This design comes from an exercise in tuning for a short achievable clock period and few clock cycles on the open sky130 flow, not from production work. The RTL was checked by simulation tests, not by an equivalence proof against the original design. Not every run is shown, and edits may drop behaviour that the tests do not exercise. Power figures rest on the tool's default switching activity, not on a simulated workload.

### flow/config.mk
export PLATFORM = sky130hd
export DESIGN_NAME = mips_verilog
export DESIGN_NICKNAME = mips_verilog
export VERILOG_FILES = /design/flow/design.v
export SDC_FILE = /design/flow/constraint.sdc
export NUM_CORES = 4
export LEC_CHECK = 0
export CAP_MARGIN = 20
export CELL_PAD_IN_SITES_DETAIL_PLACEMENT = 2
export CELL_PAD_IN_SITES_GLOBAL_PLACEMENT = 2
export CORE_MARGIN = 2
export CORE_UTILIZATION = 25
export GPL_ROUTABILITY_DRIVEN = 1
export PLACE_DENSITY = 0.35
export SETUP_SLACK_MARGIN = 0.3
export SLEW_MARGIN = 20
### flow/constraint.sdc
create_clock -name core_clock -period 13.0 [get_ports {CLK}]
set_input_delay 2.6000 -clock core_clock [delete_from_list [all_inputs] [get_ports {CLK}]]
set_output_delay 2.6000 -clock core_clock [all_outputs]
set_load 0.01 [all_outputs]
### flow/design.v
module ctrol (OPCODE, MemRead, RegWrite, RegDst, ALUSrc, Branch, Brchne, MemWrite, MemtoReg, Jump, Jal, ALUOp);
	input wire [5:0] OPCODE;
	output reg [1:0] RegDst, ALUSrc;
	output reg MemtoReg, MemRead, RegWrite, Branch, Brchne, MemWrite, Jump, Jal;
	output reg [2:0] ALUOp;
	always @(*) begin
		RegWrite <= 1'b0;
		RegDst <= 2'b00;
		ALUSrc <= 2'b00;
		Branch <= 1'b0;
		Brchne <= 1'b0;
		MemWrite <= 1'b0;
		MemtoReg <= 1'b0;
		Jump <= 1'b0;
		Jal <= 1'b0;
		ALUOp <= 3'b000;
		MemRead <= 1'b0;
		case(OPCODE)
			0: begin
                RegWrite <= 1'b1;
                RegDst <= 2'b01;
                ALUSrc <= 2'b00;
                Branch <= 1'b0;
                Brchne <= 1'b0;
                MemWrite <= 1'b0;
                MemtoReg <= 1'b0;
                Jump <= 1'b0;
                Jal <= 1'b0;
                ALUOp <= 3'b110;
                MemRead <= 1'b0;
			end
			35: begin
                RegWrite <= 1'b1;
                RegDst <= 2'b00;
                ALUSrc <= 2'b01;
                Branch <= 1'b0;
                Brchne <= 1'b0;
                MemWrite <= 1'b0;
                MemtoReg <= 1'b1;
                Jump <= 1'b0;
                Jal <= 1'b0;
                ALUOp <= 3'b000;
                MemRead <= 1'b1;
			end
			43: begin
                RegWrite <= 1'b0;
                RegDst <= 2'b00;
                ALUSrc <= 2'b01;
                Branch <= 1'b0;
                Brchne <= 1'b0;
                MemWrite <= 1'b1;
                MemtoReg <= 1'b0;
                Jump <= 1'b0;
                Jal <= 1'b0;
                ALUOp <= 3'b000;
                MemRead <= 1'b0;
			end
			4: begin
                RegWrite <= 1'b0;
                RegDst <= 2'b00;
                ALUSrc <= 2'b00;
                Branch <= 1'b1;
                Brchne <= 1'b0;
                MemWrite <= 1'b0;
                MemtoReg <= 1'b0;
                Jump <= 1'b0;
                Jal <= 1'b0;
                ALUOp <= 3'b001;
                MemRead <= 1'b0;
			end
            5: begin
                RegWrite <= 1'b0;
                RegDst <= 2'b00;
                ALUSrc <= 2'b00;
                Branch <= 1'b0;
                Brchne <= 1'b1;
                MemWrite <= 1'b0;
                MemtoReg <= 1'b0;
                Jump <= 1'b0;
                Jal <= 1'b0;
                ALUOp <= 3'b001;
                MemRead <= 1'b0;
			end
            8: begin
                RegWrite <= 1'b1;
                RegDst <= 2'b00;
                ALUSrc <= 2'b01;
                Branch <= 1'b0;
                Brchne <= 1'b0;
                MemWrite <= 1'b0;
                MemtoReg <= 1'b0;
                Jump <= 1'b0;
                Jal <= 1'b0;
                ALUOp <= 3'b000;
                MemRead <= 1'b0;
			end
            2: begin
                RegWrite <= 1'b0;
                RegDst <= 2'b00;
                ALUSrc <= 2'b00;
                Branch <= 1'b0;
                Brchne <= 1'b0;
                MemWrite <= 1'b0;
                MemtoReg <= 1'b0;
                Jump <= 1'b1;
                Jal <= 1'b0;
                ALUOp <= 3'b000;
                MemRead <= 1'b0;
			end
            3: begin
                RegWrite <= 1'b1;
                RegDst <= 2'b10;
                ALUSrc <= 2'b00;
                Branch <= 1'b0;
                Brchne <= 1'b0;
                MemWrite <= 1'b0;
                MemtoReg <= 1'b0;
                Jump <= 1'b1;
                Jal <= 1'b1;
                ALUOp <= 3'b000;
                MemRead <= 1'b0;
			end
            12: begin
                RegWrite <= 1'b1;
                RegDst <= 2'b00;
                ALUSrc <= 2'b10;
                Branch <= 1'b0;
                Brchne <= 1'b0;
                MemWrite <= 1'b0;
                MemtoReg <= 1'b0;
                Jump <= 1'b0;
                Jal <= 1'b0;
                ALUOp <= 3'b010;
                MemRead <= 1'b0;
			end
            13: begin
                RegWrite <= 1'b1;
                RegDst <= 2'b00;
                ALUSrc <= 2'b10;
                Branch <= 1'b0;
                Brchne <= 1'b0;
                MemWrite <= 1'b0;
                MemtoReg <= 1'b0;
                Jump <= 1'b0;
                Jal <= 1'b0;
                ALUOp <= 3'b011;
                MemRead <= 1'b0;
			end
            14: begin
                RegWrite <= 1'b1;
                RegDst <= 2'b00;
                ALUSrc <= 2'b10;
                Branch <= 1'b0;
                Brchne <= 1'b0;
                MemWrite <= 1'b0;
                MemtoReg <= 1'b0;
                Jump <= 1'b0;
                Jal <= 1'b0;
                ALUOp <= 3'b100;
                MemRead <= 1'b0;
			end
            10: begin
                RegWrite <= 1'b1;
                RegDst <= 2'b00;
                ALUSrc <= 2'b01;
                Branch <= 1'b0;
                Brchne <= 1'b0;
                MemWrite <= 1'b0;
                MemtoReg <= 1'b0;
                Jump <= 1'b0;
                Jal <= 1'b0;
                ALUOp <= 3'b101;
                MemRead <= 1'b0;
			end
            11: begin
                RegWrite <= 1'b1;
                RegDst <= 2'b00;
                ALUSrc <= 2'b01;
                Branch <= 1'b0;
                Brchne <= 1'b0;
                MemWrite <= 1'b0;
                MemtoReg <= 1'b0;
                Jump <= 1'b0;
                Jal <= 1'b0;
                ALUOp <= 3'b101;
                MemRead <= 1'b0;
			end
            15: begin
                RegWrite <= 1'b1;
                RegDst <= 2'b00;
                ALUSrc <= 2'b11;
                Branch <= 1'b0;
                Brchne <= 1'b0;
                MemWrite <= 1'b0;
                MemtoReg <= 1'b0;
                Jump <= 1'b0;
                Jal <= 1'b0;
                ALUOp <= 3'b000;
                MemRead <= 1'b0;
			end
			default: ;
		endcase
	end
endmodule
module ulactrol(
        input wire [5:0] funct,
        input wire [2:0] ALUOp,
        output JR, shamt,
        output reg [3:0] OP);
    reg [3:0] operational;
    always @(*) begin
        case(funct)
            6'b100000: operational = 4'b0000; 
            6'b100010: operational = 4'b0001; 
            6'b100100: operational = 4'b0011; 
            6'b100111: operational = 4'b0100; 
            6'b100101: operational = 4'b0101; 
            6'b100110: operational = 4'b0110; 
            6'b000000: operational = 4'b0111; 
            6'b000100: operational = 4'b1000; 
            6'b000010:  operational = 4'b1001; 
            6'b000110: operational = 4'b1010; 
            6'b000011: operational = 4'b1100; 
            6'b000111: operational = 4'b1101;
            6'b101010: operational = 4'b1110; 
            6'b101011: operational = 4'b1111; 
            default: operational = 4'b0000;
        endcase
    end
    always @(*) begin
        case(ALUOp)
            3'b000: OP = 4'b0000; 
            3'b001: OP = 4'b0001; 
            3'b010: OP = 4'b0011; 
            3'b011: OP = 4'b0101; 
            3'b100: OP = 4'b0110; 
            3'b110: OP = operational; 
            3'b101: OP = 4'b1110; 
            3'b111: OP = 4'b1111; 
            default: OP = 4'b0000; 
        endcase
    end
    assign JR = (ALUOp == 3'b110) ? ((funct == 6'b001000) ? 1'b1 : 1'b0) : 1'b0;
    assign shamt = (ALUOp == 3'b110) ? ((funct == 6'b000000 || funct == 6'b000010 || funct == 6'b000011) ? 1'b1 : 1'b0) : 1'b0;
endmodule
module ula(
     	input		[3:0]		OP, 
		input		[4:0] 		shamt,
		input		[31:0]		In2,
		input		[31:0]		In1,
		output reg	[31:0]		result,
		output					Zero_flag
    );
	 reg signed [31:0]signed_In2, signed_In1;
    always @(*)
    begin
	 signed_In1 = In1;
	 signed_In2 = In2;
        case(OP)
				4'b0000: result <= (In1 + In2); 
            4'b0001: result <= (In1 - In2); 
            4'b0011: result <= (In1 & In2); 
				4'b0100: result <= ~(In1 | In2); 
				4'b0101: result <= (In1 | In2); 
				4'b0110: result <= (In1 ^ In2); 
				4'b0111: result <= (In2 << (In1)); 
				4'b1000: result <= (In1 << (In2)); 
				4'b1001: result <= (In2 >> (In1)); 
				4'b1010: result <= (In1 >> (In2)); 
				4'b1110: result <=  ((signed_In1 < signed_In2) ? 32'b1 : 32'b0); 
				4'b1111: result <= ((In1 < In2) ? 32'b1 : 32'b0) ; 
            default: result <= 32'b0;
        endcase
    end
	assign Zero_flag = (result == 32'b0);
endmodule
module regfile (
    input [4:0] ReadAddr1, ReadAddr2, WriteAddr,
	 input [31:0] WriteData,
    output reg [31:0] ReadData1, ReadData2, 
    input Clock, RegWrite, Reset
);
    reg [31:0] registradores [31:0];
	 integer i;
    always @(*) begin
        ReadData1 = registradores[ReadAddr1];
    end
    always @(*) begin
        ReadData2 = registradores[ReadAddr2];
    end
    always @(posedge Clock or posedge Reset) begin
        if (Reset) begin
            for(i=0;i<32;i=i+1) begin
            registradores[i] <= 32'b0;
            end
        end else begin
            if (RegWrite && WriteAddr != 32'b0) begin
                registradores[WriteAddr] <= WriteData;
            end
        end
    end
endmodule
module PC(
	input clock, 
	input reset,
	input [31:0] nextPC, 
	output reg [31:0] PC
);
	always @(posedge clock or posedge reset) begin
		if (reset) PC <= 32'b0;
		else PC <= nextPC;
	end
endmodule
module Mux_4x1_NBits #(
    parameter Bits = 2
)
(
    input [1:0] sel,
    input [(Bits - 1):0] in_0,
    input [(Bits - 1):0] in_1,
    input [(Bits - 1):0] in_2,
    input [(Bits - 1):0] in_3,
    output reg [(Bits - 1):0] out
);
    always @ (*) begin
        case (sel)
            2'h0: out = in_0;
            2'h1: out = in_1;
            2'h2: out = in_2;
            2'h3: out = in_3;
            default:
                out = 'h0;
        endcase
    end
endmodule
module Mux_2x1_NBits #(
    parameter Bits = 2
)
(
    input [0:0] sel,
    input [(Bits - 1):0] in_0,
    input [(Bits - 1):0] in_1,
    output reg [(Bits - 1):0] out
);
    always @ (*) begin
        case (sel)
            1'h0: out = in_0;
            1'h1: out = in_1;
            default:
                out = 'h0;
        endcase
    end
endmodule
module Addr32_0(
   input [31:0] a, 
   b,
   output [31:0] out);
   assign out = a + b;
endmodule
module DIG_BitExtender #(
    parameter inputBits = 2,
    parameter outputBits = 4
)
(
    input [(inputBits-1):0] in,
    output [(outputBits - 1):0] out
);
    assign out = {{(outputBits - inputBits){in[inputBits - 1]}}, in};
endmodule
module Shift32(
   input [31:0] a, 
   shamt,
   output [31:0] out);
   assign out = a << shamt;
endmodule
module Addr32_1(
   input [31:0] a, 
   b,
   output [31:0] out);
   assign out = a + b;
endmodule
module mips_verilog (
  input CLK,
  input RST,
  output [31:0] imem_addr,
  input [31:0] imem_data,
  output [31:0] dmem_addr,
  output [31:0] dmem_wdata,
  output dmem_we,
  input [31:0] dmem_rdata
);
  wire [31:0] PC_temp;
  wire [31:0] NextPC;
  wire [5:0] opcode;
  wire MemToReg;
  wire MemRead;
  wire RegWrite;
  wire Branch;
  wire BranchNe;
  wire MemWrite;
  wire Jump;
  wire Jal;
  wire [1:0] RegDst;
  wire [1:0] ALUSrc;
  wire [2:0] ALUOp;
  wire [31:0] instr;
  wire [25:0] j_address;
  wire [15:0] immediate;
  wire [4:0] s0;
  wire [4:0] s1;
  wire [5:0] funct;
  wire [4:0] shamt;
  wire [4:0] rd;
  wire [31:0] RegWD;
  wire [4:0] RegWAddr;
  wire [31:0] RegData1;
  wire [31:0] s2;
  wire [31:0] ALUResult_temp;
  wire [31:0] MemData_temp;
  wire PCSrc;
  wire [31:0] PCPlus4;
  wire [31:0] PCBranch;
  wire [31:0] NPC0;
  wire [31:0] PCJump;
  wire [31:0] NPC1;
  wire JumpRegister;
  wire [31:0] ALUMem;
  wire [31:0] In1;
  wire [31:0] In2;
  wire [3:0] Op;
  wire zero;
  wire UseShamt;
  wire [27:0] s_j_addr;
  wire [59:0] s3;
  wire [31:0] sign_imm;
  wire [31:0] zero_imm;
  wire [31:0] branch_offset;
  wire [31:0] upper_imm;
  wire [31:0] sign_shamt;
  regfile RegFile_i0 (
    .WriteData( RegWD ),
    .ReadAddr1( s1 ),
    .ReadAddr2( s0 ),
    .WriteAddr( RegWAddr ),
    .RegWrite( RegWrite ),
    .Clock( CLK ),
    .Reset( RST ),
    .ReadData1( RegData1 ),
    .ReadData2( s2 )
  );
  assign MemData_temp = MemRead ? dmem_rdata : 32'b0;
  Mux_4x1_NBits #(
    .Bits(32)
  )
  Mux_4x1_NBits_i2 (
    .sel( ALUSrc ),
    .in_0( s2 ),
    .in_1( sign_imm ),
    .in_2( zero_imm ),
    .in_3( upper_imm ),
    .out( In2 )
  );
  Mux_2x1_NBits #(
    .Bits(32)
  )
  Mux_2x1_NBits_i3 (
    .sel( UseShamt ),
    .in_0( RegData1 ),
    .in_1( sign_shamt ),
    .out( In1 )
  );
  ula Ula_i4 (
    .In1( In1 ),
    .In2( In2 ),
    .OP( Op ),
    .result( ALUResult_temp ),
    .Zero_flag( zero )
  );
  Mux_2x1_NBits #(
    .Bits(32)
  )
  Mux_2x1_NBits_i5 (
    .sel( MemToReg ),
    .in_0( ALUResult_temp ),
    .in_1( MemData_temp ),
    .out( ALUMem )
  );
  Mux_2x1_NBits #(
    .Bits(32)
  )
  Mux_2x1_NBits_i6 (
    .sel( JumpRegister ),
    .in_0( NPC1 ),
    .in_1( ALUMem ),
    .out( NextPC )
  );
  assign PCSrc = ((~ zero & BranchNe) | (zero & Branch));
  Mux_2x1_NBits #(
    .Bits(32)
  )
  Mux_2x1_NBits_i7 (
    .sel( Jal ),
    .in_0( ALUMem ),
    .in_1( PCPlus4 ),
    .out( RegWD )
  );
  PC PC_i8 (
    .clock( CLK ),
    .reset( RST ),
    .nextPC( NextPC ),
    .PC( PC_temp )
  );
  assign instr = imem_data;
  Addr32_0 Addr32_0_i10 (
    .a( PC_temp ),
    .b( 32'b1 ),
    .out( PCPlus4 )
  );
  assign j_address = instr[25:0];
  assign opcode = instr[31:26];
  ctrol Control_i11 (
    .OPCODE( opcode ),
    .MemtoReg( MemToReg ),
    .MemRead( MemRead ),
    .RegWrite( RegWrite ),
    .Branch( Branch ),
    .Brchne( BranchNe ),
    .MemWrite( MemWrite ),
    .Jump( Jump ),
    .Jal( Jal ),
    .RegDst( RegDst ),
    .ALUSrc( ALUSrc ),
    .ALUOp( ALUOp )
  );
  assign s_j_addr[25:0] = j_address;
  assign s_j_addr[27:26] = 2'b0;
  assign immediate = j_address[15:0];
  assign s0 = j_address[20:16];
  assign s1 = j_address[25:21];
  assign s3[27:0] = s_j_addr;
  assign s3[59:28] = PCPlus4;
  DIG_BitExtender #(
    .inputBits(16),
    .outputBits(32)
  )
  DIG_BitExtender_i12 (
    .in( immediate ),
    .out( sign_imm )
  );
  assign zero_imm[15:0] = immediate;
  assign zero_imm[31:16] = 16'b0;
  assign upper_imm[15:0] = immediate;
  assign upper_imm[31:16] = 16'b0;
  assign funct = immediate[5:0];
  assign shamt = immediate[10:6];
  assign rd = immediate[15:11];
  ulactrol UlaCtrl_i13 (
    .ALUOp( ALUOp ),
    .funct( funct ),
    .OP( Op ),
    .shamt( UseShamt ),
    .JR( JumpRegister )
  );
  Mux_4x1_NBits #(
    .Bits(5)
  )
  Mux_4x1_NBits_i14 (
    .sel( RegDst ),
    .in_0( s0 ),
    .in_1( rd ),
    .in_2( 5'b1 ),
    .in_3( 5'b0 ),
    .out( RegWAddr )
  );
  DIG_BitExtender #(
    .inputBits(5),
    .outputBits(32)
  )
  DIG_BitExtender_i15 (
    .in( shamt ),
    .out( sign_shamt )
  );
  Shift32 Shift32_i16 (
    .a( sign_imm ),
    .shamt( 32'b10 ),
    .out( branch_offset )
  );
  assign PCJump = {PCPlus4[31:26], j_address};
  Addr32_1 Addr32_1_i17 (
    .a( PCPlus4 ),
    .b( branch_offset ),
    .out( PCBranch )
  );
  Mux_2x1_NBits #(
    .Bits(32)
  )
  Mux_2x1_NBits_i18 (
    .sel( PCSrc ),
    .in_0( PCPlus4 ),
    .in_1( PCBranch ),
    .out( NPC0 )
  );
  Mux_2x1_NBits #(
    .Bits(32)
  )
  Mux_2x1_NBits_i19 (
    .sel( Jump ),
    .in_0( NPC0 ),
    .in_1( PCJump ),
    .out( NPC1 )
  );
  assign imem_addr = PC_temp;
  assign dmem_addr = ALUResult_temp;
  assign dmem_wdata = s2;
  assign dmem_we = MemWrite;
endmodule
### flow/run.sh
#!/bin/bash
# synth_recipe.tcl (not shown) runs the flow's synth.tcl, then flattens the netlist and writes it again
# the make line also repeats each setting of config.mk as NAME=value (left out here)
make -C /OpenROAD-flow-scripts/flow DESIGN_CONFIG=/design/flow/config.mk WORK_HOME=/design/flow/orfs CLKGATE_MAP_FILE= SYNTH_SCRIPT=/design/flow/synth_recipe.tcl finish
==> out/results.tsv, run 1 <==
stage	metric	value	unit
timing	post-route clock period utilization	0.979	
hold_path	Worst Hold Class	reg -> reg	
timing	Fin. Hold Viols	0	
route	wirelength, routed	597000	um
synthesis	count of cell types in the netlist	109	
floorplan	Initial Util	0.251	
route	Initial DRT Pass Iterations	6	
final_layout	Final nets	9117	
final_layout	Multi-input gate area	41100	um^2
route	via count	80100	
final_layout	commonest non-fill, non-tap cells in the layout	nand2_1, o21ai_0, dfrtp_1	
flow_run	max cap viols	0	
synthesis	Async S/R FF share, synth	1.00	
critical_path	Max stage delay cell, worst path	o22ai_1	
timing	number of max-slew violations in the final report	0	
synthesis	Mapped Cells	8586	
clock_tree	Clock Latency Late Sink	870	ps
timing	final worst path period need	12730	ps
global_routing	gr ovfl total	0	
global_routing	initial antenna violation count	75	
run_status	status	timing/DRC/antenna clean	
clock_tree	Root Driver	clkbuf_16	
clock_tree	CTS H-tree lvls	4	
critical_path	Setup crit start kind	input port	
route	Via density	6.27	
critical_path	CP most frequent cell	buf_4	
route	Initial DRC Count	8562	
floorplan	FP Rows	194	
placed_design	Setup WS pre-CTS	-1050	ps
route	antenna viol nets, final	0	
route	Residual DRC	0	
timing	f_max	78.6	MHz
power	Leak	38.8	nW
final_layout	post-layout instance area	86500	um^2
clock_tree	# hold bufs at CTS	0	
placed_design	GPL Wtd Cong	1.02	
floorplan	die footprint	285000	um^2
timing	final hold slack	405	ps
critical_path	WS Path Type	in -> out	
timing	Final setup viols	0	
final_layout	commonest non-fill, non-tap cell in the layout	nand2_1	
synthesis	Post-synth EDFFs	0	
critical_path	worst-path fanout max	18	
final_layout	fillers	31500	
global_routing	vias in the first global route	81900	
critical_path	CP max stage delay	910	ps
synthesis	Post-Syn Area per Cell	8.17	um^2
clock_tree	TritonCTS Buffers	146	
global_routing	largest net degree at the start of global routing	133	
power	Pwr per Cell Area	155	nW/um^2
clock_tree	clock buffer depth	4	
synthesis	Post-Syn Area	70100	um^2
critical_path	CP required	10400	ps
timing	Worst Slack Setup Final	272	ps
final_layout	area delta synth->final	23.3	%
timing	Setup TNS	0	ps
clock_tree	CTS clk-pin slew, worst paths	50	ps
power	Power Total	13.4	mW
final_layout	share of cells above drive strength 1	0.161	
timing	unrepaired setup endpoints after global routing	true	
clock_tree	CTS Sinks	1056	
placed_design	dpl hpwl	431000	um
timing	pin slew with the least headroom to its limit	1340	ps
critical_path	arrival time worst endpoint	10130	ps
timing	Slew headroom	0.100	
global_routing	first-pass GRT wire length	791000	um
synthesis	top_reg_cell synth	dfrtp_1	
synthesis	syn_nets	8787	
synthesis	synth warn	9	
synthesis	proportion of synthesized chip area in sequential cells	0.377	
critical_path	Crit. End Element	output port	
placed_design	DP Area	81000	um^2
timing	clock skew	68.5	ps
clock_tree	CTS tree	built	
synthesis	FF+latch count, synth	1056	
Testbench counts for the RTL of run 1, summed over its fixed seeds: cycles 13,195.
-- run 1: layout make-up --
cell class,instances,share of cell area
diodes,34,0.000984
well taps,3724,0.0539
inverters,125,0.00548
clock inverters,38,0.00546
clock buffers,215,0.0496
flip-flops and latches,1056,0.306
repair buffers,1023,0.104
multi-input cells,6564,0.475
-- run 1: cells by family (layout without fill, tap and decap cells) --
kind of cell,Yosys count,in the layout,synth area share
adder cells (fa/ha/maj),135,135,0.0244
flip-flops,1056,1056,0.377
multiplexers,337,337,0.0506
AND/OR/NAND/NOR,3481,3481,0.246
AO/OA/AOI/OAI,2504,2504,0.228
other,0,34,0
XOR/XNOR,107,107,0.0134
buffers and inverters,966,1401,0.0607
-- run 1: synth_stat cells (all sizes together) (41+ instances only) --
library cell / instances / area share
nand2: 1280 / 0.069
o21ai: 1138 / 0.081
dfrtp: 1056 / 0.38
and3: 608 / 0.054
clkbuf: 562 / 0.030
nand3: 467 / 0.033
nor2: 411 / 0.022
a21oi: 318 / 0.024
mux2i: 290 / 0.042
a22oi: 285 / 0.031
buf: 279 / 0.024
nand4: 187 / 0.017
a2111oi: 153 / 0.019
ha: 132 / 0.024
inv: 124 / 0.0066
nor3: 99 / 0.0072
a221oi: 86 / 0.012
xnor2: 84 / 0.010
nor4: 76 / 0.0070
o22ai: 62 / 0.0056
and4: 48 / 0.0060
nor2b: 44 / 0.0039
a22o: 41 / 0.0051
-- run 1: metrics by stage --
step,std cells,util
finish,12800,0.310
global route,12800,0.309
CTS,12700,0.309
detailed placement,12500,0.290
global placement,12500,0.290
floorplan,8586,-
-- run 1: flip-flops by register name, indices dropped and copies added, names as in the netlist --
name	flops
PC_i8.PC	32
RegFile_i0.registradores	1024
-- run 1: critical path: cells and delay by family --
kind	cells	cell delay, ps
AO/OA/AOI/OAI	10	3120
adder cells (fa/ha/maj)	1	250
XOR/XNOR	1	250
buffers and inverters	11	2510
AND/OR/NAND/NOR	6	1340
-- run 1: path summary, 6_finish.rpt --
check	startpoint	end	slack (ps)	cells after the start
setup / recovery	imem_data[24]	dmem_addr[26]	270	29
hold / removal	RegFile_i0.registradores[0][18]	RegFile_i0.registradores[0][18]	410	0
setup reg to reg	RegFile_i0.registradores[10][2]	PC_i8.PC[18]	4200	33
hold reg to reg	RegFile_i0.registradores[0][18]	RegFile_i0.registradores[0][18]	410	0
max in group asynchronous	RST	RegFile_i0.registradores[10][13]	8350	5
min in group asynchronous	RST	RegFile_i0.registradores[9][27]	2270	3
-- run 1: what timing repair did --
action,in CTS,in global routing
pin swaps,14,10
setup buffers,19,8
resized for setup,63,31
setup endpoints to repair,10,4
-- run 1: power breakdown --
part           internal, mW  switching (mW)
sequential             3.70           0.551
clock                  2.44            1.75
combinational          1.57            3.35
total                  7.72            5.65
-- run 1: metal layers --
layer | GRT usage | share of wire | up-vias
met3 | 0.0757 | 0.069 | 1392
met2 | 0.644 | 0.45 | 3878
met5 | 0 | 0.00031 | -
met1 | 0.501 | 0.40 | 42600
met4 | 0.286 | 0.083 | 28
li1 | - | - | 32200
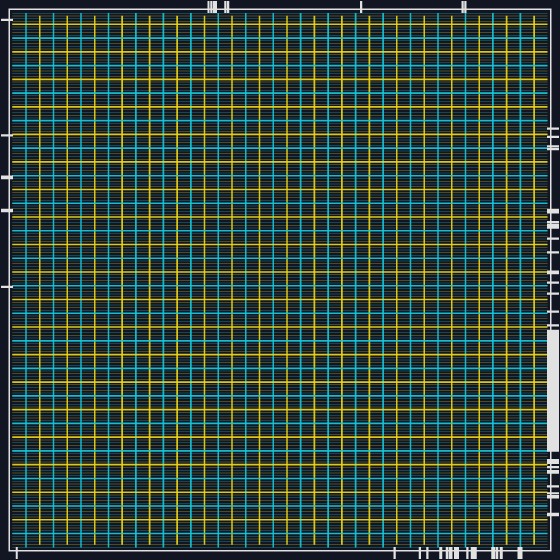
Run 1: power grid
Pins as bars on the die edge.
| color | net |
|---|---|
| yellow | VDD |
| cyan | VSS |
met4 straps: 38
met1 rails: 195
Die Wd: 534 um
die height: 534 um
Max IR drop VDD: 0.0922 mV
CORE AREA: 279000 um^2

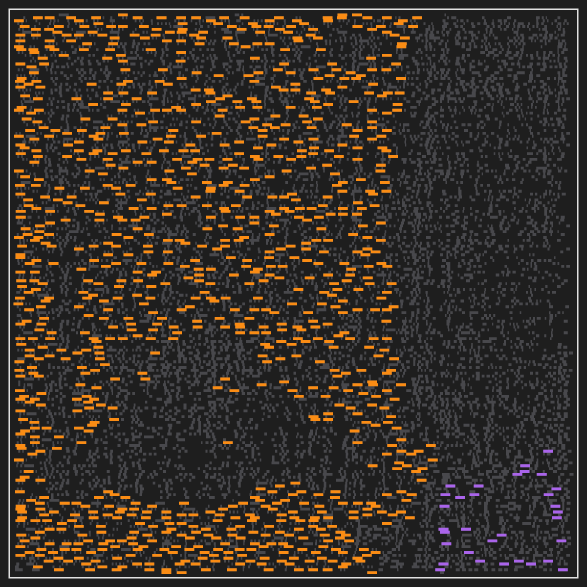
Run 1: register map, names as in the netlist
Other cells in gray.
| color | name in the netlist | placed flops |
|---|---|---|
| orange | RegFile_i0.registradores | 1024 |
| purple | PC_i8.PC | 32 |
P_seq: 4.26 mW
final core utilization: 0.310
Reg area: 26400 um^2
Seq/total area: 0.306

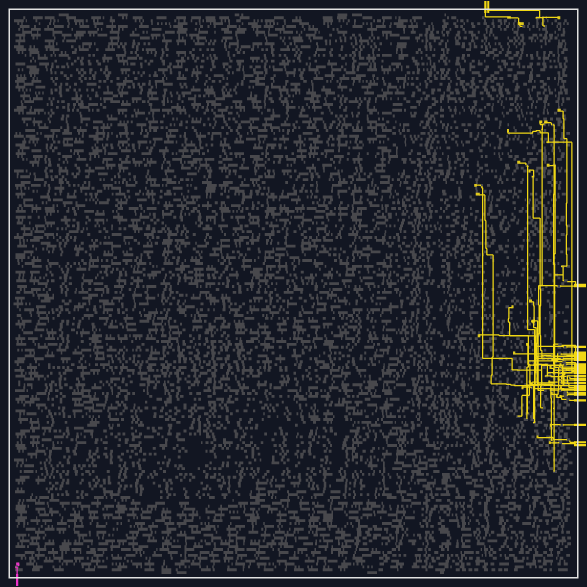
Run 1: wires at chosen ports, followed through buffers
| color | port | direction | end cells | buffers | wire |
|---|---|---|---|---|---|
| yellow | dmem_addr | output | 32 | 40 | 3970 um |
| magenta | RST | input | 1 | 1 | 14.7 um |
I/O Buffers: 162
io pins: 163

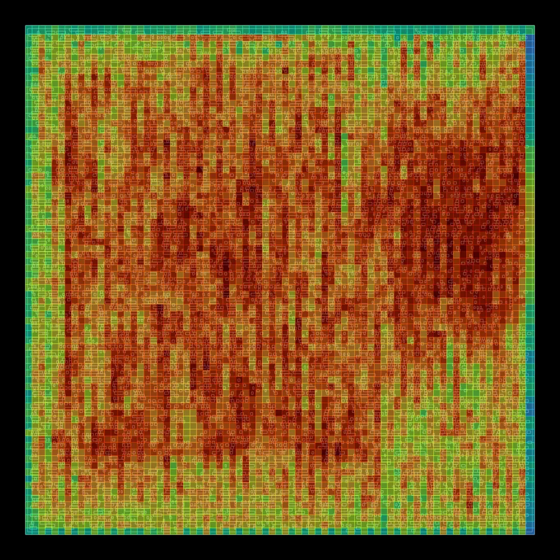
Run 1: routing congestion map
GRT Total Usage: 0.408
met1 Use GR: 0.501
GR met3 Demand/Resource: 0.0757
WL/cell: 46.7 um

--- run 2 (changed files replaced; the others as in run 1) ---
removed: flow/run.sh
==> flow/design.v <==
module ctrol (
    input  [31:0] instr,
    output        is_j,         
    output        is_jal,
    output        is_jr,
    output        is_beq,
    output        is_bne,
    output        is_lw,
    output        is_sw,
    output        writes,       
    output [4:0]  wdst,
    output        a_rt,         
    output        a_pc,         
    output        b_imm,        
    output [31:0] imm,
    output        use_a,        
    output        use_b,        
    output        op_add, op_sub, op_and, op_or, op_xor, op_nor,
    output        op_slt, op_sltu, op_shl, op_shr
);
    wire [5:0] op = instr[31:26];
    wire [5:0] fn = instr[5:0];
    wire [4:0] rt = instr[20:16];
    wire [4:0] rd = instr[15:11];
    wire [15:0] i16 = instr[15:0];
    wire r     = (op == 6'd0);
    wire addi  = (op == 6'd8);
    wire andi  = (op == 6'd12);
    wire ori   = (op == 6'd13);
    wire xori  = (op == 6'd14);
    wire slti  = (op == 6'd10) | (op == 6'd11);
    wire lui   = (op == 6'd15);
    assign is_lw  = (op == 6'd35);
    assign is_sw  = (op == 6'd43);
    assign is_beq = (op == 6'd4);
    assign is_bne = (op == 6'd5);
    assign is_jal = (op == 6'd3);
    assign is_j   = (op == 6'd2) | is_jal;
    wire f_add  = (fn == 6'b100000);
    wire f_sub  = (fn == 6'b100010);
    wire f_and  = (fn == 6'b100100);
    wire f_or   = (fn == 6'b100101);
    wire f_xor  = (fn == 6'b100110);
    wire f_nor  = (fn == 6'b100111);
    wire f_slt  = (fn == 6'b101010);
    wire f_sltu = (fn == 6'b101011);
    wire f_sll  = (fn == 6'b000000);
    wire f_srl  = (fn == 6'b000010);
    wire f_sra  = (fn == 6'b000011);
    wire f_sllv = (fn == 6'b000100);
    wire f_srlv = (fn == 6'b000110);
    wire f_srav = (fn == 6'b000111);
    wire f_known = f_sub | f_and | f_or | f_xor | f_nor | f_slt | f_sltu |
                   f_sll | f_srl | f_sra | f_sllv | f_srlv | f_srav;
    assign is_jr = r & (fn == 6'b001000);
    wire imm_i = addi | andi | ori | xori | slti | lui | is_lw | is_sw;
    assign writes = r | addi | andi | ori | xori | slti | lui | is_lw | is_jal;
    assign wdst = r ? rd : is_jal ? 5'd1 : rt;
    wire sh_imm = r & (f_sll | f_srl);
    assign a_rt  = sh_imm;
    assign a_pc  = is_jal;
    assign b_imm = imm_i | sh_imm | is_jal;
    assign imm = is_jal ? 32'b0 :
                 sh_imm ? {{27{instr[10]}}, instr[10:6]} :
                 (andi | ori | xori | lui) ? {16'b0, i16} :
                 {{16{i16[15]}}, i16};
    assign use_a = ~is_j & (r | imm_i | is_beq | is_bne);
    assign use_b = (r & ~sh_imm) | is_beq | is_bne;
    assign op_sub  = r & f_sub;
    assign op_and  = (r & f_and) | andi;
    assign op_or   = (r & f_or) | ori;
    assign op_xor  = (r & f_xor) | xori;
    assign op_nor  = r & f_nor;
    assign op_slt  = (r & f_slt) | slti;
    assign op_sltu = r & f_sltu;
    assign op_shl  = r & (f_sll | f_sllv);
    assign op_shr  = r & (f_srl | f_srlv);
    assign op_add  = (r & ~f_known) | addi | lui | is_lw | is_sw | is_jal;
endmodule
module ula (
    input  [31:0] a,
    input  [31:0] b,
    input         op_add,
    input         op_sub,
    input         op_and,
    input         op_or,
    input         op_xor,
    input         op_nor,
    input         op_slt,
    input         op_sltu,
    input         op_shl,
    input         op_shr,
    output [31:0] result,
    output [31:0] sum
);
    wire [32:0] diff = {1'b0, a} - {1'b0, b};
    wire        lt_s = (a[31] ^ b[31]) ? a[31] : diff[31];
    wire        lt_u = diff[32];
    wire        big  = |b[31:5];
    wire [31:0] shl  = big ? 32'b0 : (a << b[4:0]);
    wire [31:0] shr  = big ? 32'b0 : (a >> b[4:0]);
    assign sum = a + b;
    assign result = ({32{op_add}}  & sum)
                  | ({32{op_sub}}  & diff[31:0])
                  | ({32{op_and}}  & (a & b))
                  | ({32{op_or}}   & (a | b))
                  | ({32{op_xor}}  & (a ^ b))
                  | ({32{op_nor}}  & ~(a | b))
                  | {31'b0, (op_slt & lt_s) | (op_sltu & lt_u)}
                  | ({32{op_shl}}  & shl)
                  | ({32{op_shr}}  & shr);
endmodule
module regfile (
    input         Clock,
    input         Reset,
    input  [4:0]  ReadAddr1,
    input  [4:0]  ReadAddr2,
    input  [4:0]  WriteAddr,
    input  [31:0] WriteData,
    input         RegWrite,
    output [31:0] ReadData1,
    output [31:0] ReadData2
);
    reg [31:0] registradores [1:31];
    integer i;
    always @(posedge Clock or posedge Reset) begin
        if (Reset) begin
            for (i = 1; i < 32; i = i + 1)
                registradores[i] <= 32'b0;
        end else if (RegWrite && WriteAddr != 5'd0) begin
            registradores[WriteAddr] <= WriteData;
        end
    end
    function [31:0] rd_port(input [4:0] a);
        begin
            if (a == 5'd0) rd_port = 32'b0;
            else if (RegWrite && WriteAddr == a) rd_port = WriteData;
            else rd_port = registradores[a];
        end
    endfunction
    assign ReadData1 = rd_port(ReadAddr1);
    assign ReadData2 = rd_port(ReadAddr2);
endmodule
module PC #(
    parameter IB = 5,             
    parameter TB = 8              
)
(
    input         clock,
    input         reset,
    input  [31:0] fpc,            
    output        hit,
    output [31:0] hit_tgt,
    input         w0,
    input         w0_v,
    input  [31:0] w0_pc,
    input  [31:0] w0_tgt,
    input         w1,
    input         w1_v,
    input  [31:0] w1_pc,
    input  [31:0] w1_tgt
);
    localparam N = 1 << IB;
    reg            v   [0:N-1];
    reg [TB-IB-1:0] tag [0:N-1];
    reg [31:0]     tgt [0:N-1];
    integer i;
    wire [IB-1:0] fi = fpc[IB-1:0];
    assign hit     = v[fi] & (tag[fi] == fpc[TB-1:IB]);
    assign hit_tgt = tgt[fi];
    always @(posedge clock or posedge reset) begin
        if (reset) begin
            for (i = 0; i < N; i = i + 1) begin
                v[i]   <= 1'b0;
                tag[i] <= 0;
                tgt[i] <= 32'b0;
            end
        end else begin
            for (i = 0; i < N; i = i + 1) begin
                if (w0 && w0_pc[IB-1:0] == i) begin
                    v[i]   <= w0_v;
                    tag[i] <= w0_pc[TB-1:IB];
                    tgt[i] <= w0_tgt;
                end else if (w1 && w1_pc[IB-1:0] == i) begin
                    v[i]   <= w1_v;
                    tag[i] <= w1_pc[TB-1:IB];
                    tgt[i] <= w1_tgt;
                end
            end
        end
    end
endmodule
module mips_verilog (
  input CLK,
  input RST,
  output [31:0] imem_addr,
  input [31:0] imem_data,
  output [31:0] dmem_addr,
  output [31:0] dmem_wdata,
  output dmem_we,
  input [31:0] dmem_rdata
);
  reg [31:0] f_pc;
  reg        d_v;
  reg [31:0] d_ir, d_pc, d_pcp1, d_pred;
  reg        e_v;
  reg [31:0] e_a, e_b, e_sd, e_pcp1, e_bt, e_pred, e_pc;
  reg [1:0]  e_fa, e_fb, e_fs;           
  reg        e_beq, e_bne, e_jr, e_lw, e_sw, e_wr;
  reg [4:0]  e_rd;
  reg        e_op_add, e_op_sub, e_op_and, e_op_or, e_op_xor, e_op_nor;
  reg        e_op_slt, e_op_sltu, e_op_shl, e_op_shr;
  reg [31:0] m_res, m_sd;
  reg        m_we, m_lw, m_wr;
  reg [4:0]  m_rd;
  reg [31:0] w_val;
  reg        w_wr;
  reg [4:0]  w_rd;
  reg [31:0] ras;
  reg        r_v;                         
  reg [31:0] r_pc;
  reg [31:0] f_pco;                       
  wire [31:0] f_pcp1 = f_pc + 32'd1;
  wire        btb_hit;
  wire [31:0] btb_tgt;
  wire [5:0]  f_op = imem_data[31:26];
  wire        f_isj = (f_op[5:1] == 5'b00001);
  wire        f_isjr = (f_op == 6'd0) & (imem_data[5:0] == 6'b001000);
  wire [31:0] f_bpred = btb_hit ? btb_tgt : f_pcp1;
  wire [31:0] f_pred = f_isj ? {f_pcp1[31:26], imem_data[25:0]} :
                       f_isjr ? ras : f_bpred;
  assign imem_addr = f_pco;
  wire d_is_j, d_is_jal, d_is_jr, d_beq, d_bne, d_lw, d_sw, d_writes;
  wire [4:0] d_wdst;
  wire d_a_rt, d_a_pc, d_b_imm, d_use_a, d_use_b;
  wire [31:0] d_imm;
  wire d_op_add, d_op_sub, d_op_and, d_op_or, d_op_xor, d_op_nor;
  wire d_op_slt, d_op_sltu, d_op_shl, d_op_shr;
  ctrol dec (
    .instr(d_ir), .is_j(d_is_j), .is_jal(d_is_jal), .is_jr(d_is_jr),
    .is_beq(d_beq), .is_bne(d_bne), .is_lw(d_lw), .is_sw(d_sw),
    .writes(d_writes), .wdst(d_wdst), .a_rt(d_a_rt), .a_pc(d_a_pc),
    .b_imm(d_b_imm), .imm(d_imm), .use_a(d_use_a), .use_b(d_use_b),
    .op_add(d_op_add), .op_sub(d_op_sub), .op_and(d_op_and), .op_or(d_op_or),
    .op_xor(d_op_xor), .op_nor(d_op_nor), .op_slt(d_op_slt),
    .op_sltu(d_op_sltu), .op_shl(d_op_shl), .op_shr(d_op_shr)
  );
  wire [4:0] d_rs = d_ir[25:21];
  wire [4:0] d_rt = d_ir[20:16];
  wire [4:0] d_ra = d_a_rt ? d_rt : d_rs;      
  wire [31:0] rf_a, rf_b;
  regfile rf (
    .Clock(CLK), .Reset(RST),
    .ReadAddr1(d_ra), .ReadAddr2(d_rt),
    .WriteAddr(w_rd), .WriteData(w_val), .RegWrite(w_wr),
    .ReadData1(rf_a), .ReadData2(rf_b)
  );
  wire d_br = d_beq | d_bne;
  wire d_wr = d_writes & (d_wdst != 5'd0);
  wire d_use_s = d_sw;                           
  wire e_ld_hz = e_v & e_lw & e_wr;
  wire stall = d_v & e_ld_hz &
               ((d_use_a & (d_ra == e_rd)) |
                ((d_use_b | d_use_s) & (d_rt == e_rd)));
  wire [31:0] d_jt = {d_pcp1[31:26], d_ir[25:0]};
  wire        d_st = d_br & (d_pred == d_pcp1) & d_ir[15];
  wire [31:0] d_bt = d_pcp1 + {d_imm[29:0], 2'b00};
  wire [31:0] d_exp = d_is_j ? d_jt : d_is_jr ? ras : d_st ? d_bt : d_pcp1;
  wire        d_miss = d_st | (d_is_j ? (d_pred != d_jt) :
                               d_is_jr ? (d_pred != ras) : (~d_br & (d_pred != d_pcp1)));
  wire redir_e = r_v;
  wire [31:0] redir_e_pc = r_pc;
  wire redir_d = d_v & ~stall & ~redir_e & d_miss;
  wire [31:0] w_fwd = w_val;
  wire [31:0] ea = e_fa[1] ? m_res : e_fa[0] ? w_fwd : e_a;
  wire [31:0] eb = e_fb[1] ? m_res : e_fb[0] ? w_fwd : e_b;
  wire [31:0] es = e_fs[1] ? m_res : e_fs[0] ? w_fwd : e_sd;
  wire [31:0] e_res, e_sum;
  ula alu (
    .a(ea), .b(eb),
    .op_add(e_op_add), .op_sub(e_op_sub), .op_and(e_op_and), .op_or(e_op_or),
    .op_xor(e_op_xor), .op_nor(e_op_nor), .op_slt(e_op_slt),
    .op_sltu(e_op_sltu), .op_shl(e_op_shl), .op_shr(e_op_shr),
    .result(e_res), .sum(e_sum)
  );
  wire e_eq = (ea == eb);
  wire e_taken = (e_beq & e_eq) | (e_bne & ~e_eq);
  wire [31:0] e_k = e_pred;
  wire [31:0] e_co = (ea & eb) | (~(ea ^ eb) & 32'b0) | ((ea ^ eb) & ~e_k);
  wire [31:0] e_req = ea ^ eb ^ e_k;             
  wire e_jr_ok = (e_req == {e_co[30:0], 1'b0});
  wire e_br_ok = e_taken ? (e_bt == e_pred) : (e_pcp1 == e_pred);
  wire ev = e_v & ~r_v;
  wire e_redir = ev & (((e_beq | e_bne) & ~e_br_ok) | (e_jr & ~e_jr_ok));
  wire [31:0] e_rpc = e_jr ? e_sum : e_taken ? e_bt : e_pcp1;
  wire bw0 = ev & (e_beq | e_bne);
  wire bw1 = d_v & ~d_br & d_miss;
  PC btb (
    .clock(CLK), .reset(RST), .fpc(f_pc),
    .hit(btb_hit), .hit_tgt(btb_tgt),
    .w0(bw0), .w0_v(e_taken), .w0_pc(e_pc), .w0_tgt(e_bt),
    .w1(bw1), .w1_v(1'b0), .w1_pc(d_pc), .w1_tgt(d_jt)
  );
  wire [31:0] f_next = redir_e ? redir_e_pc : redir_d ? d_exp : stall ? f_pc : f_pred;
  always @(posedge CLK or posedge RST) begin
    if (RST) begin
      f_pc <= 32'b0;
      d_v <= 1'b0; d_ir <= 32'b0; d_pc <= 32'b0; d_pcp1 <= 32'b0; d_pred <= 32'b0;
      e_v <= 1'b0; e_a <= 32'b0; e_b <= 32'b0; e_sd <= 32'b0; e_pcp1 <= 32'b0;
      e_bt <= 32'b0; e_pred <= 32'b0; e_pc <= 32'b0;
      e_fa <= 2'b0; e_fb <= 2'b0; e_fs <= 2'b0;
      e_beq <= 1'b0; e_bne <= 1'b0; e_jr <= 1'b0; e_lw <= 1'b0; e_sw <= 1'b0;
      e_wr <= 1'b0; e_rd <= 5'b0;
      e_op_add <= 1'b0; e_op_sub <= 1'b0; e_op_and <= 1'b0; e_op_or <= 1'b0;
      e_op_xor <= 1'b0; e_op_nor <= 1'b0; e_op_slt <= 1'b0; e_op_sltu <= 1'b0;
      e_op_shl <= 1'b0; e_op_shr <= 1'b0;
      m_res <= 32'b0; m_lw <= 1'b0; m_wr <= 1'b0;
      m_rd <= 5'b0;
      w_val <= 32'b0; w_wr <= 1'b0; w_rd <= 5'b0;
      ras <= 32'b0;
      r_v <= 1'b0; r_pc <= 32'b0;
    end else begin
      r_v <= e_redir;
      r_pc <= e_rpc;
      f_pc <= f_next;
      if (redir_e | redir_d) d_v <= 1'b0;
      else if (~stall) d_v <= 1'b1;
      if (~stall) begin
        d_ir <= imem_data;
        d_pc <= f_pc;
        d_pcp1 <= f_pcp1;
        d_pred <= f_pred;
      end
      if (d_v & d_is_jal & ~redir_e & ~stall) ras <= d_pcp1;
      e_v <= d_v & ~stall & ~redir_e;
      e_a <= d_a_pc ? d_pcp1 : rf_a;
      e_b <= d_b_imm ? d_imm : rf_b;
      e_sd <= rf_b;
      e_fa <= {d_use_a & m_wr_n(d_ra, 1'b1), d_use_a & m_wr_n(d_ra, 1'b0)};
      e_fb <= {d_use_b & m_wr_n(d_rt, 1'b1), d_use_b & m_wr_n(d_rt, 1'b0)};
      e_fs <= {d_use_s & m_wr_n(d_rt, 1'b1), d_use_s & m_wr_n(d_rt, 1'b0)};
      e_pcp1 <= d_pcp1;
      e_bt <= d_bt;
      e_pred <= (d_br & ~d_st) ? d_pred : d_exp;
      e_pc <= d_pc;
      e_beq <= d_beq; e_bne <= d_bne; e_jr <= d_is_jr;
      e_lw <= d_lw; e_sw <= d_sw;
      e_wr <= d_wr; e_rd <= d_wdst;
      e_op_add <= d_op_add; e_op_sub <= d_op_sub; e_op_and <= d_op_and;
      e_op_or <= d_op_or; e_op_xor <= d_op_xor; e_op_nor <= d_op_nor;
      e_op_slt <= d_op_slt; e_op_sltu <= d_op_sltu;
      e_op_shl <= d_op_shl; e_op_shr <= d_op_shr;
      m_res <= e_res;
      m_lw <= e_lw;
      m_wr <= ev & e_wr;
      m_rd <= e_rd;
      w_val <= m_lw ? dmem_rdata : m_res;
      w_wr <= m_wr;
      w_rd <= m_rd;
    end
  end
  function m_wr_n(input [4:0] r, input from_e);
    begin
      if (from_e) m_wr_n = e_v & e_wr & (e_rd == r);
      else        m_wr_n = m_wr & (m_rd == r) & ~(e_v & e_wr & (e_rd == r));
    end
  endfunction
  reg [31:0] m_addr;
  always @(posedge CLK) begin
    f_pco <= RST ? 32'b0 : f_next;
    m_we <= ~RST & ev & e_sw;
    m_addr <= e_res;
    m_sd <= es;
  end
  assign dmem_addr = m_addr;
  assign dmem_wdata = m_sd;
  assign dmem_we = m_we;
endmodule
==> flow/flow/run.sh <==
#!/bin/bash
bash standard.sh SETUP_SLACK_MARGIN=8.7 ROUTING_LAYER_ADJUSTMENT=0.4 finish > standard_flow.log 2>&1
==> flow/standard.sh <==
#!/bin/bash
# synth_recipe.tcl (not shown) runs the flow's synth.tcl, then flattens the netlist and writes it again
# the make line also repeats each setting of config.mk as NAME=value (left out here)
make -C /OpenROAD-flow-scripts/flow DESIGN_CONFIG=/design/flow/config.mk WORK_HOME=/design/flow/orfs CLKGATE_MAP_FILE= SYNTH_SCRIPT=/design/flow/synth_recipe.tcl "${@:-finish}"
==> flow/config.mk <==
export PLATFORM = sky130hd
export DESIGN_NAME = mips_verilog
export DESIGN_NICKNAME = mips_verilog
export VERILOG_FILES = /design/flow/design.v
export SDC_FILE = /design/flow/constraint.sdc
export NUM_CORES = 4
export LEC_CHECK = 0
export ABC_CLOCK_PERIOD_IN_PS = 3000
export CAP_MARGIN = 20
export CORE_MARGIN = 2
export CORE_UTILIZATION = 35
export GPL_ROUTABILITY_DRIVEN = 1
export GPL_TIMING_DRIVEN = 1
export PLACE_DENSITY = 0.5
export SETUP_SLACK_MARGIN = 0.3
export SLEW_MARGIN = 20
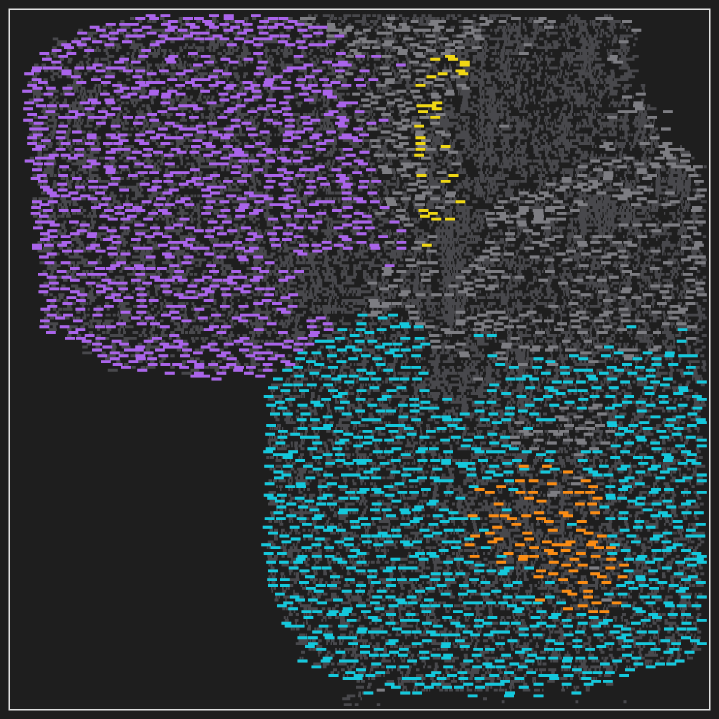
Run 2: register map, names as in the netlist
Other sequential cells in the stronger gray, the rest of the logic in the fainter gray.
| color | name in the netlist | placed flops |
|---|---|---|
| orange | btb.tag | 96 |
| yellow | e_a | 32 |
| purple | rf.registradores | 992 |
| cyan | btb.tgt | 1024 |
not colored: 602
Seq/total area: 0.385
P_seq: 12.4 mW

==> run 2 against run 1 <==
  * Final cell count is 62% higher
  * Via count is 73% higher
  * Wire length is 40% higher
  * Synthesized cell count is 73% higher
  * Clock power is 130% higher
  * Highest routed layer unchanged
  * Still clean
  * Worst hold slack worse by 4.0 ps
==> out/results.tsv, run 2 <==
stage	metric	value	unit
critical_path	r2r worst-path depth	22	
final_layout	Largest register FFs	1024	
synthesis	top post-synthesis cells by area	dfrtp_1, mux2_2, mux2i_1	
floorplan	Die Wd	654	um
critical_path	WS Path Type	reg -> reg	
global_routing	GRT Total Usage	0.373	
clock_tree	TritonCTS Buffers	328	
clock_tree	CTS Sinks	2746	
clock_tree	CTS tree	built	
synthesis	synth warn	7	
critical_path	Largest delay share family, worst path	compound AO/OA/AOI/OAI gates	
hold_path	Hold Path End	m_lw	
route	Initial DRT Pass Iterations	9	
hold_path	Worst Hold Class	reg -> reg	
power	Max IR drop VDD	0.237	mV
critical_path	worst-path fanout max	6	
global_routing	largest net degree at the start of global routing	158	
clock_tree	clock buffer depth	4	
synthesis	Synth top area share	0.448	
critical_path	instance count on the critical path	22	
critical_path	CP most frequent cell	buf_12	
floorplan	io pins	163	
floorplan	FP Rows	238	
synthesis	Post-synth EDFFs	0	
hold_path	hold_sp	e_lw	
final_layout	commonest non-fill, non-tap cell in the layout	dfrtp_1	
final_layout	commonest non-fill, non-tap cells in the layout	dfrtp_1, nor2_1, mux2i_1	
floorplan	CORE AREA	420000	um^2
placed_design	GPL Wtd Cong	1.00	
global_routing	gr ovfl total	0	
timing	post-route clock period utilization	0.375	
floorplan	Initial Util	0.352	
critical_path	worst reg-to-reg setup slack	8130	ps
synthesis	count of cell types in the netlist	117	
route	WL/cell	40.4	um
critical_path	Crit. End Element	flop	
clock_tree	CTS clk-pin slew, worst paths	60	ps
critical_path	arrival time worst endpoint	5760	ps
synthesis	top cells by count, synth	dfrtp_1, nor2_1, clkbuf_1	
route	Residual DRC	0	
final_layout	Reg area	68400	um^2
power	Pwr per Cell Area	192	nW/um^2
timing	Setup TNS	0	ps
timing	unrepaired setup endpoints after global routing	true	
final_layout	fillers	40900	
floorplan	die footprint	428000	um^2
critical_path	CP max stage delay	470	ps
floorplan	die height	654	um
critical_path	CP required	13890	ps
final_layout	area delta synth->final	19.9	%
critical_path	CP Buf/Inv Count	8	
timing	number of max-slew violations in the final report	0	
critical_path	Setup crit start kind	flop	
final_layout	Top Registers	btb.tgt (1024), rf.registradores (992), btb.tag (96)	
route	Initial DRC Count	22600	
placed_design	Setup WS pre-CTS	6190	ps
clock_tree	Root Driver	clkbuf_16	
synthesis	Async S/R FF share, synth	0.965	
synthesis	Post-Syn Area per Cell	9.98	um^2
critical_path	Max stage delay cell, worst path	a2111oi_4	
critical_path	worst r2r src	e_fb[0]	
final_layout	Multi-input gate area	78200	um^2
synthesis	Post-Syn Area	148000	um^2
timing	Final setup viols	0	
placed_design	I/O Buffers	162	
route	wirelength, routed	836000	um
clock_tree	CTS H-tree lvls	5	
synthesis	FF+latch count, synth	2746	
final_layout	Biggest register	btb.tgt	
power	Leak	79.6	nW
run_status	status	timing/DRC/antenna clean	
timing	final worst path period need	4870	ps
timing	clock skew	84.0	ps
synthesis	syn_nets	15000	
global_routing	initial antenna violation count	59	
Testbench counts for the RTL of run 2, summed over its fixed seeds: cycles 13,684.
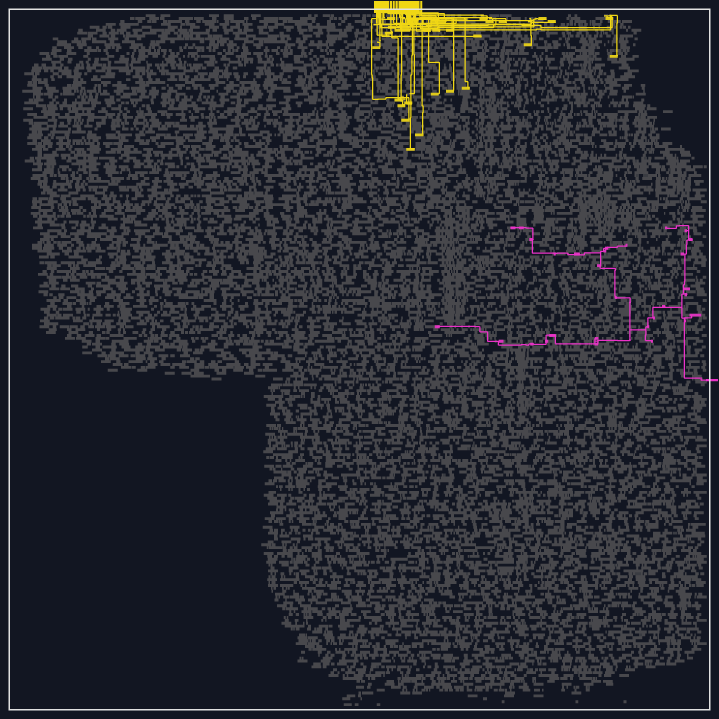
Run 2: wires at chosen ports, followed through buffers
| color | port | direction | end cells | buffers | wire |
|---|---|---|---|---|---|
| magenta | RST | input | 30 | 2 | 796 um |
| yellow | dmem_addr | output | 32 | 32 | 3120 um |

## run 2: worst max-delay path by stage
stage / startpoint / endpoint / slack (ps)
3_5_place_dp: e_fb[0] / m_res[31] / 6190
3_3_place_gp: e_fb[0] / m_res[31] / 6220
5_1_grt: e_fb[0] / m_res[31] / 8030
6_report: e_fb[0] / m_res[30] / 8130
4_1_cts: e_fb[0] / m_res[31] / 8050
2_1_floorplan: RST / btb.tag[0][0] / 1480
## run 2: stage by stage
stage          instances  area [um^2]  power [mW]   util  hold WS, ps
5_1_grt            20700       177000        34.7  0.421          419
3_5_place_dp       19600       156000        22.3  0.371          386
3_3_place_gp       19600       156000        22.2  0.371          397
2_1_floorplan      14800       148000        17.4      -          352
4_1_cts            20400       173000        32.7  0.411          405
6_report           20700       177000        34.0  0.422          401
## run 2: where the power goes
group | internal [mW] | switching, mW | total, mW
clock | 5.59 | 4.09 | 9.68
sequential | 10.7 | 1.73 | 12.4
combinational | 3.89 | 7.99 | 11.9
total | 20.2 | 13.8 | 34.0
## run 2: layout make-up
| type | count | share of cell area |
|---|---|---|
| Clock inverter | 111 | 0.00741 |
| Multi-Input combinational cell | 10300 | 0.441 |
| Sequential cell | 2746 | 0.385 |
| Tap cell | 5640 | 0.0398 |
| Inverter | 207 | 0.00461 |
| Timing Repair Buffer | 1126 | 0.0666 |
| Antenna cell | 61 | 0.000861 |
| Clock buffer | 476 | 0.0542 |
## run 2: what timing repair did
action	4_1_cts	5_1_grt
endpoints found under the setup margin	1818	1878
hold buffers	0	0
cloned	27	19
gates resized for setup	903	526
buffers inserted	208	186
pin swaps	134	225
## run 2: routing by layer
metal,routed length [um],GRT usage
met4,67500,0.238
met5,291,0
met3,115000,0.134
met2,335000,0.519
met1,318000,0.487
## run 2: cells by family after synthesis
kind of cell,synth area share
AOI/OAI and AO/OA,0.180
xor gates and xnor gates,0.0166
adders and majority gates,0.0159
buffers and inverters,0.0465
DFF,0.461
muxes,0.173
and+or+nand+nor,0.107
Run 2, power grid:
Pins as bars on the die edge.
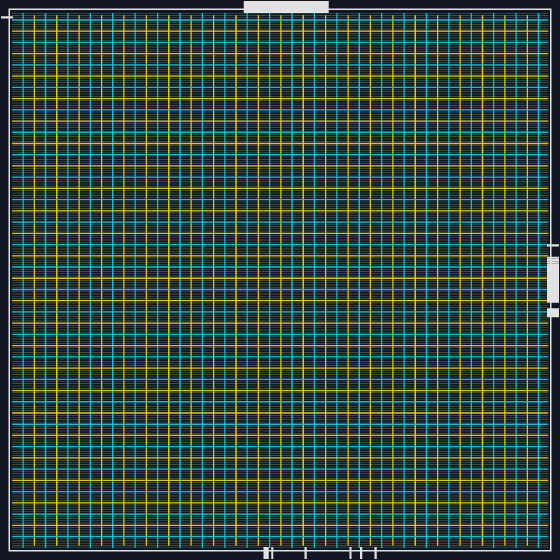

==> run 3, diff against run 2 <==
--- a/flow/design.v
+++ b/flow/design.v
@@ -79,2 +79,31 @@
 endmodule
+module ks_add (
+    input  [31:0] a,
+    input  [31:0] b,
+    input         cin,
+    output [31:0] s,
+    output        cout
+);
+    reg [31:0] g, p;
+    reg [31:0] gn, pn;
+    reg [32:0] c;
+    integer i, d;
+    always @(*) begin
+        g = a & b;
+        p = a ^ b;
+        g[0] = g[0] | (p[0] & cin);
+        for (d = 1; d < 32; d = d * 2) begin
+            gn = g; pn = p;
+            for (i = d; i < 32; i = i + 1) begin
+                gn[i] = g[i] | (p[i] & g[i - d]);
+                pn[i] = p[i] & p[i - d];
+            end
+            g = gn; p = pn;
+        end
+        c[0] = cin;
+        for (i = 1; i <= 32; i = i + 1) c[i] = g[i - 1];
+    end
+    assign s = a ^ b ^ c[31:0];
+    assign cout = c[32];
+endmodule
 module ula (
@@ -95,5 +124,8 @@
 );
-    wire [32:0] diff = {1'b0, a} - {1'b0, b};
+    wire [32:0] d33 = {1'b0, a} - {1'b0, b};
+    wire [31:0] diff = d33[31:0];
+    wire        no_borrow = ~d33[32];
+    assign sum = a + b;
     wire        lt_s = (a[31] ^ b[31]) ? a[31] : diff[31];
-    wire        lt_u = diff[32];
+    wire        lt_u = ~no_borrow;
     wire        big  = |b[31:5];
@@ -101,12 +133,10 @@
     wire [31:0] shr  = big ? 32'b0 : (a >> b[4:0]);
-    assign sum = a + b;
-    assign result = ({32{op_add}}  & sum)
-                  | ({32{op_sub}}  & diff[31:0])
-                  | ({32{op_and}}  & (a & b))
-                  | ({32{op_or}}   & (a | b))
-                  | ({32{op_xor}}  & (a ^ b))
-                  | ({32{op_nor}}  & ~(a | b))
-                  | {31'b0, (op_slt & lt_s) | (op_sltu & lt_u)}
-                  | ({32{op_shl}}  & shl)
-                  | ({32{op_shr}}  & shr);
+    wire [31:0] quick = ({32{op_and}}  & (a & b))
+                      | ({32{op_or}}   & (a | b))
+                      | ({32{op_xor}}  & (a ^ b))
+                      | ({32{op_nor}}  & ~(a | b))
+                      | ({32{op_shl}}  & shl)
+                      | ({32{op_shr}}  & shr);
+    assign result = ({32{op_add}} & sum) | ({32{op_sub}} & diff)
+                  | {31'b0, (op_slt & lt_s) | (op_sltu & lt_u)} | quick;
 endmodule
@@ -207,3 +237,4 @@
   reg [31:0] e_a, e_b, e_sd, e_pcp1, e_bt, e_pred, e_pc;
-  reg [1:0]  e_fa, e_fb, e_fs;           
+  reg        e_fa, e_fb, e_fs;           
+  reg        e_eqt, e_eqn;               
   reg        e_beq, e_bne, e_jr, e_lw, e_sw, e_wr;
@@ -222,3 +253,4 @@
   reg [31:0] f_pco;                       
-  wire [31:0] f_pcp1 = f_pc + 32'd1;
+  wire [31:0] f_pcp1;
+  ks_add inc1 (.a(f_pc), .b(32'd1), .cin(1'b0), .s(f_pcp1), .cout());
   wire        btb_hit;
@@ -266,3 +298,4 @@
   wire        d_st = d_br & (d_pred == d_pcp1) & d_ir[15];
-  wire [31:0] d_bt = d_pcp1 + {d_imm[29:0], 2'b00};
+  wire [31:0] d_bt;
+  ks_add bta (.a(d_pcp1), .b({d_imm[29:0], 2'b00}), .cin(1'b0), .s(d_bt), .cout());
   wire [31:0] d_exp = d_is_j ? d_jt : d_is_jr ? ras : d_st ? d_bt : d_pcp1;
@@ -273,6 +306,5 @@
   wire redir_d = d_v & ~stall & ~redir_e & d_miss;
-  wire [31:0] w_fwd = w_val;
-  wire [31:0] ea = e_fa[1] ? m_res : e_fa[0] ? w_fwd : e_a;
-  wire [31:0] eb = e_fb[1] ? m_res : e_fb[0] ? w_fwd : e_b;
-  wire [31:0] es = e_fs[1] ? m_res : e_fs[0] ? w_fwd : e_sd;
+  wire [31:0] ea = e_fa ? m_res : e_a;
+  wire [31:0] eb = e_fb ? m_res : e_b;
+  wire [31:0] es = e_fs ? m_res : e_sd;
   wire [31:0] e_res, e_sum;
@@ -291,3 +323,3 @@
   wire e_jr_ok = (e_req == {e_co[30:0], 1'b0});
-  wire e_br_ok = e_taken ? (e_bt == e_pred) : (e_pcp1 == e_pred);
+  wire e_br_ok = e_taken ? e_eqt : e_eqn;
   wire ev = e_v & ~r_v;
@@ -310,3 +342,4 @@
       e_bt <= 32'b0; e_pred <= 32'b0; e_pc <= 32'b0;
-      e_fa <= 2'b0; e_fb <= 2'b0; e_fs <= 2'b0;
+      e_fa <= 1'b0; e_fb <= 1'b0; e_fs <= 1'b0;
+      e_eqt <= 1'b0; e_eqn <= 1'b0;
       e_beq <= 1'b0; e_bne <= 1'b0; e_jr <= 1'b0; e_lw <= 1'b0; e_sw <= 1'b0;
@@ -335,8 +368,8 @@
       e_v <= d_v & ~stall & ~redir_e;
-      e_a <= d_a_pc ? d_pcp1 : rf_a;
-      e_b <= d_b_imm ? d_imm : rf_b;
-      e_sd <= rf_b;
-      e_fa <= {d_use_a & m_wr_n(d_ra, 1'b1), d_use_a & m_wr_n(d_ra, 1'b0)};
-      e_fb <= {d_use_b & m_wr_n(d_rt, 1'b1), d_use_b & m_wr_n(d_rt, 1'b0)};
-      e_fs <= {d_use_s & m_wr_n(d_rt, 1'b1), d_use_s & m_wr_n(d_rt, 1'b0)};
+      e_a <= d_a_pc ? d_pcp1 : m_wr_n(d_ra, 1'b0) ? m_val : rf_a;
+      e_b <= d_b_imm ? d_imm : m_wr_n(d_rt, 1'b0) ? m_val : rf_b;
+      e_sd <= m_wr_n(d_rt, 1'b0) ? m_val : rf_b;
+      e_fa <= d_use_a & m_wr_n(d_ra, 1'b1);
+      e_fb <= d_use_b & m_wr_n(d_rt, 1'b1);
+      e_fs <= d_use_s & m_wr_n(d_rt, 1'b1);
       e_pcp1 <= d_pcp1;
@@ -344,2 +377,4 @@
       e_pred <= (d_br & ~d_st) ? d_pred : d_exp;
+      e_eqt <= d_st | add_eq(d_pcp1, {d_imm[29:0], 2'b00}, d_pred);
+      e_eqn <= ~d_st & (d_pcp1 == d_pred);
       e_pc <= d_pc;
@@ -356,3 +391,3 @@
       m_rd <= e_rd;
-      w_val <= m_lw ? dmem_rdata : m_res;
+      w_val <= m_val;
       w_wr <= m_wr;
@@ -361,2 +396,10 @@
   end
+  function add_eq(input [31:0] a, input [31:0] b, input [31:0] k);
+    reg [31:0] co;
+    begin
+      co = (a & b) | ((a ^ b) & ~k);
+      add_eq = ((a ^ b ^ k) == {co[30:0], 1'b0});
+    end
+  endfunction
+  wire [31:0] m_val = m_lw ? dmem_rdata : m_res;
   function m_wr_n(input [4:0] r, input from_e);
@@ -371,3 +414,3 @@
     m_we <= ~RST & ev & e_sw;
-    m_addr <= e_res;
+    m_addr <= e_sum;                      
     m_sd <= es;
--- a/flow/config.mk
+++ b/flow/config.mk
@@ -7,2 +7,3 @@
 export LEC_CHECK = 0
+export ABC_AREA = 1
 export ABC_CLOCK_PERIOD_IN_PS = 3000
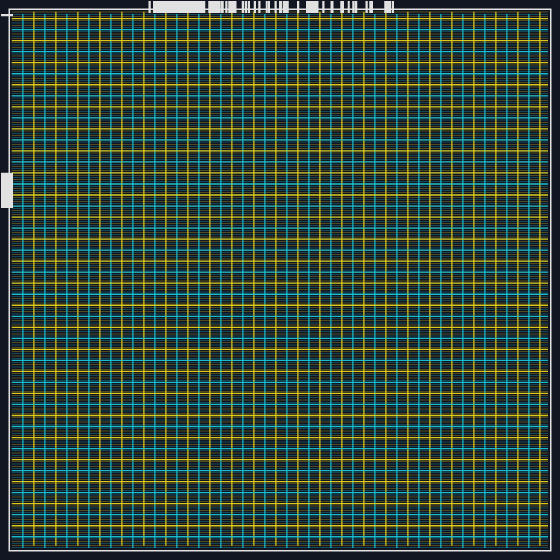
Run 3: power grid
Pins as bars on the die edge.
| color | net |
|---|---|
| cyan | VSS |
| yellow | VDD |
signal pins: 163
met5 straps: 48
rows: 243
Die Wd: 666 um
CORE AREA: 437000 um^2

==> run 3 against run 2 <==
  * Clock skew is 34 ps higher
  * Largest cell class unchanged
  * Still clean
  * Wire length is 3.8% higher
  * Highest routed layer unchanged
  * Clock-buffer cell count is 7 higher
  * Via count is 15% higher
  * Sequential cell count is 1 lower
  * Largest power group unchanged
  * Global-route usage is 0.57 points higher
  * Combinational power is 12% lower
==> out/results.tsv, run 3 <==
stage	metric	value	unit
run_status	status	timing/DRC/antenna clean	
timing	post-route clock period utilization	0.360	
hold_path	hold_sp	e_lw	
synthesis	syn_nets	21800	
power	Max IR drop VDD	0.134	mV
critical_path	Crit. End Element	flop	
timing	final worst path period need	4680	ps
route	antenna viol nets, final	0	
timing	Slew headroom	0.118	
floorplan	die footprint	444000	um^2
route	Residual DRC	0	
critical_path	worst-path fanout max	34	
clock_tree	CTS tree	built	
power	Clock power frac	0.313	
flow_run	max cap viols	0	
placed_design	GPL Wtd Cong	1.03	
route	via count	160000	
timing	pin slew with the least headroom to its limit	1320	ps
timing	number of max-slew violations in the final report	0	
synthesis	Post-Syn Area	153000	um^2
route	wirelength, routed	868000	um
critical_path	crit path from	d_pcp1[31]	
power	Pwr per Cell Area	182	nW/um^2
global_routing	largest net degree at the start of global routing	152	
floorplan	io pins	163	
critical_path	CP max stage delay	1140	ps
synthesis	most common cell in the netlist	nand2_1	
power	P_int	18.9	mW
timing	Setup TNS	0	ps
synthesis	Synth top area share	0.432	
final_layout	commonest non-fill, non-tap cell in the layout	nand2_1	
final_layout	Final nets	21300	
synthesis	count of cell types in the netlist	76	
final_layout	share of cells above drive strength 1	0.0878	
final_layout	Biggest register	btb.tgt	
synthesis	Mapped Cells	21500	
final_layout	Top Registers	btb.tgt (1024), rf.registradores (992), btb.tag (96)	
final_layout	commonest non-fill, non-tap cells in the layout	nand2_1, o21ai_0, dfrtp_1	
placed_design	dpl cells	26400	
critical_path	worst r2r src	d_pcp1[31]	
hold_path	Hold Path End	m_lw	
placed_design	I/O Buffers	162	
global_routing	initial antenna violation count	103	
placed_design	dpl hpwl	547000	um
synthesis	leading area contributor after synthesis	dfrtp_1	
critical_path	CP required	13790	ps
critical_path	worst path cell trace	xor2_1 -> nor2_1 -> nand2_1 -> inv_1 -> nand2_1 -> nor2_1 -> nand4_1 -> inv_1 -> nor2_2 -> buf_4 -> clkinvlp_4 -> o21ai_0	
power	sw power	13.2	mW
clock_tree	CTS H-tree lvls	5	
route	Initial DRC Count	25000	
final_layout	Largest register FFs	1024	
clock_tree	TritonCTS Buffers	331	
final_layout	area delta synth->final	15.1	%
power	switch share	0.410	
hold_path	Worst Hold Class	reg -> reg	
timing	unrepaired setup endpoints after global routing	true	
critical_path	r2r worst-path depth	12	
route	Via density	5.88	
floorplan	FP Rows	243	
clock_tree	CTS clk-pin slew, worst paths	60	ps
global_routing	vias in the first global route	144000	
synthesis	top_reg_cell synth	dfrtp_1	
critical_path	WS Path Type	reg -> reg	
power	Leak	82.2	nW
timing	Final setup viols	0	
final_layout	fin cells	27200	
synthesis	top cells by count, synth	nand2_1, o21ai_0, dfrtp_1	
global_routing	gr ovfl total	0	
clock_tree	clock buffer depth	4	
critical_path	Setup crit start kind	flop	
global_routing	GRT Total Usage	0.379	
synthesis	synth warn	8	
synthesis	Post-synth EDFFs	0	
timing	Fin. Hold Viols	0	
hold_path	Hold Path Stages	0	
synthesis	FF+latch count, synth	2745	
power	Gate power share	0.327	
critical_path	Worst R2R End	e_pred[4]	
route	Initial DRT Pass Iterations	9	
route	WL/cell	31.9	um
power	Power Total	32.1	mW
clock_tree	CTS Sinks	2745	
power	Seq pwr share	0.361	
clock_tree	Root Driver	clkbuf_16	
critical_path	worst reg-to-reg setup slack	8320	ps
timing	f_max	214	MHz
critical_path	Max stage delay cell, worst path	o21ai_0	
synthesis	proportion of synthesized chip area in sequential cells	0.444	
synthesis	top post-synthesis cells by area	dfrtp_1, nand2_1, o21ai_0	
synthesis	Async S/R FF share, synth	0.965	
global_routing	first-pass GRT wire length	1190000	um
floorplan	Initial Util	0.351	
critical_path	arrival time worst endpoint	5460	ps
final_layout	fillers	45700	
synthesis	Post-Syn Area per Cell	7.13	um^2
Testbench counts for the RTL of run 3, summed over its fixed seeds: cycles 13,684.
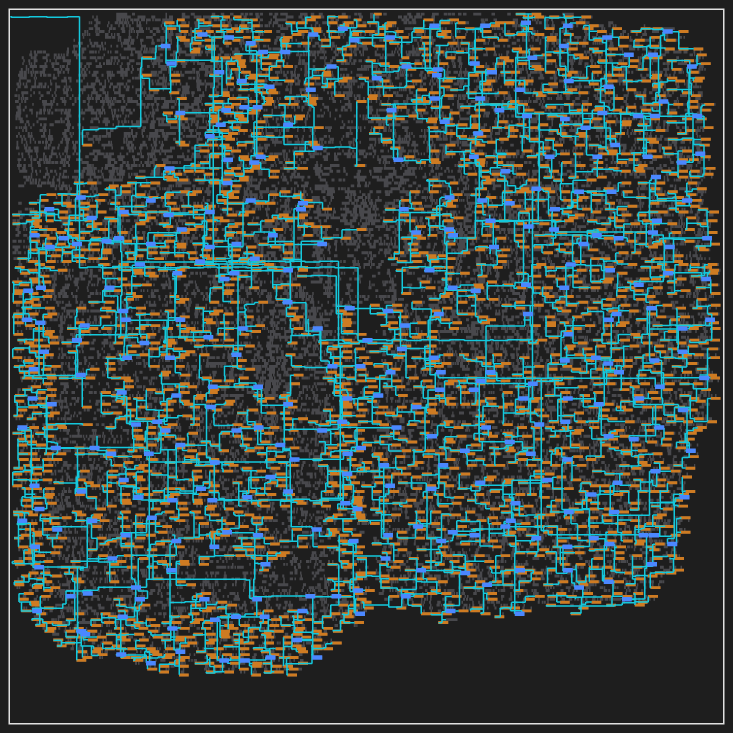
Run 3: routed clock nets over the placement
[orange] flip-flops | count: 2745
[cyan] clock wires | length: 43.2 mm
[blue] cells driving clock nets | count: 331
flops lie: widely spread
Clock Latency Late Sink: 1070 ps
clock group power: 10.0 mW
clock skew: 118 ps

run 3: changes by cell type after synthesis, moves of 108 or more:
cell	change
a21oi_1	-599
a221oi_1	-197
a22o_1	-273
a22oi_1	-722
clkbuf_1	-108
inv_1	+1773
mux2_2	-1155
mux2i_1	-1213
nand2_1	+5982
nand3_1	+687
nor2_1	-271
o21ai_0	+3181
o22ai_1	+270
xnor2_1	-143
run 3: critical path, delay by kind of cell, from the launching register on:
kind	cells	cell delay (ps)
buffers and inverters	4	1410
XOR/XNOR	1	610
AO/OA/AOI/OAI	1	1140
AND/OR/NAND/NOR	6	760
flip-flops	1	500
run 3: worst max-delay path by stage:
stage                                          end  slack, ps  cells after the start
after floorplan                          f_pco[27]     -27510                      4
after global placement    rf.registradores[23][17]       7100                      6
after detailed placement   rf.registradores[3][18]       7110                      6
after CTS                                f_pco[30]       8620                     23
after global routing                     e_pred[3]       8420                     12
final                                    e_pred[4]       8320                     12
run 3: stage by stage:
stage          setup slack (ps)  instance area, um^2  hold slack [ps]   util
3_3_place_gp               7100               160000              383  0.366
6_report                   8320               177000              414  0.404
2_1_floorplan            -27510               153000              349      -
3_5_place_dp               7110               160000              381  0.367
5_1_grt                    8420               176000              410  0.404
4_1_cts                    8620               175000              405  0.399
run 3: power by group through the flow:
stage | logic (mW) | clock network (mW) | registers, mW
after global placement | 9.53 | 0 | 11.6
after floorplan | 5.36 | 0 | 11.5
after detailed placement | 9.56 | 0 | 11.7
final | 10.5 | 10.0 | 11.6
after global routing | 11.1 | 10.4 | 11.7
after CTS | 9.86 | 10.1 | 11.5
run 3: layout make-up:
class                      count  area (um^2)  share of cell area
sequential                  2745        68300               0.387
clock inverter               127         1770              0.0100
multi-input combinational  15200        74100               0.419
timing repair buffer         747         7620              0.0431
inverter                    2024         7730              0.0438
antenna                       98          245             0.00139
tap                         5757         7200              0.0408
clock buffer                 483         9690              0.0548
run 3: layer usage:
layer | global-route usage | vias up | part of all wire
li1 | - | 69000 | -
met1 | 0.485 | 76700 | 0.38
met2 | 0.539 | 11100 | 0.41
met3 | 0.114 | 2965 | 0.12
met4 | 0.276 | 26 | 0.088
met5 | 0 | - | 0.00024
run 3: timing repair:
action,CTS,global route
cloned,17,10
endpoints found under the setup margin,3212,2201
gates resized for setup,633,328
setup buffers,48,47
pin swaps,34,35
hold buffers,0,0
run 3: logic make-up (layout without fill, tap and decap cells):
logic type | after synthesis | in the layout | synth area share
AO/OA/AOI/OAI | 5298 | 5298 | 0.187
XOR/XNOR | 161 | 161 | 0.00919
adder cells (fa/ha/maj) | 198 | 198 | 0.0193
buffers and inverters | 3597 | 3381 | 0.0919
flip-flops | 2745 | 2745 | 0.444
multiplexers | 2 | 2 | 0.000130
other | 0 | 98 | 0
AND/OR/NAND/NOR | 9531 | 9545 | 0.248
==> run 4, diff against run 3 <==
--- a/flow/design.v
+++ b/flow/design.v
@@ -376,3 +376,3 @@
       e_bt <= d_bt;
-      e_pred <= (d_br & ~d_st) ? d_pred : d_exp;
+      e_pred <= ras;
       e_eqt <= d_st | add_eq(d_pcp1, {d_imm[29:0], 2'b00}, d_pred);
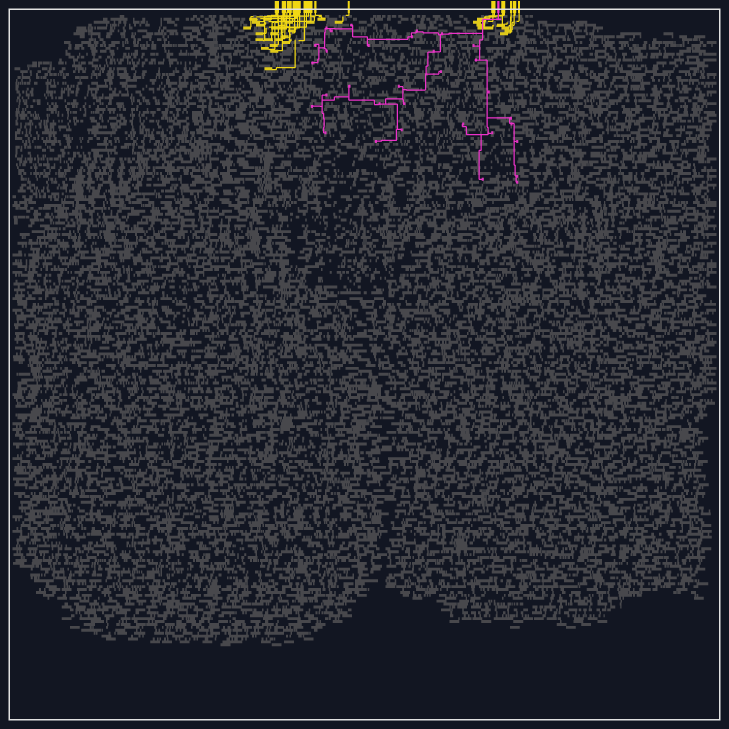
Run 4: wires at chosen ports, followed through buffers
| color | port | direction | end cells | buffers | wire |
|---|---|---|---|---|---|
| yellow | dmem_addr | output | 32 | 32 | 1010 um |
| magenta | RST | input | 32 | 2 | 926 um |

==> run 4 against run 3 <==
  * First-iteration DRC count fell by 1.1%
  * Wire length fell by 0.84%
  * Clock skew fell by 41 ps
  * Sequential cell count did not move
  * Combinational power barely moved
  * Non-clock buffer count rose by 153
  * Core utilization rose by 0.60 points
  * Clock power barely moved
  * Largest cell class unchanged
==> out/results.tsv, run 4 <==
stage	metric	value	unit
run_status	status	timing/DRC/antenna clean	
final_layout	commonest non-fill, non-tap cell in the layout	nand2_1	
global_routing	gr ovfl total	0	
critical_path	worst path cell trace	buf_12 -> nand2_1 -> nor2_1 -> nand2_1 -> inv_1 -> buf_4 -> nand2_1 -> o2111ai_1 -> nor2_1 -> nand4_1 -> o22ai_1 -> a21oi_1 -> o21ai_0 -> buf_4 -> nand2_1 -> nand2_2 -> o21ai_4	
placed_design	Setup WS pre-CTS	6520	ps
timing	f_max	222	MHz
global_routing	met1 Use GR	0.495	
synthesis	proportion of synthesized chip area in sequential cells	0.449	
critical_path	CP required	13850	ps
synthesis	Mapped Cells	21100	
critical_path	Crit. End Element	flop	
final_layout	fillers	45000	
critical_path	r2r worst-path depth	17	
timing	Setup TNS	0	ps
route	Initial DRT Pass Iterations	9	
critical_path	worst r2r src	d_ir[18]	
timing	number of max-slew violations in the final report	0	
global_routing	GRT Total Usage	0.376	
power	Pwr per Cell Area	181	nW/um^2
power	Gate power share	0.332	
synthesis	top post-synthesis cells by area	dfrtp_1, nand2_1, o21ai_0	
synthesis	Async S/R FF share, synth	0.965	
synthesis	most common cell in the netlist	nand2_1	
route	Via density	5.89	
synthesis	syn_nets	21400	
route	WL/cell	32.0	um
critical_path	CP max stage delay	650	ps
floorplan	Die Wd	663	um
global_routing	busiest grt layer	met2	
floorplan	die footprint	439000	um^2
power	switch share	0.412	
floorplan	Initial Util	0.352	
global_routing	vias in the first global route	143000	
global_routing	GR met3 Demand/Resource	0.109	
final_layout	Top Registers	btb.tgt (1024), rf.registradores (992), btb.tag (96)	
critical_path	Setup crit start kind	flop	
synthesis	top cells by count, synth	nand2_1, o21ai_0, dfrtp_1	
final_layout	share of cells above drive strength 1	0.0966	
synthesis	leading area contributor after synthesis	dfrtp_1	
power	sw power	13.2	mW
critical_path	worst reg-to-reg setup slack	8500	ps
placed_design	dpl hpwl	546000	um
synthesis	FF+latch count, synth	2745	
power	Max IR drop VDD	0.156	mV
synthesis	synth warn	8	
timing	Fin. Hold Viols	0	
synthesis	Post-synth EDFFs	0	
floorplan	FP Rows	241	
clock_tree	CTS tree	built	
placed_design	I/O Buffers	162	
route	via count	158000	
route	Residual DRC	0	
critical_path	WS Path Type	reg -> reg	
clock_tree	TritonCTS Buffers	328	
final_layout	commonest non-fill, non-tap cells in the layout	nand2_1, o21ai_0, dfrtp_1	
timing	pin slew with the least headroom to its limit	1320	ps
floorplan	die height	663	um
timing	post-route clock period utilization	0.346	
route	Initial DRC Count	24700	
timing	unrepaired setup endpoints after global routing	true	
final_layout	Final nets	21100	
timing	Slew headroom	0.116	
power	Power Total	32.0	mW
floorplan	io pins	163	
clock_tree	CTS clk-pin slew, worst paths	60	ps
global_routing	initial antenna violation count	92	
floorplan	CORE AREA	432000	um^2
global_routing	met2 usage	0.530	
route	wirelength, routed	861000	um
hold_path	Hold Path End	w_rd[1]	
timing	Worst Slack Setup Final	8500	ps
final_layout	Biggest register	btb.tgt	
clock_tree	clock buffer depth	4	
synthesis	count of cell types in the netlist	69	
clock_tree	Root Driver	clkbuf_16	
hold_path	hold_sp	m_rd[1]	
power	P_int	18.8	mW
critical_path	CP Buf/Inv Count	4	
timing	final worst path period need	4500	ps
clock_tree	CTS Sinks	2745	
hold_path	Hold Path Stages	0	
synthesis	Synth top area share	0.436	
critical_path	crit path from	d_ir[18]	
synthesis	top_reg_cell synth	dfrtp_1	
final_layout	area delta synth->final	16.5	%
critical_path	arrival time worst endpoint	5350	ps
critical_path	Worst R2R End	e_b[4]	
route	antenna viol nets, final	0	
synthesis	Post-Syn Area per Cell	7.19	um^2
power	Leak	80.8	nW
timing	Final setup viols	0	
critical_path	worst-path fanout max	38	
global_routing	largest net degree at the start of global routing	132	
hold_path	Worst Hold Class	reg -> reg	
critical_path	Max stage delay cell, worst path	inv_1	
final_layout	Largest register FFs	1024	
flow_run	max cap viols	0	
clock_tree	CTS H-tree lvls	5	
synthesis	Post-Syn Area	152000	um^2
power	Seq pwr share	0.363	
critical_path	Largest delay share family, worst path	buffers and inverters	
global_routing	first-pass GRT wire length	1170000	um
placed_design	GPL Wtd Cong	1.02	
critical_path	CP most frequent cell	nand2_1	
Testbench counts for the RTL of run 4, summed over its fixed seeds: cycles 13,684.
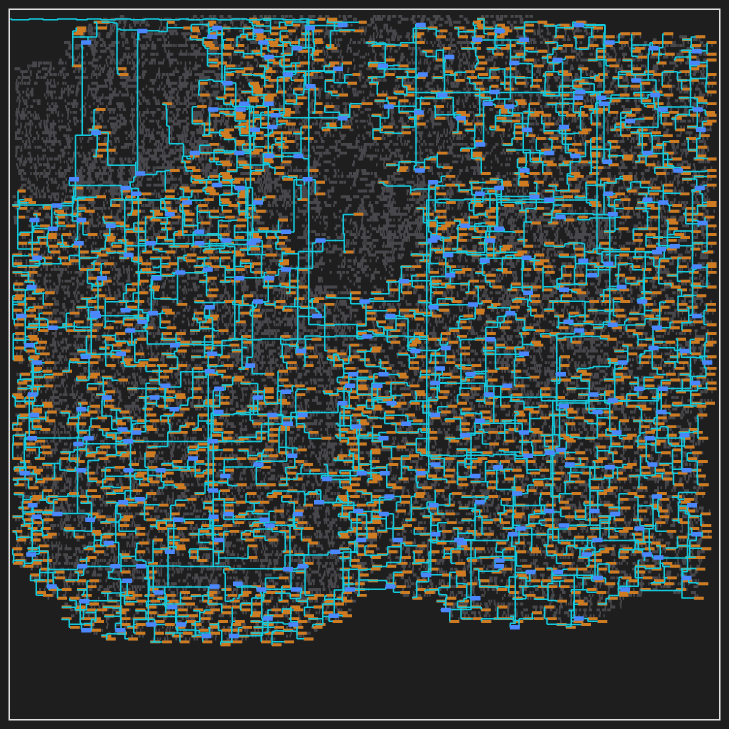
Run 4: routed clock nets over the placement
[orange] flip-flops | count: 2745
[blue] cells driving clock nets | count: 328
[cyan] clock wires | length: 42.7 mm
routed clock nets: 329
Clock power frac: 0.305
clock group power: 9.78 mW
clock skew: 77.3 ps
Clock Latency Late Sink: 1050 ps

-- run 4: cell count changes in the layout (fill, tap and decap cells not counted), sizes merged, moves of 36 or more --
| cell | before | now |
|---|---|---|
| o22ai | 524 | 776 |
| nand2 | 7043 | 6406 |
| buf | 570 | 711 |
| diode | 98 | 62 |
| o21ai | 3948 | 4016 |
| nand4 | 213 | 173 |
| nand3 | 854 | 595 |
| a21oi | 363 | 409 |
| inv | 2001 | 2199 |
-- run 4: power groups by stage --
stage               combinational, mW  clock [mW]  sequential [mW]
floorplan                        5.27           0             11.4
global placement                 9.55           0             11.7
detailed placement               9.56           0             11.7
CTS                              9.93        9.84             11.6
global route                     11.2        10.2             11.8
finish                           10.6        9.78             11.6
-- run 4: metrics by stage --
stage          hold WS, ps  instances   util  cell area (um^2)
2_1_floorplan          349      21100      -            152000
3_5_place_dp           417      26000  0.369            159000
4_1_cts                432      26700  0.403            174000
5_1_grt                451      26800  0.410            177000
3_3_place_gp           420      26000  0.369            159000
6_report               437      26900  0.410            177000
-- run 4: cell families after synthesis --
logic type / share of synthesized area
AOI/OAI and AO/OA: 0.199
xor gates and xnor gates: 0.00922
adders and majority gates: 0.0195
buffers and inverters: 0.0963
DFF: 0.449
muxes: 0.000461
and+or+nand+nor: 0.226
-- run 4: what timing repair did --
item,4_1_cts,5_1_grt
gates cloned,20,18
endpoints found under the setup margin,3223,1981
resized for setup,762,415
pin swaps,36,80
setup buffers,90,115
hold buffers,0,0
-- run 4: worst max-delay path by stage --
stage,end,depth (start not counted),slack [ps]
after floorplan,f_pco[29],3,-26920
after global placement,btb.tgt[23][10],6,6490
after detailed placement,btb.tgt[24][29],6,6520
after CTS,btb.tgt[20][21],7,8680
after global routing,f_pco[29],23,8640
final,e_b[4],17,8500
-- run 4: layout make-up --
cell class | instances | area (um^2) | area share
Multi-Input combinational cell | 14600 | 72300 | 0.409
Antenna cell | 62 | 155 | 0.000877
Sequential cell | 2745 | 68300 | 0.386
Timing Repair Buffer | 900 | 9310 | 0.0526
Clock buffer | 474 | 9630 | 0.0544
Clock inverter | 118 | 1470 | 0.00829
Tap cell | 5710 | 7140 | 0.0404
Inverter | 2242 | 8620 | 0.0487
-- run 4: per-layer routing --
metal	up-vias	routed length, um	part of all wire
li1	68000	-	-
met1	76500	337000	0.39
met2	10800	347000	0.40
met3	2693	104000	0.12
met4	40	72300	0.084
met5	-	523	0.00061
==> run 5, diff against run 4 <==
==> flow/flow/run.sh (replaced) <==
#!/bin/bash
bash standard.sh SETUP_SLACK_MARGIN=9.1 ROUTING_LAYER_ADJUSTMENT=0.4 finish > standard_flow.log 2>&1
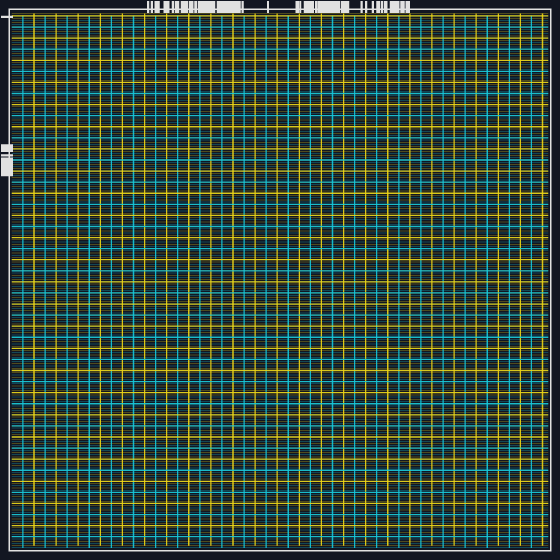
Run 5: power grid
Pins as bars on the die edge.
| color | net |
|---|---|
| yellow | VDD |
| cyan | VSS |
rows: 241
met4 straps: 48
met5 straps: 48
met1 rails: 242
Max IR drop VDD: 0.165 mV
CORE AREA: 432000 um^2
die height: 663 um
Die Wd: 663 um

==> run 5 against run 4 <==
  * Still clean on timing, DRC and antenna
  * Core utilization rose by 1.6 points
  * Clock power barely moved
  * Critical path depth fell by 16
  * Wire length rose by 2.7%
  * Combinational power rose by about 10%
  * Area after synthesis did not move
  * First-iteration DRC count rose by 3.2%
  * Critical endpoint is now dmem_wdata[11]
  * Highest routed layer unchanged
==> out/results.tsv, run 5 <==
stage	metric	value	unit
clock_tree	CTS tree	built	
route	via count	160000	
final_layout	Biggest register	btb.tgt	
clock_tree	TritonCTS Buffers	328	
placed_design	I/O Buffers	162	
route	WL/cell	32.6	um
final_layout	Final nets	21400	
synthesis	FF+latch count, synth	2745	
critical_path	CP max stage delay	400	ps
route	Via density	5.91	
synthesis	Synth top area share	0.436	
synthesis	count of cell types in the netlist	69	
timing	unrepaired setup endpoints after global routing	true	
power	Leak	83.6	nW
synthesis	syn_nets	21400	
final_layout	final core utilization	0.426	
floorplan	FP Rows	241	
critical_path	arrival time worst endpoint	1510	ps
critical_path	Crit. End Element	output port	
floorplan	die footprint	439000	um^2
timing	Setup TNS	0	ps
global_routing	initial antenna violation count	96	
power	Pwr per Cell Area	180	nW/um^2
critical_path	Setup crit start kind	flop	
timing	number of max-slew violations in the final report	0	
timing	Final setup viols	0	
critical_path	worst-path fanout max	1	
synthesis	Mapped Cells	21100	
placed_design	dpl hpwl	546000	um
final_layout	commonest non-fill, non-tap cell in the layout	nand2_1	
synthesis	proportion of synthesized chip area in sequential cells	0.449	
synthesis	top cells by count, synth	nand2_1, o21ai_0, dfrtp_1	
route	met2 wire len	354000	um
timing	post-route clock period utilization	0.316	
timing	final worst path period need	4110	ps
synthesis	Post-Syn Area per Cell	7.19	um^2
clock_tree	CTS H-tree lvls	5	
final_layout	area delta synth->final	21.1	%
synthesis	Post-Syn Area	152000	um^2
timing	Slew headroom	0.121	
route	Residual DRC	0	
hold_path	Hold Path Stages	0	
final_layout	post-layout instance area	184000	um^2
placed_design	GPL Wtd Cong	1.02	
hold_path	Worst Hold Class	reg -> reg	
final_layout	share of cells above drive strength 1	0.133	
route	Top Metal Used	met5	
global_routing	vias in the first global route	145000	
final_layout	fillers	44300	
clock_tree	Root Driver	clkbuf_16	
critical_path	WS Path Type	reg -> out	
final_layout	Largest register FFs	1024	
clock_tree	Clock Latency Late Sink	1040	ps
final_layout	commonest non-fill, non-tap cells in the layout	nand2_1, o21ai_0, dfrtp_1	
critical_path	worst path cell trace	buf_6	
synthesis	synth warn	8	
route	wirelength, routed	884000	um
critical_path	CP Buf/Inv Count	1	
critical_path	CP required	10400	ps
critical_path	instance count on the critical path	1	
critical_path	r2r worst-path depth	19	
global_routing	first-pass GRT wire length	1200000	um
synthesis	top_reg_cell synth	dfrtp_1	
critical_path	Max stage delay cell, worst path	dfxtp_4	
synthesis	Async S/R FF share, synth	0.965	
run_status	status	timing/DRC/antenna clean	
flow_run	max cap viols	0	
route	Initial DRT Pass Iterations	9	
route	antenna viol nets, final	0	
synthesis	most common cell in the netlist	nand2_1	
floorplan	Initial Util	0.352	
global_routing	gr ovfl total	0	
timing	Fin. Hold Viols	0	
placed_design	DP Area	159000	um^2
route	met3 WL	112000	um
timing	final hold slack	436	ps
final_layout	Top Registers	btb.tgt (1024), rf.registradores (992), btb.tag (96)	
timing	pin slew with the least headroom to its limit	1310	ps
clock_tree	CTS Sinks	2745	
clock_tree	clock buffer depth	4	
synthesis	leading area contributor after synthesis	dfrtp_1	
synthesis	Post-synth EDFFs	0	
floorplan	io pins	163	
global_routing	largest net degree at the start of global routing	104	
critical_path	Largest delay share family, worst path	flip-flops	
timing	clock skew	80.9	ps
timing	f_max	243	MHz
route	wl on met1	341000	um
clock_tree	CTS clk-pin slew, worst paths	70	ps
synthesis	top post-synthesis cells by area	dfrtp_1, nand2_1, o21ai_0	
route	Initial DRC Count	25500	
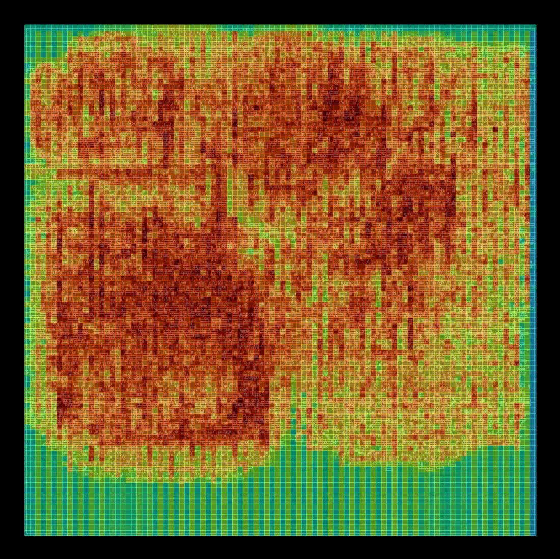
Run 5: routing congestion map
met1 Use GR: 0.503
busiest grt layer: met2
GRT Total Usage: 0.384

## run 5: layout make-up
type	instances	area (um^2)	share of cell area
clock buffer	474	9630	0.0524
antenna	62	155	0.000844
timing repair buffer	1174	13600	0.0738
tap	5710	7140	0.0388
multi-input combinational	14600	74800	0.406
clock inverter	118	1470	0.00798
inverter	2242	8750	0.0476
sequential	2745	68500	0.372
## run 5: cell families after synthesis
group | after synthesis | synth area share
compound gates | 5593 | 0.199
flops | 2745 | 0.449
xor+xnor | 160 | 0.00922
fa+ha+maj | 198 | 0.0195
mux | 7 | 0.000461
buf+inv | 3789 | 0.0963
simple gates | 8639 | 0.226
## run 5: per-layer routing
| metal | global-route usage | up-vias |
|---|---|---|
| met2 | 0.539 | 11300 |
| met1 | 0.503 | 77800 |
| met3 | 0.116 | 2825 |
| met5 | 0.00184 | - |
| li1 | - | 68600 |
| met4 | 0.272 | 45 |
## run 5: worst reg2reg max path, cell delays in order (launching register included)
cell and delay, ps:
dfrtp_4 520, buf_6 140, inv_1 60, nand2_1 140
nand2_4 80, buf_12 150, inv_1 170, buf_12 200
ha_1 310, nor2_4 70, o21bai_4 190, nand3_4 120
nand3_4 110, a21o_1 180, a21o_1 180, nand4_1 180
o311ai_4 140, fa_2 500, a221oi_2 280, nand3_2 190
## run 5: worst paths after layout
check	to	start	slack (ps)
worst min-delay path	w_rd[1]	m_rd[1]	440
min in group asynchronous	f_pc[17]	RST	2300
worst max-delay path	dmem_wdata[11]	m_sd[11]	8890
max in group asynchronous	btb.tag[15][2]	RST	9110
worst min register to register	w_rd[1]	m_rd[1]	440
worst max register to register	m_res[31]	e_fb	8910
## run 5: power breakdown
group          leakage [nW]  internal [mW]  total (mW)  switching [mW]
registers              36.1           10.4        11.7            1.21
clock network          5.44           5.63        9.80            4.17
logic                  42.1           3.36        11.7            8.35
## run 5: timing repair
action                                  4_1_cts  5_1_grt
endpoints found under the setup margin     3727     2055
cloned                                       58       32
hold buffers                                  0        0
pin swaps                                   159      252
gates resized for setup                    1790      661
buffers inserted                            227      205
## run 5: stage by stage
| stage | total power, mW | setup WS [ps] | std cells |
|---|---|---|---|
| global placement | 21.2 | 6490 | 26000 |
| CTS | 31.9 | 8860 | 26800 |
| global route | 34.2 | 8890 | 27100 |
| floorplan | 16.7 | -26920 | 21100 |
| finish | 33.2 | 8890 | 27100 |
| detailed placement | 21.3 | 6520 | 26000 |

==> screenshots <==
Routing congestion map.
Plate I
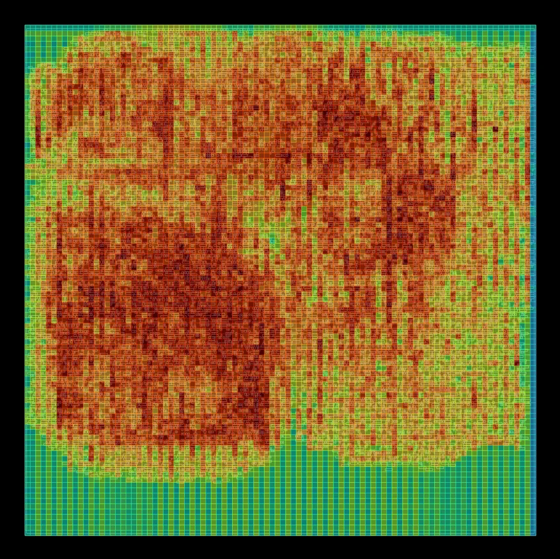
Plate II
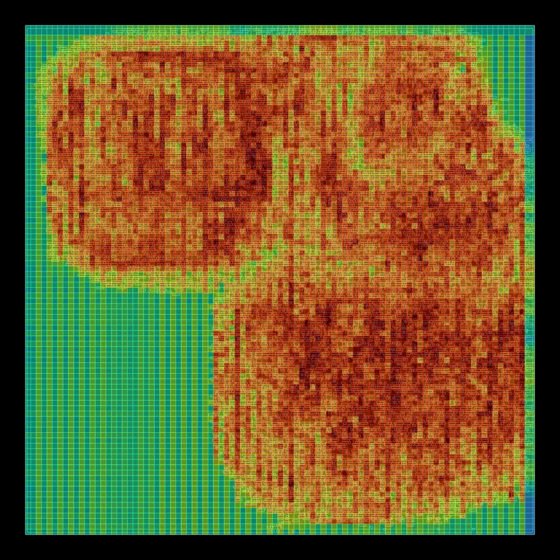
Plate I is run 4.
Plate II is run 2.

-- port drivers added, routing unchanged --
The results above use ideal ports. As a check the final layouts listed here were re-extracted and re-timed, cells and wires unchanged. Step 1, drivers: a clkbuf_16 drives CLK and a buf_2 each remaining input, both assumed. Step 2, shift: input delay + t, output delay - t, t = (earliest + latest rising clock arrival at the registers) / 2. This alone moves slack from input paths to output paths. Three values: ideal ports, drivers, drivers and shift; two values: the first two.
run	shift t [ns]	setup WS [ns]	worst setup path after step 2	worst slew at a driven data input, ns
run 1	0.938	0.272 / 0.161 / 0.161	input to output	0.16
run 2	1.101	8.125 / 8.125 / 7.687	input to register	0.23
run 3	1.139	8.322 / 8.322 / 7.720	input, reset recovery	0.15
run 4	1.140	8.499 / 8.499 / 7.752	input, reset recovery	0.10
run 5	1.131	8.887 / 8.752 / 8.091	input, reset recovery	0.10
After both steps every run listed still meets setup and hold. The setup slack of run 5, which loses most, moves by -0.135 ns with the drivers and by -0.796 ns with both steps. The worst setup slack also covers recovery checks on asynchronous resets.
